Context: an optimization exercise on an open-source flow, tuned for small area, a short achievable clock period and few clock cycles per item. The choices shown serve that exercise and are no tape-out recipe.
Where RTL was checked, it was by simulation tests only, not by an equivalence proof against the original.
The series may have gaps, and a smaller design here may also do less where the tests do not look.
For runs 2 to 4 and 7, only the layout was checked, not whether the RTL still works.

==> run_1/metal_density.png <==
28 x 28 tiles, from black (low) to pale yellow (high), scaled to the fullest tile. Values are wire area over tile area, all layers added.
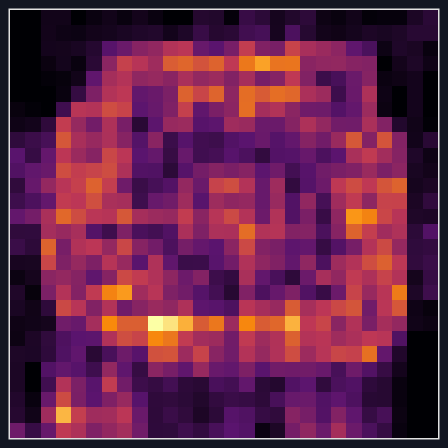
==> run_1/layer_met3.png <==
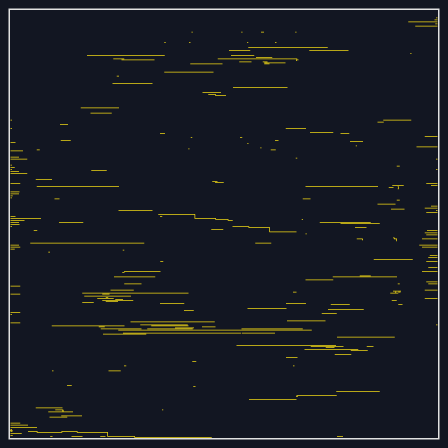
==> run_1/congestion.png <==
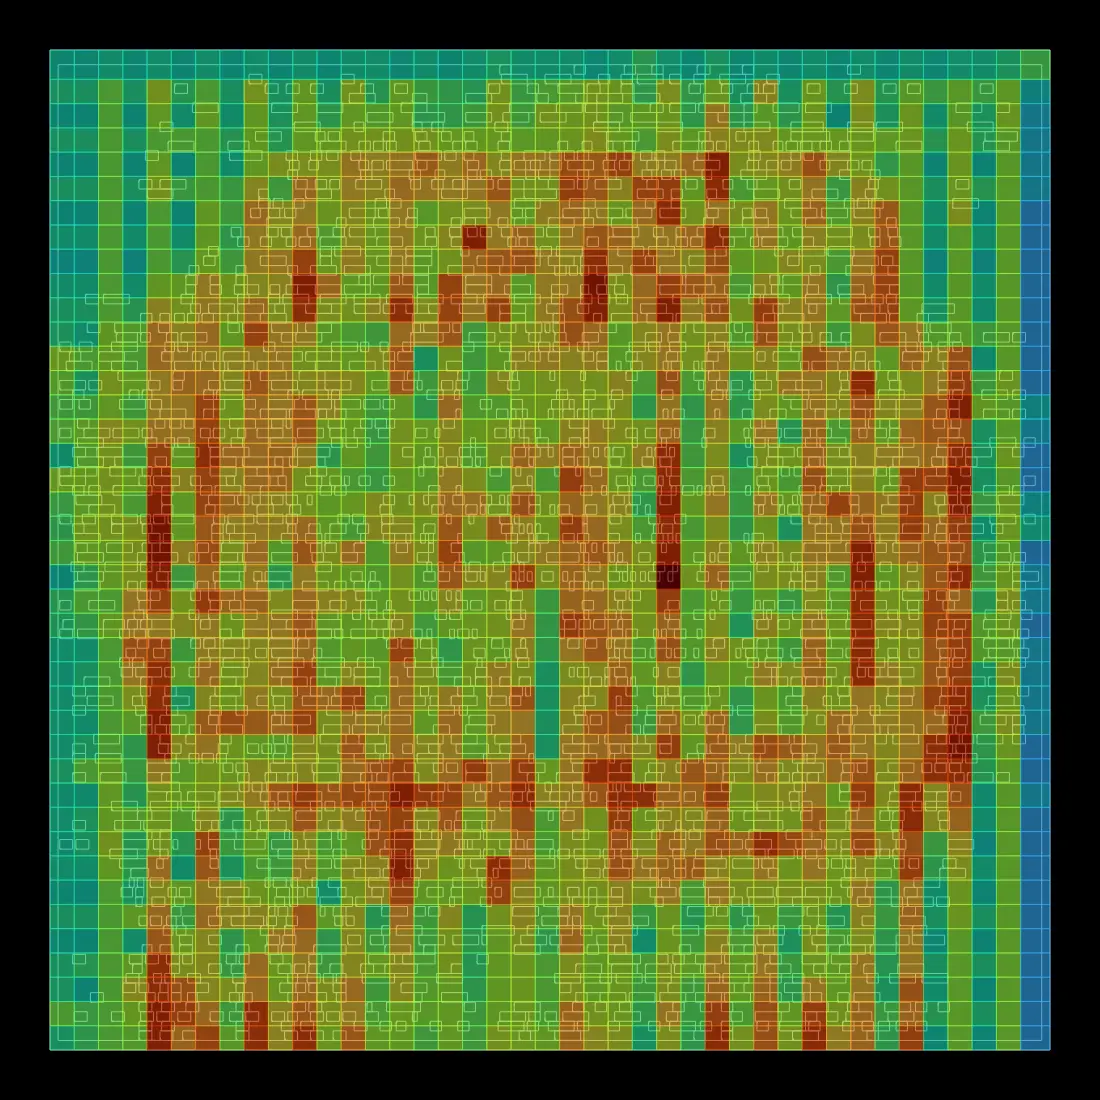
==> run_1/io_fan.png <==
Scale bar: 100 µm.
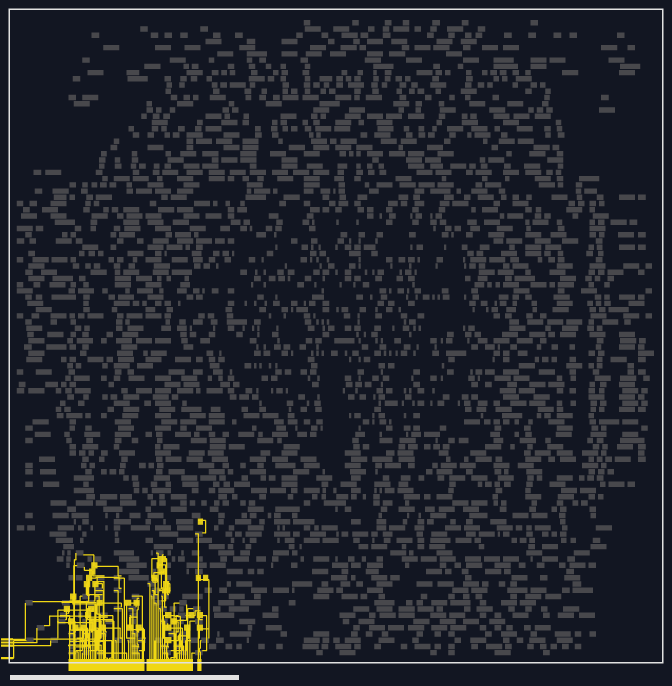
--- flow/design.v: outline only ---
// module ysyx_041461_CSA: 10 lines
// module ysyx_041461_PGn: 11 lines
// module ysyx_041461_PGp: 11 lines
// module ysyx_041461_HA: 9 lines
// module ysyx_041461_MUL: 1802 lines
module ysyx_041461_MUL(
    input  wire   [0:0]  clk             ,
    input  wire   [0:0]  rst             ,
    input  wire   [0:0]  MUL_valid_in    ,
    input  wire   [1:0]  MUL_signed      ,
    input  wire   [63:0] MUL_multiplicand,
    input  wire   [63:0] MUL_multiplier  ,
    output wire   [0:0]  MUL_valid_out   ,
    output wire   [63:0] MUL_result_hi   ,
    output wire   [63:0] MUL_result_lo
);
  // ...
==> flow/run.sh <==
#!/bin/bash
# synth_recipe.tcl (not shown) runs the flow's synth.tcl, then flattens the netlist and writes it again
# the make line also repeats each setting of config.mk as NAME=value (left out here)
make -C /OpenROAD-flow-scripts/flow DESIGN_CONFIG=/design/flow/config.mk WORK_HOME=/design/flow/orfs CLKGATE_MAP_FILE= SYNTH_SCRIPT=/design/flow/synth_recipe.tcl finish
==> flow/config.mk <==
export PLATFORM = sky130hd
export DESIGN_NAME = ysyx_041461_MUL
export DESIGN_NICKNAME = ysyx_041461_MUL
export VERILOG_FILES = /design/flow/design.v
export SDC_FILE = /design/flow/constraint.sdc
export NUM_CORES = 4
export LEC_CHECK = 0
export CAP_MARGIN = 20
export CELL_PAD_IN_SITES_DETAIL_PLACEMENT = 1
export CELL_PAD_IN_SITES_GLOBAL_PLACEMENT = 2
export CORE_MARGIN = 2
export CORE_UTILIZATION = 30
export CTS_CLUSTER_DIAMETER = 80
export CTS_CLUSTER_SIZE = 20
export SETUP_SLACK_MARGIN = 5
export SLEW_MARGIN = 20
export SYNTH_HIERARCHICAL = 1
==> flow/constraint.sdc <==
create_clock -name core_clock -period 8.0 [get_ports {clk}]
set_input_delay 1.6000 -clock core_clock [delete_from_list [all_inputs] [get_ports {clk}]]
set_output_delay 1.6000 -clock core_clock [all_outputs]
set_load 0.01 [all_outputs]
==> results by group, run 1 <==
Outcome
  • Status: finished clean

Cells and area
  • Final Util: 36.4%
  • FILL cells: 8503
  • Number of multi-input logic gates: 1549
  • Top cell class by occupied area: multi-input gates
  • Non-clk buf share: 10.1%
  • Layout Nets: 2742
  • Leading cell types in the layout, fill and taps excluded: dfxtp_1, xnor2_1, a22oi_1
  • Multi-input logic area: 15400 µm²
  • Finished Cell Area: 28200 µm²
  • Ratio of cells with drive above 1 in the final layout: 14.2%
  • Ant. Diodes: 2

Clock network
  • CTS Hold Bufs: 0
  • Clock-pin slew on the worst setup and hold paths: 0.09 ns
  • Post-CTS Setup Bufs: 5
  • Post-CTS resize count: 150
  • CTS buffer count: 31
  • CTS tree: done
  • Clock Sinks: 369
  • Clk root buf: clkbuf_16

STA
  • Fin. max-slew vios: 0
  • Slew @ Worst Pin: 0.927 ns
  • RSZ-0062 raised after global routing: false
  • Worst rel slew slack: 38.1%
  • Final Hold Viols: 0
  • Setup Viol. Count Final: 0
  • Final WS setup: 5.08 ns
  • Setup TNS: 0 ns

Placed design
  • RD Place Congestion: 0.805

Run
  • Max-Cap Viols: 0

Critical path
  • Worst path slowest cell: dfxtp_4
  • Worst-path maximum fanout: 32
  • Setup crit end kind: register
  • Arrival time worst endpoint: 3.42 ns
  • CP cell instances: buf_6 > xnor2_1 > fa_1 > fa_1 > fa_1

Min path
  • Hold Path Stages: 0
  • Hold Crit Class: reg2reg

Routing
  • Total number of vias: 16.7k
  • Highest metal used: met4
  • First-pass DRT Iterations: 5
  • Metal-1 WL: 36.8 mm
  • Routed WL: 81.9 mm

Global routing
  • Gr ovfl total: 0

Synth
  • Cells after synthesis: 2121

Floorplan
  • Die H: 284 µm
Testbench counts for the RTL of run 1, summed over its fixed seeds: cycles 26,400, items 2,400.
About metal_density.png:
mean over tiles	0.16
tiles over half the peak	14%
fullest tile	0.53
nearly empty tiles	6.1%

About layer_met3.png:
share of all routed wire	3.6%
main direction	horizontal
nets with wire on the layer	160
wire length on this layer	2980 µm

About congestion.png:
met3 Track Usage GR: 2.54%
grt met1 use: 26.6%
GR peak layer: met2
wire per inst: 24.6 µm

About io_fan.png:
port	colour	bits	direction	edge	end cells	buffers	wire
`MUL_multiplier`	yellow	64	input	60 bottom, 4 left	37	64	2180 µm

## Run 2: what changed since run 1
--- a/flow/design.v
+++ b/flow/design.v
@@ -63,6 +63,9 @@
 end
 assign MUL_valid_out = ph[10];
-wire [0:0] first;
+wire [1:0] first;
 assign first[0] = ph[1];
+reg first_r1;
+always @(posedge clk) first_r1 <= idle & MUL_valid_in;
+assign first[1] = first_r1;
 wire m01_in = ~MUL_signed[1] & MUL_signed[0];
 reg [64:0] X;
@@ -447,74 +450,74 @@
 assign s_in[34] = S[42] & ~first[0];
 assign c_in[34] = first[0] ? b0row[32] : C[42];
-assign s_in[35] = S[43] & ~first[0];
-assign c_in[35] = first[0] ? b0row[33] : C[43];
-assign s_in[36] = S[44] & ~first[0];
-assign c_in[36] = first[0] ? b0row[34] : C[44];
-assign s_in[37] = S[45] & ~first[0];
-assign c_in[37] = first[0] ? b0row[35] : C[45];
-assign s_in[38] = S[46] & ~first[0];
-assign c_in[38] = first[0] ? b0row[36] : C[46];
-assign s_in[39] = S[47] & ~first[0];
-assign c_in[39] = first[0] ? b0row[37] : C[47];
-assign s_in[40] = S[48] & ~first[0];
-assign c_in[40] = first[0] ? b0row[38] : C[48];
-assign s_in[41] = S[49] & ~first[0];
-assign c_in[41] = first[0] ? b0row[39] : C[49];
-assign s_in[42] = S[50] & ~first[0];
-assign c_in[42] = first[0] ? b0row[40] : C[50];
-assign s_in[43] = S[51] & ~first[0];
-assign c_in[43] = first[0] ? b0row[41] : C[51];
-assign s_in[44] = S[52] & ~first[0];
-assign c_in[44] = first[0] ? b0row[42] : C[52];
-assign s_in[45] = S[53] & ~first[0];
-assign c_in[45] = first[0] ? b0row[43] : C[53];
-assign s_in[46] = S[54] & ~first[0];
-assign c_in[46] = first[0] ? b0row[44] : C[54];
-assign s_in[47] = S[55] & ~first[0];
-assign c_in[47] = first[0] ? b0row[45] : C[55];
-assign s_in[48] = S[56] & ~first[0];
-assign c_in[48] = first[0] ? b0row[46] : C[56];
-assign s_in[49] = S[57] & ~first[0];
-assign c_in[49] = first[0] ? b0row[47] : C[57];
-assign s_in[50] = S[58] & ~first[0];
-assign c_in[50] = first[0] ? b0row[48] : C[58];
-assign s_in[51] = S[59] & ~first[0];
-assign c_in[51] = first[0] ? b0row[49] : C[59];
-assign s_in[52] = S[60] & ~first[0];
-assign c_in[52] = first[0] ? b0row[50] : C[60];
-assign s_in[53] = S[61] & ~first[0];
-assign c_in[53] = first[0] ? b0row[51] : C[61];
-assign s_in[54] = S[62] & ~first[0];
-assign c_in[54] = first[0] ? b0row[52] : C[62];
-assign s_in[55] = S[63] & ~first[0];
-assign c_in[55] = first[0] ? b0row[53] : C[63];
-assign s_in[56] = S[64] & ~first[0];
-assign c_in[56] = first[0] ? b0row[54] : C[64];
-assign s_in[57] = S[65] & ~first[0];
-assign c_in[57] = first[0] ? b0row[55] : C[65];
-assign s_in[58] = S[66] & ~first[0];
-assign c_in[58] = first[0] ? b0row[56] : C[66];
-assign s_in[59] = S[67] & ~first[0];
-assign c_in[59] = first[0] ? b0row[57] : C[67];
-assign s_in[60] = S[68] & ~first[0];
-assign c_in[60] = first[0] ? b0row[58] : C[68];
-assign s_in[61] = S[69] & ~first[0];
-assign c_in[61] = first[0] ? b0row[59] : C[69];
-assign s_in[62] = S[70] & ~first[0];
-assign c_in[62] = first[0] ? b0row[60] : C[70];
-assign s_in[63] = S[71] & ~first[0];
-assign c_in[63] = first[0] ? b0row[61] : C[71];
-assign s_in[64] = S[72] & ~first[0];
-assign c_in[64] = first[0] ? b0row[62] : C[72];
-assign s_in[65] = first[0] ? ext_r : S[73];
-assign c_in[65] = first[0] ? b0row[63] : C[73];
-assign s_in[66] = S[74] & ~first[0];
-assign c_in[66] = first[0] ? b0row[64] : C[74];
-assign s_in[67] = S[75] & ~first[0];
-assign c_in[67] = first[0] ? b0row[65] : C[75];
-assign s_in[68] = 1'b0 & ~first[0];
-assign c_in[68] = first[0] ? b0row[66] : 1'b0;
-assign s_in[69] = 1'b0 & ~first[0];
-assign c_in[69] = first[0] ? 1'b0 : 1'b0;
+assign s_in[35] = S[43] & ~first[1];
+assign c_in[35] = first[1] ? b0row[33] : C[43];
+assign s_in[36] = S[44] & ~first[1];
+assign c_in[36] = first[1] ? b0row[34] : C[44];
+assign s_in[37] = S[45] & ~first[1];
+assign c_in[37] = first[1] ? b0row[35] : C[45];
+assign s_in[38] = S[46] & ~first[1];
+assign c_in[38] = first[1] ? b0row[36] : C[46];
+assign s_in[39] = S[47] & ~first[1];
+assign c_in[39] = first[1] ? b0row[37] : C[47];
+assign s_in[40] = S[48] & ~first[1];
+assign c_in[40] = first[1] ? b0row[38] : C[48];
+assign s_in[41] = S[49] & ~first[1];
+assign c_in[41] = first[1] ? b0row[39] : C[49];
+assign s_in[42] = S[50] & ~first[1];
+assign c_in[42] = first[1] ? b0row[40] : C[50];
+assign s_in[43] = S[51] & ~first[1];
+assign c_in[43] = first[1] ? b0row[41] : C[51];
+assign s_in[44] = S[52] & ~first[1];
+assign c_in[44] = first[1] ? b0row[42] : C[52];
+assign s_in[45] = S[53] & ~first[1];
+assign c_in[45] = first[1] ? b0row[43] : C[53];
+assign s_in[46] = S[54] & ~first[1];
+assign c_in[46] = first[1] ? b0row[44] : C[54];
+assign s_in[47] = S[55] & ~first[1];
+assign c_in[47] = first[1] ? b0row[45] : C[55];
+assign s_in[48] = S[56] & ~first[1];
+assign c_in[48] = first[1] ? b0row[46] : C[56];
+assign s_in[49] = S[57] & ~first[1];
+assign c_in[49] = first[1] ? b0row[47] : C[57];
+assign s_in[50] = S[58] & ~first[1];
+assign c_in[50] = first[1] ? b0row[48] : C[58];
+assign s_in[51] = S[59] & ~first[1];
+assign c_in[51] = first[1] ? b0row[49] : C[59];
+assign s_in[52] = S[60] & ~first[1];
+assign c_in[52] = first[1] ? b0row[50] : C[60];
+assign s_in[53] = S[61] & ~first[1];
+assign c_in[53] = first[1] ? b0row[51] : C[61];
+assign s_in[54] = S[62] & ~first[1];
+assign c_in[54] = first[1] ? b0row[52] : C[62];
+assign s_in[55] = S[63] & ~first[1];
+assign c_in[55] = first[1] ? b0row[53] : C[63];
+assign s_in[56] = S[64] & ~first[1];
+assign c_in[56] = first[1] ? b0row[54] : C[64];
+assign s_in[57] = S[65] & ~first[1];
+assign c_in[57] = first[1] ? b0row[55] : C[65];
+assign s_in[58] = S[66] & ~first[1];
+assign c_in[58] = first[1] ? b0row[56] : C[66];
+assign s_in[59] = S[67] & ~first[1];
+assign c_in[59] = first[1] ? b0row[57] : C[67];
+assign s_in[60] = S[68] & ~first[1];
+assign c_in[60] = first[1] ? b0row[58] : C[68];
+assign s_in[61] = S[69] & ~first[1];
+assign c_in[61] = first[1] ? b0row[59] : C[69];
+assign s_in[62] = S[70] & ~first[1];
+assign c_in[62] = first[1] ? b0row[60] : C[70];
+assign s_in[63] = S[71] & ~first[1];
+assign c_in[63] = first[1] ? b0row[61] : C[71];
+assign s_in[64] = S[72] & ~first[1];
+assign c_in[64] = first[1] ? b0row[62] : C[72];
+assign s_in[65] = first[1] ? ext_r : S[73];
+assign c_in[65] = first[1] ? b0row[63] : C[73];
+assign s_in[66] = S[74] & ~first[1];
+assign c_in[66] = first[1] ? b0row[64] : C[74];
+assign s_in[67] = S[75] & ~first[1];
+assign c_in[67] = first[1] ? b0row[65] : C[75];
+assign s_in[68] = 1'b0 & ~first[1];
+assign c_in[68] = first[1] ? b0row[66] : 1'b0;
+assign s_in[69] = 1'b0 & ~first[1];
+assign c_in[69] = first[1] ? 1'b0 : 1'b0;
 wire n3_in = n3 & ~first[0];
 wire [73:0] hp, hg;
--- a/flow/config.mk
+++ b/flow/config.mk
@@ -11,6 +11,6 @@
 export CORE_MARGIN = 2
 export CORE_UTILIZATION = 30
-export CTS_CLUSTER_DIAMETER = 80
-export CTS_CLUSTER_SIZE = 20
+export CTS_CLUSTER_DIAMETER = 100
+export CTS_CLUSTER_SIZE = 25
 export SETUP_SLACK_MARGIN = 5
 export SLEW_MARGIN = 20
==> run_2/congestion.png <==
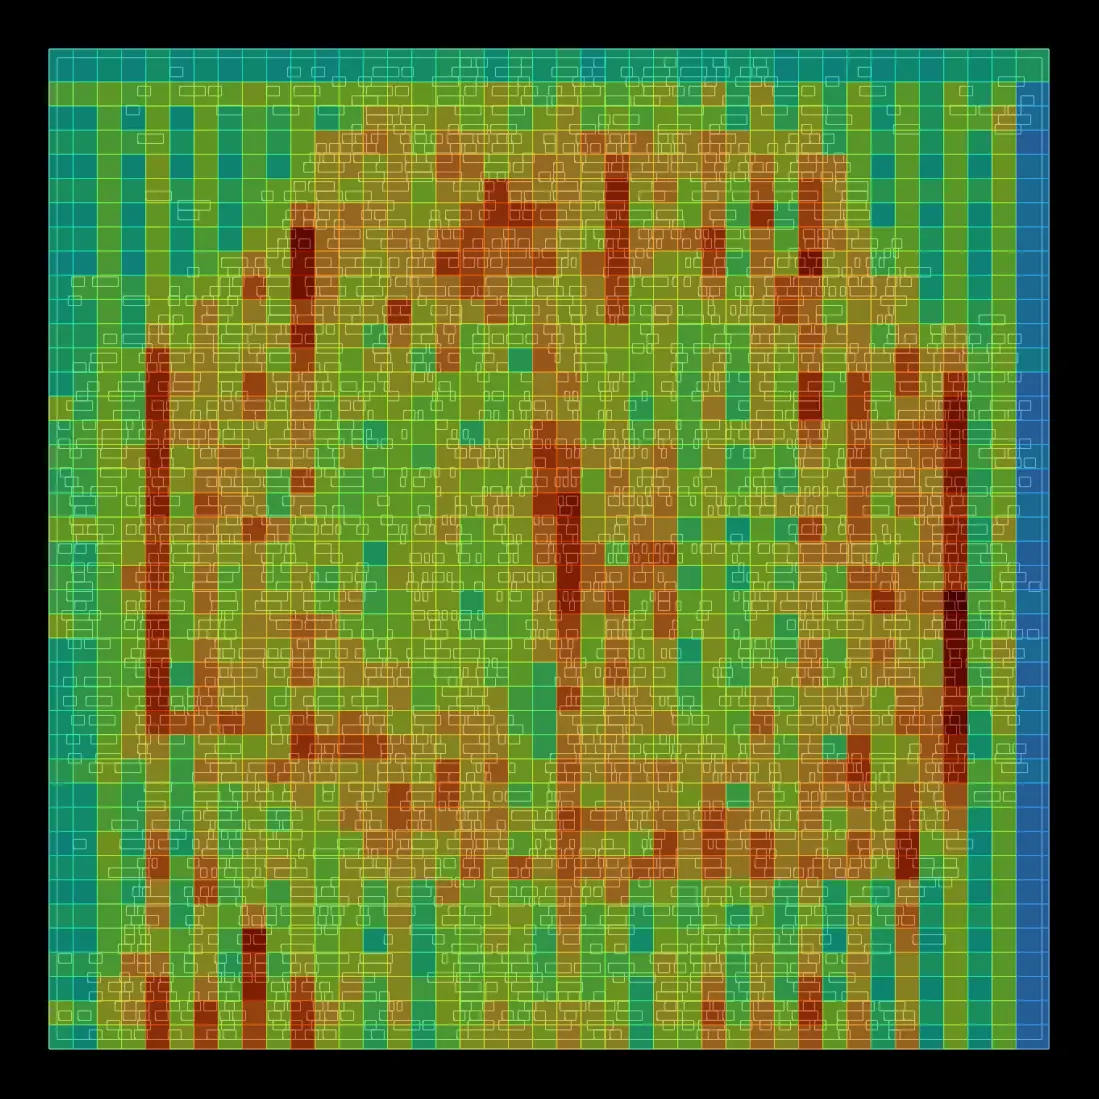
global-route met2 utilization: 33.8%
Final Util: 36.0%
grt met1 use: 27.5%

==> run_2/metal_density.png <==
29 x 29 tiles, from black (low) to pale yellow (high), scaled to the fullest tile. Values are wire area over tile area, all layers added.
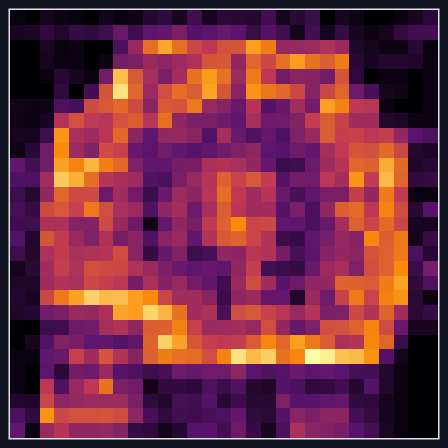
mean over tiles	0.16
fullest tile	0.45
tiles over half the peak	26%
nearly empty tiles	5.1%

==> results by group, run 2 <==
Floorplan
  • Die H: 285 µm (+0.36%)
  • Die Footprint: 81400 µm²
  • Tap cells: 1050
  • Initial Util: 30.2%
  • Core Rows: 103
  • Core Region: 78700 µm²
  • I/O pin cnt: 262

Global routing
  • Met3 Track Usage GR: 2.25% (-0.29 points)
  • GR peak layer: met2
  • Vias in the first global route: 19.2k
  • Pin count of the biggest net entering global routing: 84
  • Gr ovfl total: 0 (unchanged)

Routing
  • First-pass DRT Iterations: 6 (+1)
  • Metal-1 WL: 37.5 mm (+1.8%)
  • Routed WL: 82.9 mm (+1.2%)
  • Vias per inst: 5.02
  • Total number of vias: 17.1k (+2.3%)
  • Starting DRT DRC Count: 1040
  • Highest metal used: met4
  • Wire per inst: 24.3 µm (-1.2%)
  • Metal3 WL: 3.62 mm

Min path
  • Hold Path Stages: 0 (unchanged)
  • Hold Crit Class: reg2reg

Clock network
  • Post-CTS Setup Bufs: 6 (+1)
  • Clock-pin slew on the worst setup and hold paths: 0.10 ns (about the same)
  • Clock Sinks: 370 (+0.27%)
  • CTS Hold Bufs: 0 (unchanged)
  • CTS buffer count: 28 (-9.7%)
  • Max Buffers Root-to-Sink: 3
  • Post-CTS resize count: 153 (+2.0%)
  • CTS tree: done
  • Clk root buf: clkbuf_16

Critical path
  • Crit Path Class: reg2reg
  • Startpoint Class: register
  • Worst path slowest cell: dfxtp_4
  • Setup crit end kind: register
  • Crit path depth: 5
  • Worst-path maximum fanout: 38 (+19%)
  • CP cell instances: buf_8 > xnor2_1 > fa_1 > fa_1 > fa_1
  • R2R cell count: 5
  • Buffers & Inverters on Critical Path: 1
  • Arrival time worst endpoint: 3.51 ns (+0.09 ns)

Cells and area
  • Post-layout instance count excluding filler cells: 3408
  • Ratio of cells with drive above 1 in the final layout: 14.1% (-0.076 points)
  • Fraction of area in multi-input gates: 54.2%
  • Number of multi-input logic gates: 1581 (+2.1%)
  • Multi-input logic area: 15400 µm² (about the same)
  • Non-clk buf share: 10.5% (+0.39 points)
  • Ant. Diodes: 3 (+1)
  • Layout Nets: 2813 (+2.6%)
  • Non-Clock Buffer Count: 297
  • Leading cell types in the layout, fill and taps excluded: dfxtp_1, xnor2_1, a22oi_1
  • Most common cell after layout, fill and taps aside: dfxtp_1
  • ClkCell Share: 3.42%
  • FILL cells: 8623 (+1.4%)
  • Top cell class by occupied area: multi-input gates
  • Seq/total area: 26.5%
  • FF+latch area: 7500 µm²
  • Finished Cell Area: 28300 µm² (+0.43%)

STA
  • Setup TNS: 0 ns (unchanged)
  • FMAX: 331 MHz
  • Fin. max-slew vios: 0 (unchanged)
  • Hold WS: 0.348 ns
  • Worst rel slew slack: 31.9% (-6.1 points)
  • Final WS setup: 4.98 ns (-0.0978 ns)
  • Slew @ Worst Pin: 1.02 ns (+0.0917 ns)
  • Final Hold Viols: 0 (unchanged)
  • Setup Viol. Count Final: 0 (unchanged)
  • Post-route minimum period: 3.02 ns
  • RSZ-0062 raised after global routing: true

Placed design
  • RD Place Congestion: 0.811 (+0.70%)
  • Setup WS pre-CTS: 4.54 ns
  • Dpl cell area: 27100 µm²
  • Port-buffer cells: 261

Run
  • Max-Cap Viols: 0 (unchanged)

Synth
  • Cells after synthesis: 2187 (+3.1%)
  • Syn. warnings: 7
  • Mapped Avg Cell Area: 10.9 µm²

Outcome
  • Status: finished clean
==> run_2/layer_met4.png <==
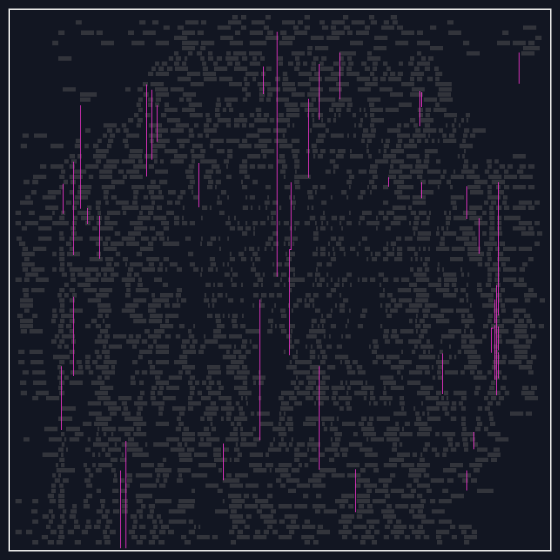
wire length on this layer	1290 µm
longest straight run	129 µm

## Run 3: large edit since run 2, in outline
flow/design.v: 1846 -> 1715 lines; modules unchanged: 4
  ysyx_041461_MUL: edited, 1805 -> 1674 lines
--- a/flow/config.mk
+++ b/flow/config.mk
@@ -10,5 +10,5 @@
 export CELL_PAD_IN_SITES_GLOBAL_PLACEMENT = 2
 export CORE_MARGIN = 2
-export CORE_UTILIZATION = 30
+export CORE_UTILIZATION = 40
 export CTS_CLUSTER_DIAMETER = 100
 export CTS_CLUSTER_SIZE = 25
==> run_3/layer_met4.png <==
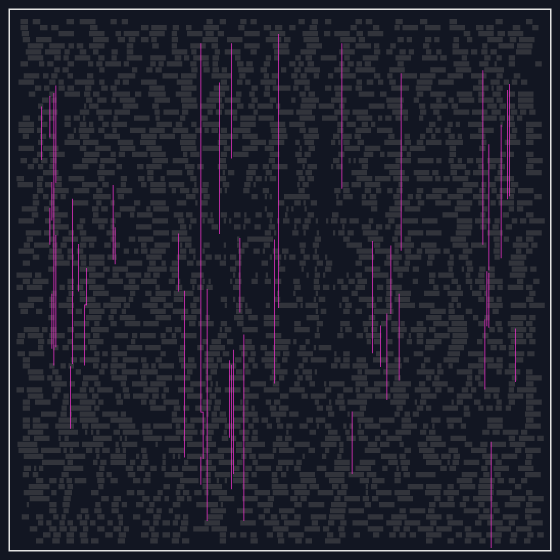
longest straight run	166 µm
main direction	vertical
share of all routed wire	2.9%
nets with wire on the layer	31

==> run_3/layer_met3.png <==
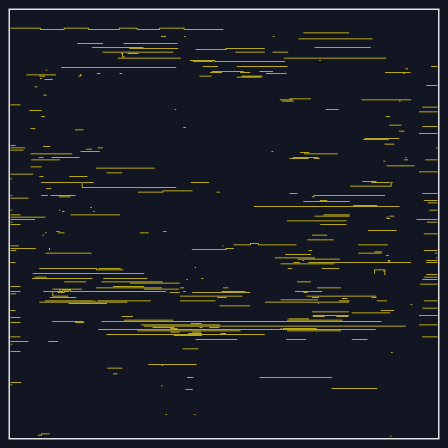
main direction	horizontal
wire length on this layer	4420 µm
longest straight run	159 µm
nets with wire on the layer	176

==> results by group, run 3 <==
Outcome
  • Status: finished clean

STA
  • Final Hold Viols: 0 (unchanged)
  • Fin. max-slew vios: 0 (unchanged)
  • Setup Viol. Count Final: 0 (unchanged)
  • FMAX: 330 MHz (-0.32%)
  • RSZ-0062 raised after global routing: true
  • Final Skew: 0.0219 ns
  • Post-route minimum period: 3.03 ns (+0.00961 ns)
  • Setup TNS: 0 ns (unchanged)
  • Worst rel slew slack: 55.0% (+23 points)
  • Hold WS: 0.347 ns (-0.00120 ns)
  • Final WS setup: 4.97 ns (-0.00961 ns)
  • Slew @ Worst Pin: 0.675 ns (-0.344 ns)

Floorplan
  • Die Footprint: 59200 µm² (-27%)
  • Initial Util: 40.5% (+10 points)
  • Tap cells: 756 (-28%)
  • I/O pin cnt: 262 (unchanged)
  • Die H: 243 µm (-15%)
  • Core Region: 56500 µm² (-28%)
  • Core Rows: 87 (-16%)

Clock network
  • CTS Hold Bufs: 0 (unchanged)
  • Clock-pin slew on the worst setup and hold paths: 0.09 ns (about the same)
  • Max Buffers Root-to-Sink: 3 (unchanged)
  • Clk latency of the worst-skew pair: 0.58 ns
  • Post-CTS Setup Bufs: 22 (+16)
  • Clock Sinks: 369 (-0.27%)
  • H-tree depth: 1
  • Post-CTS resize count: 152 (-0.65%)
  • CTS tree: done
  • Clk root buf: clkbuf_16
  • CTS buffer count: 22 (-21%)

Routing
  • Detail Route met2 WL: 38.8 mm
  • Metal-1 WL: 34.9 mm (-7.0%)
  • Total number of vias: 16.4k (-4.0%)
  • Starting DRT DRC Count: 1130 (+8.7%)
  • Metal3 WL: 4.42 mm (+22%)
  • Highest metal used: met4
  • Antenna Nets Post-Route: 0
  • Vias per inst: 5.63 (+12%)
  • DRC: 0
  • First-pass DRT Iterations: 5 (-1)
  • Routed WL: 80.4 mm (-2.9%)

Synth
  • Mapped Avg Cell Area: 11.4 µm² (+5.3%)
  • Syn. warnings: 7 (unchanged)
  • Cells after synthesis: 2002 (-8.5%)

Cells and area
  • Non-Clock Buffer Count: 302 (+1.7%)
  • Most common cell after layout, fill and taps aside: dfxtp_1
  • Leading cell types in the layout, fill and taps excluded: dfxtp_1, xnor2_1, a22oi_1
  • Inverters: 23
  • ClkCell Share: 2.66% (-0.76 points)
  • FF+latch area: 7490 µm² (-0.18%)
  • Finished Cell Area: 27100 µm² (-4.3%)
  • Fraction of area in multi-input gates: 54.3% (about the same)
  • FILL cells: 5923 (-31%)
  • Layout Nets: 2627 (-6.6%)
  • Area growth syn-to-layout: 18.4%
  • Multi-input logic area: 14700 µm² (-4.3%)
  • Top cell class by occupied area: multi-input gates
  • Seq Cell Count: 369
  • Number of multi-input logic gates: 1430 (-9.6%)
  • Seq/total area: 27.6% (+1.1 points)
  • Ant. Diodes: 0 (-3)
  • Non-clk buf share: 11.6% (+1.2 points)
  • Post-layout instance count excluding filler cells: 2915 (-14%)
  • Ratio of cells with drive above 1 in the final layout: 13.4% (-0.71 points)

Critical path
  • Critical Path Max Stage Delay: 0.56 ns
  • R2R cell count: 7 (+2)
  • Worst-path maximum fanout: 31 (-18%)
  • Crit path depth: 7 (+2)
  • Buffers & Inverters on Critical Path: 2 (+1)
  • Worst Path Required: 8.51 ns
  • Arrival time worst endpoint: 3.54 ns (+0.03 ns)
  • Worst path slowest cell: dfrtp_4
  • Crit Path Class: reg2reg
  • Startpoint Class: register
  • Setup crit end kind: register
  • CP cell instances: and2_4 > buf_4 > bufbuf_16 > a22o_1 > fa_2 > fa_1 > fa_2

Global routing
  • Vias in the first global route: 17.8k (-7.0%)
  • Global-route met2 utilization: 43.9% (+10 points)
  • Pin count of the biggest net entering global routing: 67 (-20%)
  • Gr ovfl total: 0 (unchanged)
  • GR peak layer: met2

Placed design
  • Setup WS pre-CTS: 4.36 ns (-0.182 ns)
  • Dpl cell area: 25800 µm² (-4.8%)
  • Port-buffer cells: 261 (unchanged)
  • Placed Cells: 2848
  • Detailed placement HPWL: 50.9 mm
  • RD Place Congestion: 0.822 (+1.4%)

Run
  • Max-Cap Viols: 0 (unchanged)

Min path
  • Hold Crit Class: reg2reg
  • Hold Path Stages: 0 (unchanged)
==> run_3/congestion.png <==
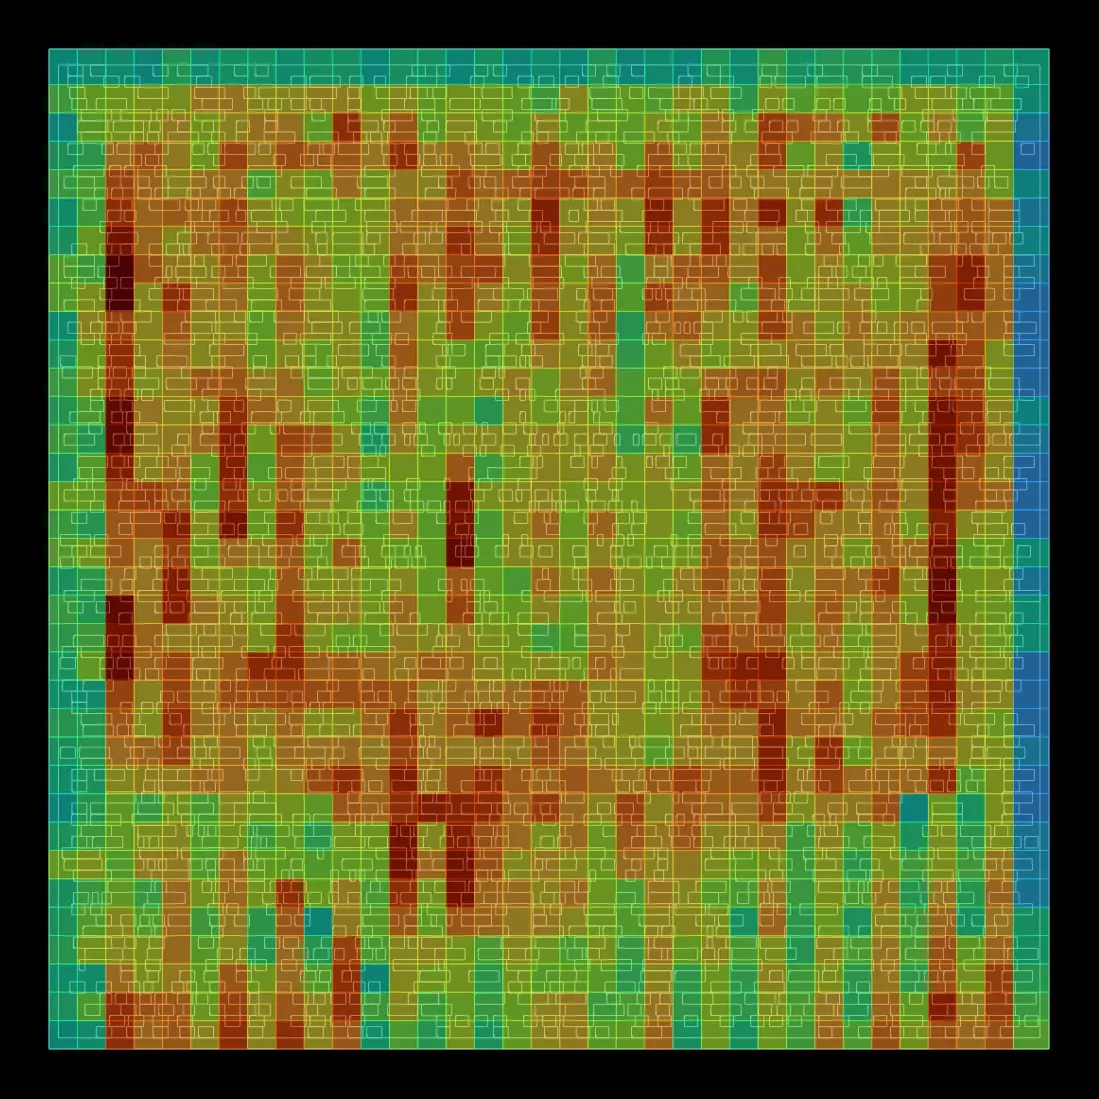
gr usage total: 26.4%
wire per inst: 27.6 µm
grt met1 use: 36.5%
Final Util: 48.0%
met3 Track Usage GR: 3.11%

## Run 4: what changed since run 3
--- a/flow/config.mk
+++ b/flow/config.mk
@@ -10,5 +10,5 @@
 export CELL_PAD_IN_SITES_GLOBAL_PLACEMENT = 2
 export CORE_MARGIN = 2
-export CORE_UTILIZATION = 40
+export CORE_UTILIZATION = 30
 export CTS_CLUSTER_DIAMETER = 100
 export CTS_CLUSTER_SIZE = 25
==> run_4/layer_met3.png <==
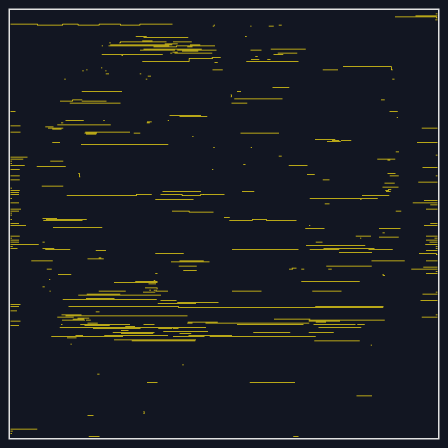
wire length on this layer	4360 µm
nets with wire on the layer	197
longest straight run	134 µm

==> run_4/io_fan.png <==
Scale bar: 100 µm.
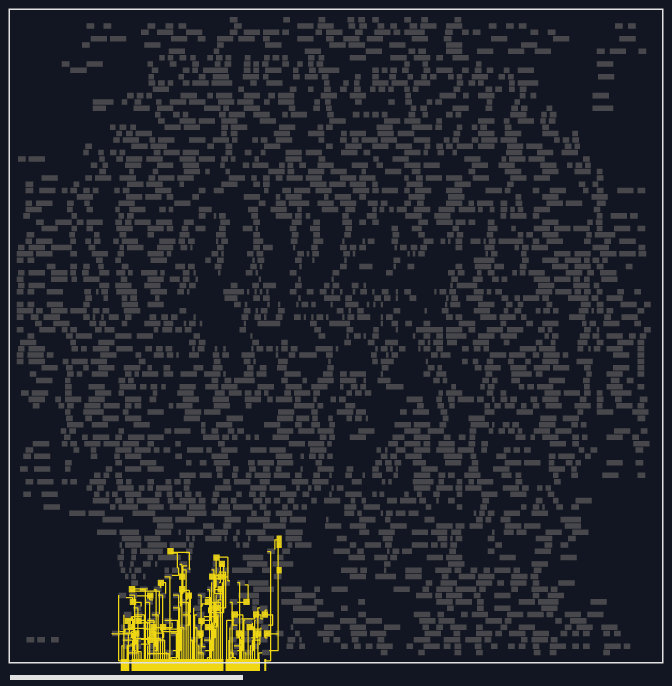
port	colour	bits	direction	edge	end cells	buffers	wire
`MUL_multiplier`	yellow	64	input	bottom	37	64	2030 µm

==> results by group, run 4 <==
Outcome
  • Status: finished clean

Clock network
  • Post-CTS resize count: 159 (+4.6%)
  • Clock Sinks: 369 (unchanged)
  • H-tree depth: 1 (unchanged)
  • Clk root buf: clkbuf_16
  • Post-CTS Setup Bufs: 21 (-4.5%)

Run
  • Max-Cap Viols: 0 (unchanged)

Cells and area
  • Ant. Diodes: 1 (+1)
  • Seq/total area: 27.0% (-0.63 points)
  • Number of multi-input logic gates: 1431 (+0.070%)
  • Inverters: 23 (unchanged)
  • ClkCell Share: 3.74% (+1.1 points)
  • Layout Nets: 2638 (+0.42%)
  • FF+latch area: 7490 µm² (+0.10%)
  • Most common cell after layout, fill and taps aside: dfxtp_1
  • Finished Cell Area: 27800 µm² (+2.4%)

Critical path
  • Startpoint Class: register
  • Crit path depth: 7 (unchanged)
  • Critical Path Max Stage Delay: 0.56 ns (about the same)
  • Worst Path Required: 8.50 ns (about the same)

Global routing
  • Gr ovfl total: 0 (unchanged)
  • Global-route met2 utilization: 36.3% (-7.7 points)
  • GR peak layer: met2
  • Pin count of the biggest net entering global routing: 66 (-1.5%)

STA
  • Final Hold Viols: 0 (unchanged)
  • Hold WS: 0.333 ns (-0.0137 ns)
  • Setup TNS: 0 ns (unchanged)
  • Slew @ Worst Pin: 0.601 ns (-0.0739 ns)
  • Setup Viol. Count Final: 0 (unchanged)
  • Post-route minimum period: 3.01 ns (-0.0256 ns)

Floorplan
  • Initial Util: 30.2% (-10 points)

Synth
  • Cells after synthesis: 2002 (unchanged)

Placed design
  • RD Place Congestion: 0.797 (-3.0%)

Min path
  • Hold Path Stages: 0 (unchanged)

Routing
  • Starting DRT DRC Count: 1083 (-4.2%)
==> run_4/congestion.png <==
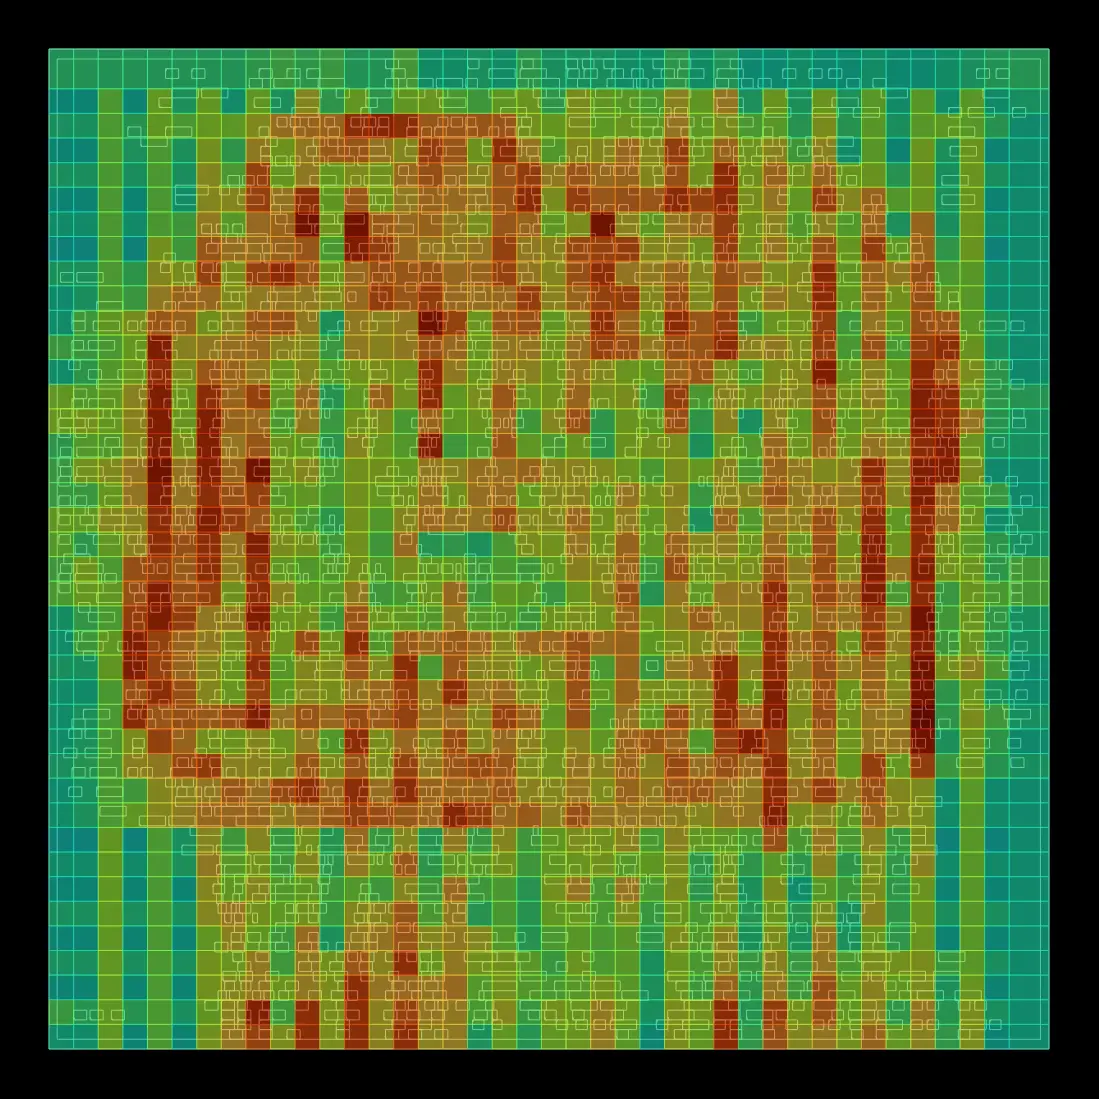
grt met1 use: 27.5%
Final Util: 36.7%
gr usage total: 21.1%
met3 Track Usage GR: 3.01%

## Run 5: large edit since run 4, in outline
flow/design.v: 1715 -> 1052 lines; modules unchanged: 0
  ysyx_041461_MUL: edited, 1674 -> 1052 lines
  removed: ysyx_041461_CSA, ysyx_041461_PGn, ysyx_041461_PGp, ysyx_041461_HA
--- a/flow/config.mk
+++ b/flow/config.mk
@@ -6,4 +6,5 @@
 export NUM_CORES = 4
 export LEC_CHECK = 0
+export ABC_CLOCK_PERIOD_IN_PS = 1500
 export CAP_MARGIN = 20
 export CELL_PAD_IN_SITES_DETAIL_PLACEMENT = 1
@@ -11,7 +12,4 @@
 export CORE_MARGIN = 2
 export CORE_UTILIZATION = 30
-export CTS_CLUSTER_DIAMETER = 100
-export CTS_CLUSTER_SIZE = 25
 export SETUP_SLACK_MARGIN = 5
 export SLEW_MARGIN = 20
-export SYNTH_HIERARCHICAL = 1
==> run_5/io_fan.png <==
Scale bar: 100 µm.
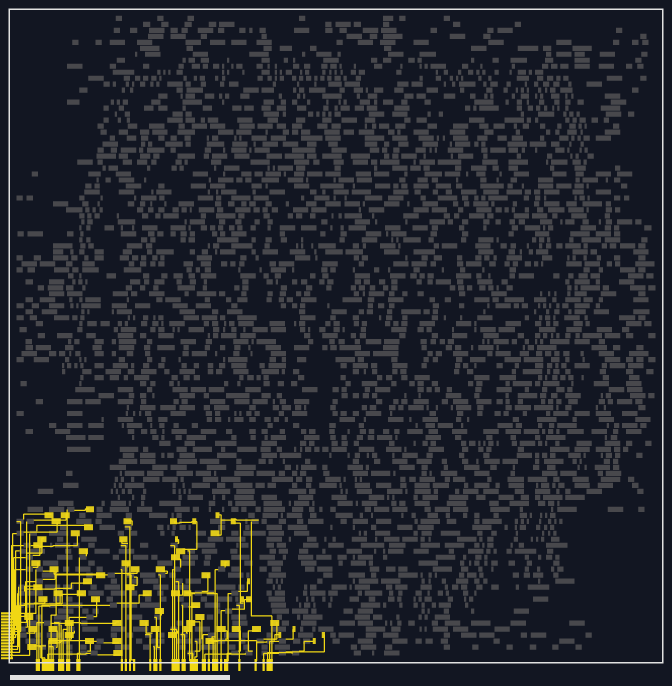
port	colour	bits	direction	edge	end cells	buffers	wire
`MUL_multiplier`	yellow	64	input	48 bottom, 16 left	68	64	2710 µm

==> run_5/layer_met4.png <==
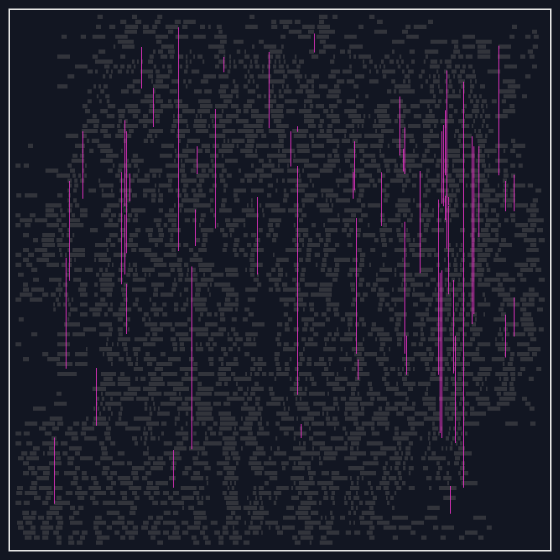
total number of vias: 20.3k
Routed WL: 102 mm

==> results by group, run 5 <==
Outcome
  • Status: finished clean

Synth
  • Adder-cell share of the synthesized area: 27.2%
  • Cells after synthesis: 2578 (+29%)
  • Synth Area in Compound Gates: 15.5%
  • Predominant post-synthesis flop cell: dfxtp_1
  • Mapped Avg Cell Area: 9.94 µm²
  • Cell taking the most area after synthesis: dfxtp_1
  • Post-synthesis mux area share: 2.56%
  • Area contributors post-synth: dfxtp_1, fa_1, xnor2_1
  • Top post-synthesis cells by count: dfxtp_1, fa_1, a22oi_1, xnor2_1, inv_1
  • Synth Area in XOR/XNOR: 11.4%
  • Flops & latches, synth: 366
  • Count of cell types in the netlist: 75
  • Post-synth EDFFs: 0
  • Count leader, synth: dfxtp_1

STA
  • Hold WS: 0.347 ns (+0.0141 ns)
  • Post-route minimum period: 3.48 ns (+0.470 ns)
  • Setup Viol. Count Final: 0 (unchanged)
  • Fin. max-slew vios: 0
  • Final Hold Viols: 0 (unchanged)
  • Setup TNS: 0 ns (unchanged)
  • Slew @ Worst Pin: 0.989 ns (+0.388 ns)

Clock network
  • Post-CTS Setup Bufs: 64 (+200%)
  • Post-CTS resize count: 350 (+120%)
  • Clk root buf: clkbuf_16
  • Clock Sinks: 366 (-0.81%)
  • Clock-pin slew on the worst setup and hold paths: 0.06 ns
  • CTS Hold Bufs: 0
  • H-tree depth: 2 (+1)

Cells and area
  • Number of multi-input logic gates: 1771 (+24%)
  • Layout Nets: 3339 (+27%)
  • Top cell class by occupied area: multi-input gates
  • FILL cells: 9289
  • Leading cell types in the layout, fill and taps excluded: dfxtp_1, a22oi_1, xnor2_1
  • ClkCell Share: 5.21% (+1.5 points)
  • Fraction of area in multi-input gates: 53.7%
  • FF+latch area: 7450 µm² (-0.60%)
  • Multi-input logic area: 18100 µm²
  • Final Util: 39.8% (+3.1 points)
  • Finished Cell Area: 33800 µm² (+22%)
  • Most common cell after layout, fill and taps aside: dfxtp_1
  • Non-Clock Buffer Count: 389
  • Ant. Diodes: 1 (unchanged)
  • Seq Cell Count: 366
  • Inverters: 228 (+890%)
  • Clk_buf instances: 67
  • Non-clk buf share: 12.3%
  • Seq/total area: 22.0% (-5.0 points)

Placed design
  • Port-buffer cells: 261
  • Placed Cells: 3784
  • RD Place Congestion: 0.928 (+16%)

Critical path
  • Worst-path maximum fanout: 4
  • Reg2reg setup slack: 4.52 ns
  • Arrival time worst endpoint: 3.99 ns
  • R2R cell count: 16
  • Startpoint Class: register
  • Crit path depth: 16 (+9)
  • Critical Path Max Stage Delay: 0.39 ns (-0.17 ns)
  • Worst Path Required: 8.52 ns (+0.02 ns)

Routing
  • Starting DRT DRC Count: 1107 (+2.2%)
  • Metal-1 WL: 44.3 mm
  • DRC: 0
  • Detail Route met2 WL: 50.6 mm
  • Metal3 WL: 4.62 mm

Min path
  • Hold Path Stages: 0 (unchanged)

Global routing
  • Met3 Track Usage GR: 2.83% (-0.18 points)
  • Grt met1 use: 29.8% (+2.3 points)
  • Global-route met2 utilization: 39.2% (+2.9 points)
  • GR peak layer: met2
  • Initial antenna violation count: 3
  • Pin count of the biggest net entering global routing: 80 (+21%)
  • Gr usage total: 22.7% (+1.6 points)
  • Gr ovfl total: 0 (unchanged)

Floorplan
  • Initial Util: 30.2% (-0.067 points)
  • Die H: 296 µm
  • Tap cells: 1144

Run
  • Max-Cap Viols: 0 (unchanged)
Testbench counts for the RTL of run 5, summed over its fixed seeds: cycles 26,400, items 2,400.
==> run_5/layer_met3.png <==
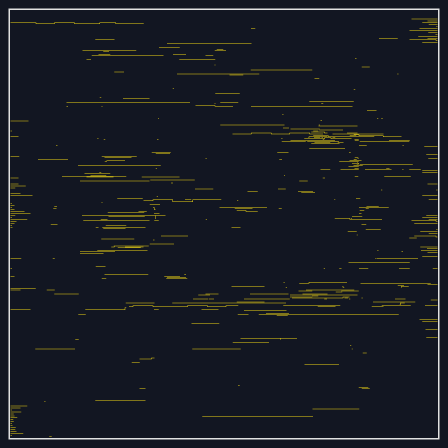
longest straight run	96.6 µm
nets with wire on the layer	233

## Run 6: what changed since run 5
--- a/flow/config.mk
+++ b/flow/config.mk
@@ -6,5 +6,4 @@
 export NUM_CORES = 4
 export LEC_CHECK = 0
-export ABC_CLOCK_PERIOD_IN_PS = 1500
 export CAP_MARGIN = 20
 export CELL_PAD_IN_SITES_DETAIL_PLACEMENT = 1
@@ -12,4 +11,3 @@
 export CORE_MARGIN = 2
 export CORE_UTILIZATION = 30
-export SETUP_SLACK_MARGIN = 5
 export SLEW_MARGIN = 20
==> run_6/layer_met4.png <==
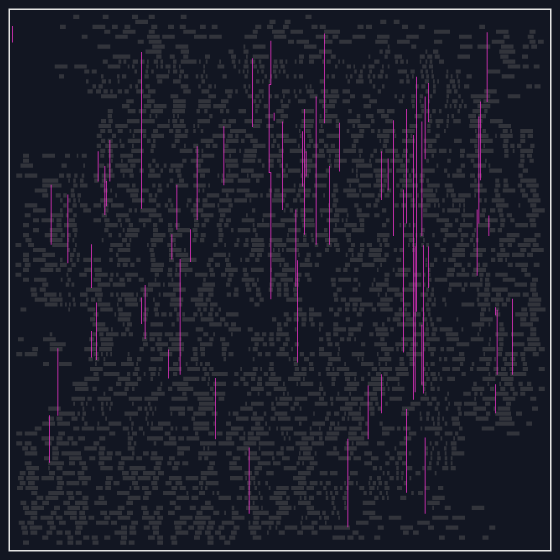
share of all routed wire	2.9%
wire length on this layer	2670 µm
longest straight run	145 µm
main direction	vertical
nets with wire on the layer	37

==> run_6/congestion.png <==
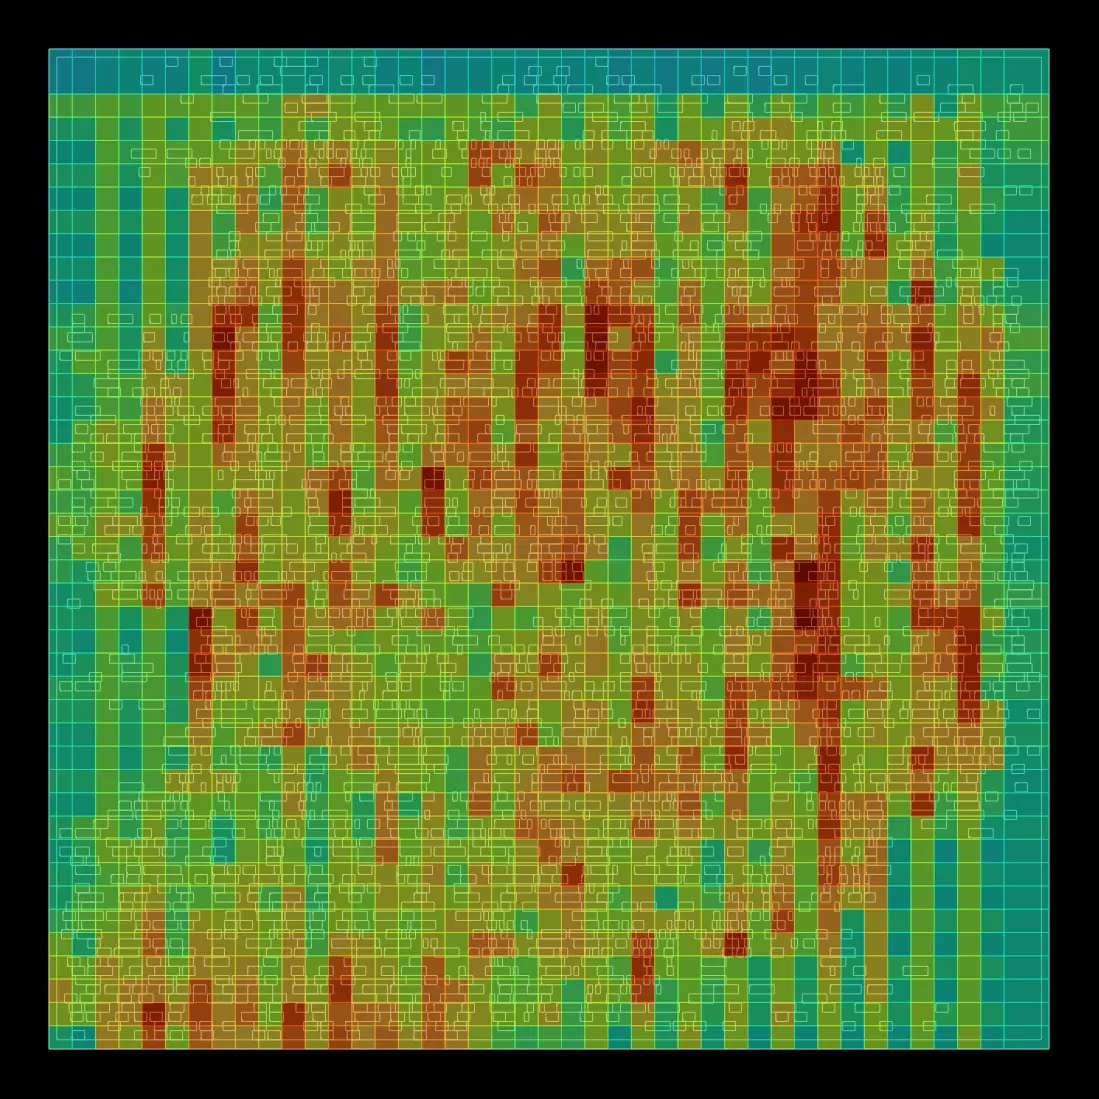
Final Util: 36.1%
wire per inst: 23.9 µm
grt met1 use: 27.2%

==> results by group, run 6 <==
Placed design
  • Placed Cells: 3786 (+0.053%)
  • Port-buffer cells: 261 (unchanged)
  • RD Place Congestion: 0.947 (+2.1%)

Cells and area
  • FF+latch area: 7410 µm² (-0.50%)
  • FILL cells: 9455 (+1.8%)
  • Seq Cell Count: 366 (unchanged)
  • Fraction of area in multi-input gates: 54.0% (+0.34 points)
  • Multi-input logic area: 16500 µm² (-8.8%)
  • Finished Cell Area: 30600 µm² (-9.3%)
  • Number of multi-input logic gates: 1769 (-0.11%)
  • Seq/total area: 24.2% (+2.2 points)
  • ClkCell Share: 5.39% (+0.18 points)
  • Most common cell after layout, fill and taps aside: dfxtp_1
  • Ant. Diodes: 0 (-1)
  • Clk_buf instances: 70 (+4.5%)

Synth
  • Adder-cell share of the synthesized area: 27.2% (unchanged)
  • Cells after synthesis: 2578 (unchanged)
  • Synth Area in Compound Gates: 15.5% (unchanged)
  • Cell taking the most area after synthesis: dfxtp_1
  • Synth Area in XOR/XNOR: 11.4% (unchanged)
  • Area contributors post-synth: dfxtp_1, fa_1, xnor2_1
  • Count of cell types in the netlist: 75 (unchanged)
  • Top post-synthesis cells by count: dfxtp_1, fa_1, a22oi_1, xnor2_1, inv_1
  • Count leader, synth: dfxtp_1

STA
  • Slew @ Worst Pin: 1.06 ns (+0.0667 ns)
  • Fin. max-slew vios: 0 (unchanged)
  • Setup Viol. Count Final: 0 (unchanged)

Clock network
  • Clock-pin slew on the worst setup and hold paths: 0.06 ns (about the same)
  • Clk root buf: clkbuf_16
  • CTS Hold Bufs: 0 (unchanged)

Routing
  • Metal3 WL: 3.45 mm (-25%)
  • Routed WL: 92.8 mm (-9.3%)
  • Detail Route met2 WL: 46.2 mm (-8.6%)
  • Total number of vias: 19.4k (-4.5%)

Global routing
  • Met3 Track Usage GR: 2.31% (-0.52 points)
  • Gr usage total: 21.3% (-1.4 points)
  • Initial antenna violation count: 4 (+1)
  • Gr ovfl total: 0 (unchanged)

Min path
  • Hold Path Stages: 0 (unchanged)

Critical path
  • Worst-path maximum fanout: 6 (+2)
  • Crit path depth: 12 (-4)
  • Startpoint Class: register
  • R2R cell count: 12 (-4)
  • Critical Path Max Stage Delay: 0.86 ns (+0.47 ns)

Outcome
  • Status: finished clean

Floorplan
  • Tap cells: 1144 (unchanged)
==> run_6/metal_density.png <==
30 x 30 tiles, from black (low) to pale yellow (high), scaled to the fullest tile. Values are wire area over tile area, all layers added.
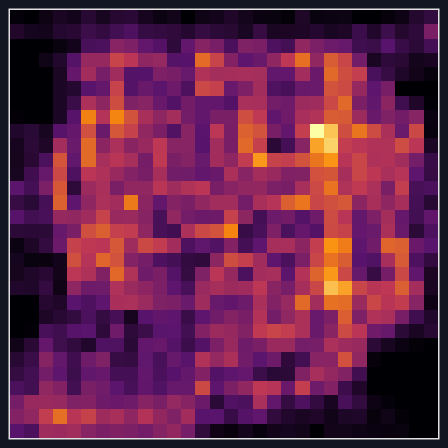
fullest tile	0.55
mean over tiles	0.16
densest ninth of the die	middle right
tiles over half the peak	14%
nearly empty tiles	6.9%

--- run 7: outline of the changes from run 6 ---
flow/design.v: 1052 -> 1461 lines; modules unchanged: 0
  ysyx_041461_MUL: edited, 1052 -> 1461 lines
--- a/flow/config.mk
+++ b/flow/config.mk
@@ -6,4 +6,5 @@
 export NUM_CORES = 4
 export LEC_CHECK = 0
+export ABC_CLOCK_PERIOD_IN_PS = 1500
 export CAP_MARGIN = 20
 export CELL_PAD_IN_SITES_DETAIL_PLACEMENT = 1
@@ -11,3 +12,4 @@
 export CORE_MARGIN = 2
 export CORE_UTILIZATION = 30
+export SETUP_SLACK_MARGIN = 5
 export SLEW_MARGIN = 20
==> run_7/layer_met4.png <==
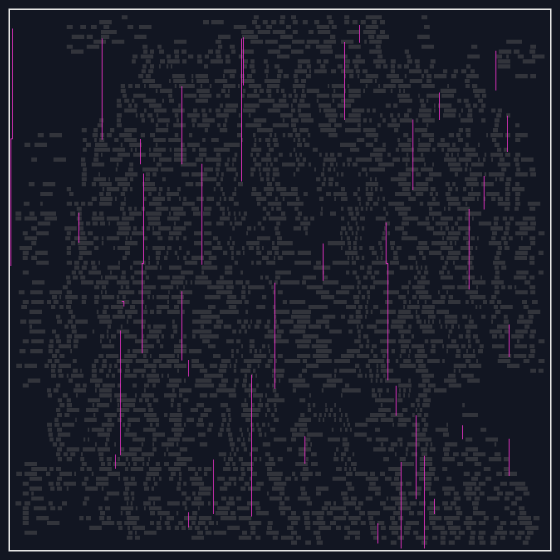
share of all routed wire	1.5%
longest straight run	78.9 µm
wire length on this layer	1380 µm
main direction	vertical
nets with wire on the layer	14

==> run_7/layer_met3.png <==
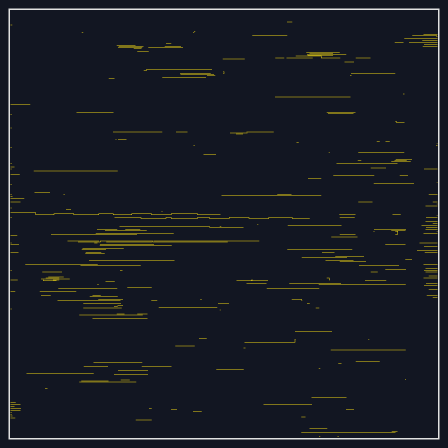
total number of vias: 19.5k
Routed WL: 90.9 mm

==> results by group, run 7 <==
Outcome
  • Status: finished clean

Critical path
  • R2R cell count: 11 (-1)
  • Worst-path maximum fanout: 5 (-1)
  • Crit path depth: 11 (-1)
  • Startpoint Class: register
  • CP cell instances: ha_1 > ha_4 > buf_4 > nand2_1 > or3_1 > or4_1 > a2bb2oi_4 > o311ai_4 > buf_6 > a31oi_2 > xnor2_1
  • Critical Path Max Stage Delay: 0.47 ns (-0.39 ns)

Clock network
  • Clock-pin slew on the worst setup and hold paths: 0.06 ns (about the same)
  • Clk root buf: clkbuf_16
  • CTS Hold Bufs: 0 (unchanged)

Synth
  • Area contributors post-synth: dfxtp_1, fa_1, xnor2_1
  • Syn. warnings: 1
  • Synth Area in Compound Gates: 15.1% (-0.42 points)
  • Adder-cell share of the synthesized area: 26.6% (-0.54 points)
  • Cells after synthesis: 2567 (-0.43%)
  • Count leader, synth: dfxtp_1
  • Count of cell types in the netlist: 70 (-6.7%)
  • Cell taking the most area after synthesis: dfxtp_1
  • Top post-synthesis cells by count: dfxtp_1, fa_1, a22oi_1, xnor2_1, inv_1
  • Synth Area in XOR/XNOR: 11.3% (-0.12 points)

Routing
  • Detail Route met2 WL: 42.8 mm (-7.3%)
  • Antenna Nets Post-Route: 0
  • Metal3 WL: 4.11 mm (+19%)
  • DRC: 0

Cells and area
  • Clk_buf instances: 63 (-10%)
  • Seq/total area: 25.0% (+0.83 points)
  • Fraction of area in multi-input gates: 53.5% (-0.50 points)
  • Most common cell after layout, fill and taps aside: dfxtp_1
  • Seq Cell Count: 391 (+6.8%)
  • FF+latch area: 8130 µm² (+9.7%)
  • Multi-input logic area: 17400 µm² (+5.1%)
  • Ant. Diodes: 3 (+3)
  • ClkCell Share: 5.28% (-0.11 points)
  • FILL cells: 9528 (+0.77%)

Floorplan
  • Tap cells: 1155 (+0.96%)
  • Core Rows: 108

Placed design
  • RD Place Congestion: 0.876 (-7.5%)
  • Placed Cells: 3785 (-0.026%)

Global routing
  • Gr usage total: 20.1% (-1.2 points)
  • Gr ovfl total: 0 (unchanged)
  • Initial antenna violation count: 8 (+4)

STA
  • Fin. max-slew vios: 0 (unchanged)
  • Final WS setup: 4.96 ns
  • Slew @ Worst Pin: 0.873 ns (-0.183 ns)
  • Setup Viol. Count Final: 0 (unchanged)

Min path
  • Hold Path Stages: 0 (unchanged)
==> run_7/congestion.png <==
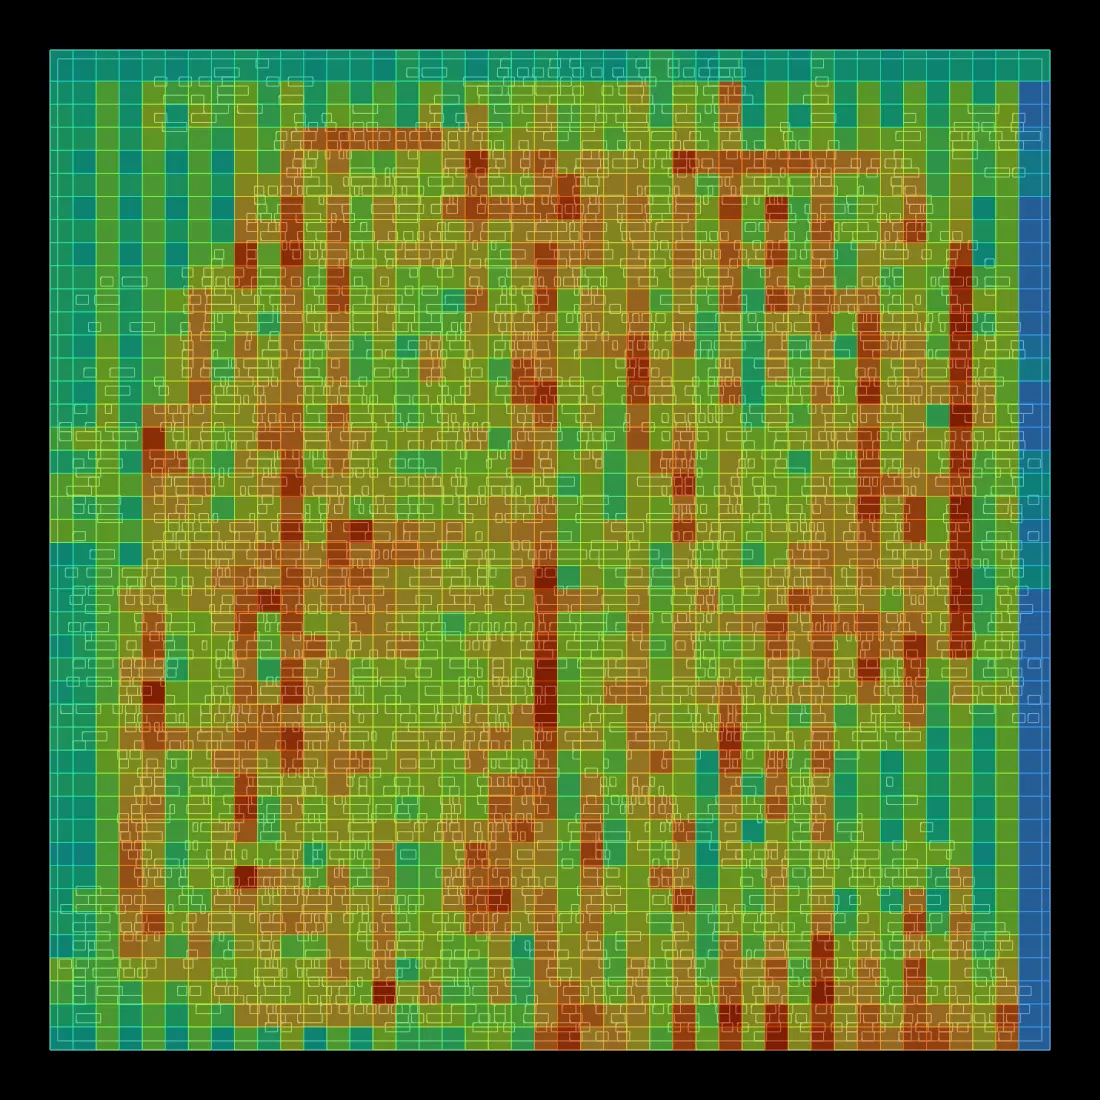
grt met1 use: 28.1%
global-route met2 utilization: 33.0%
met3 Track Usage GR: 2.98%
wire per inst: 23.2 µm
Final Util: 37.6%

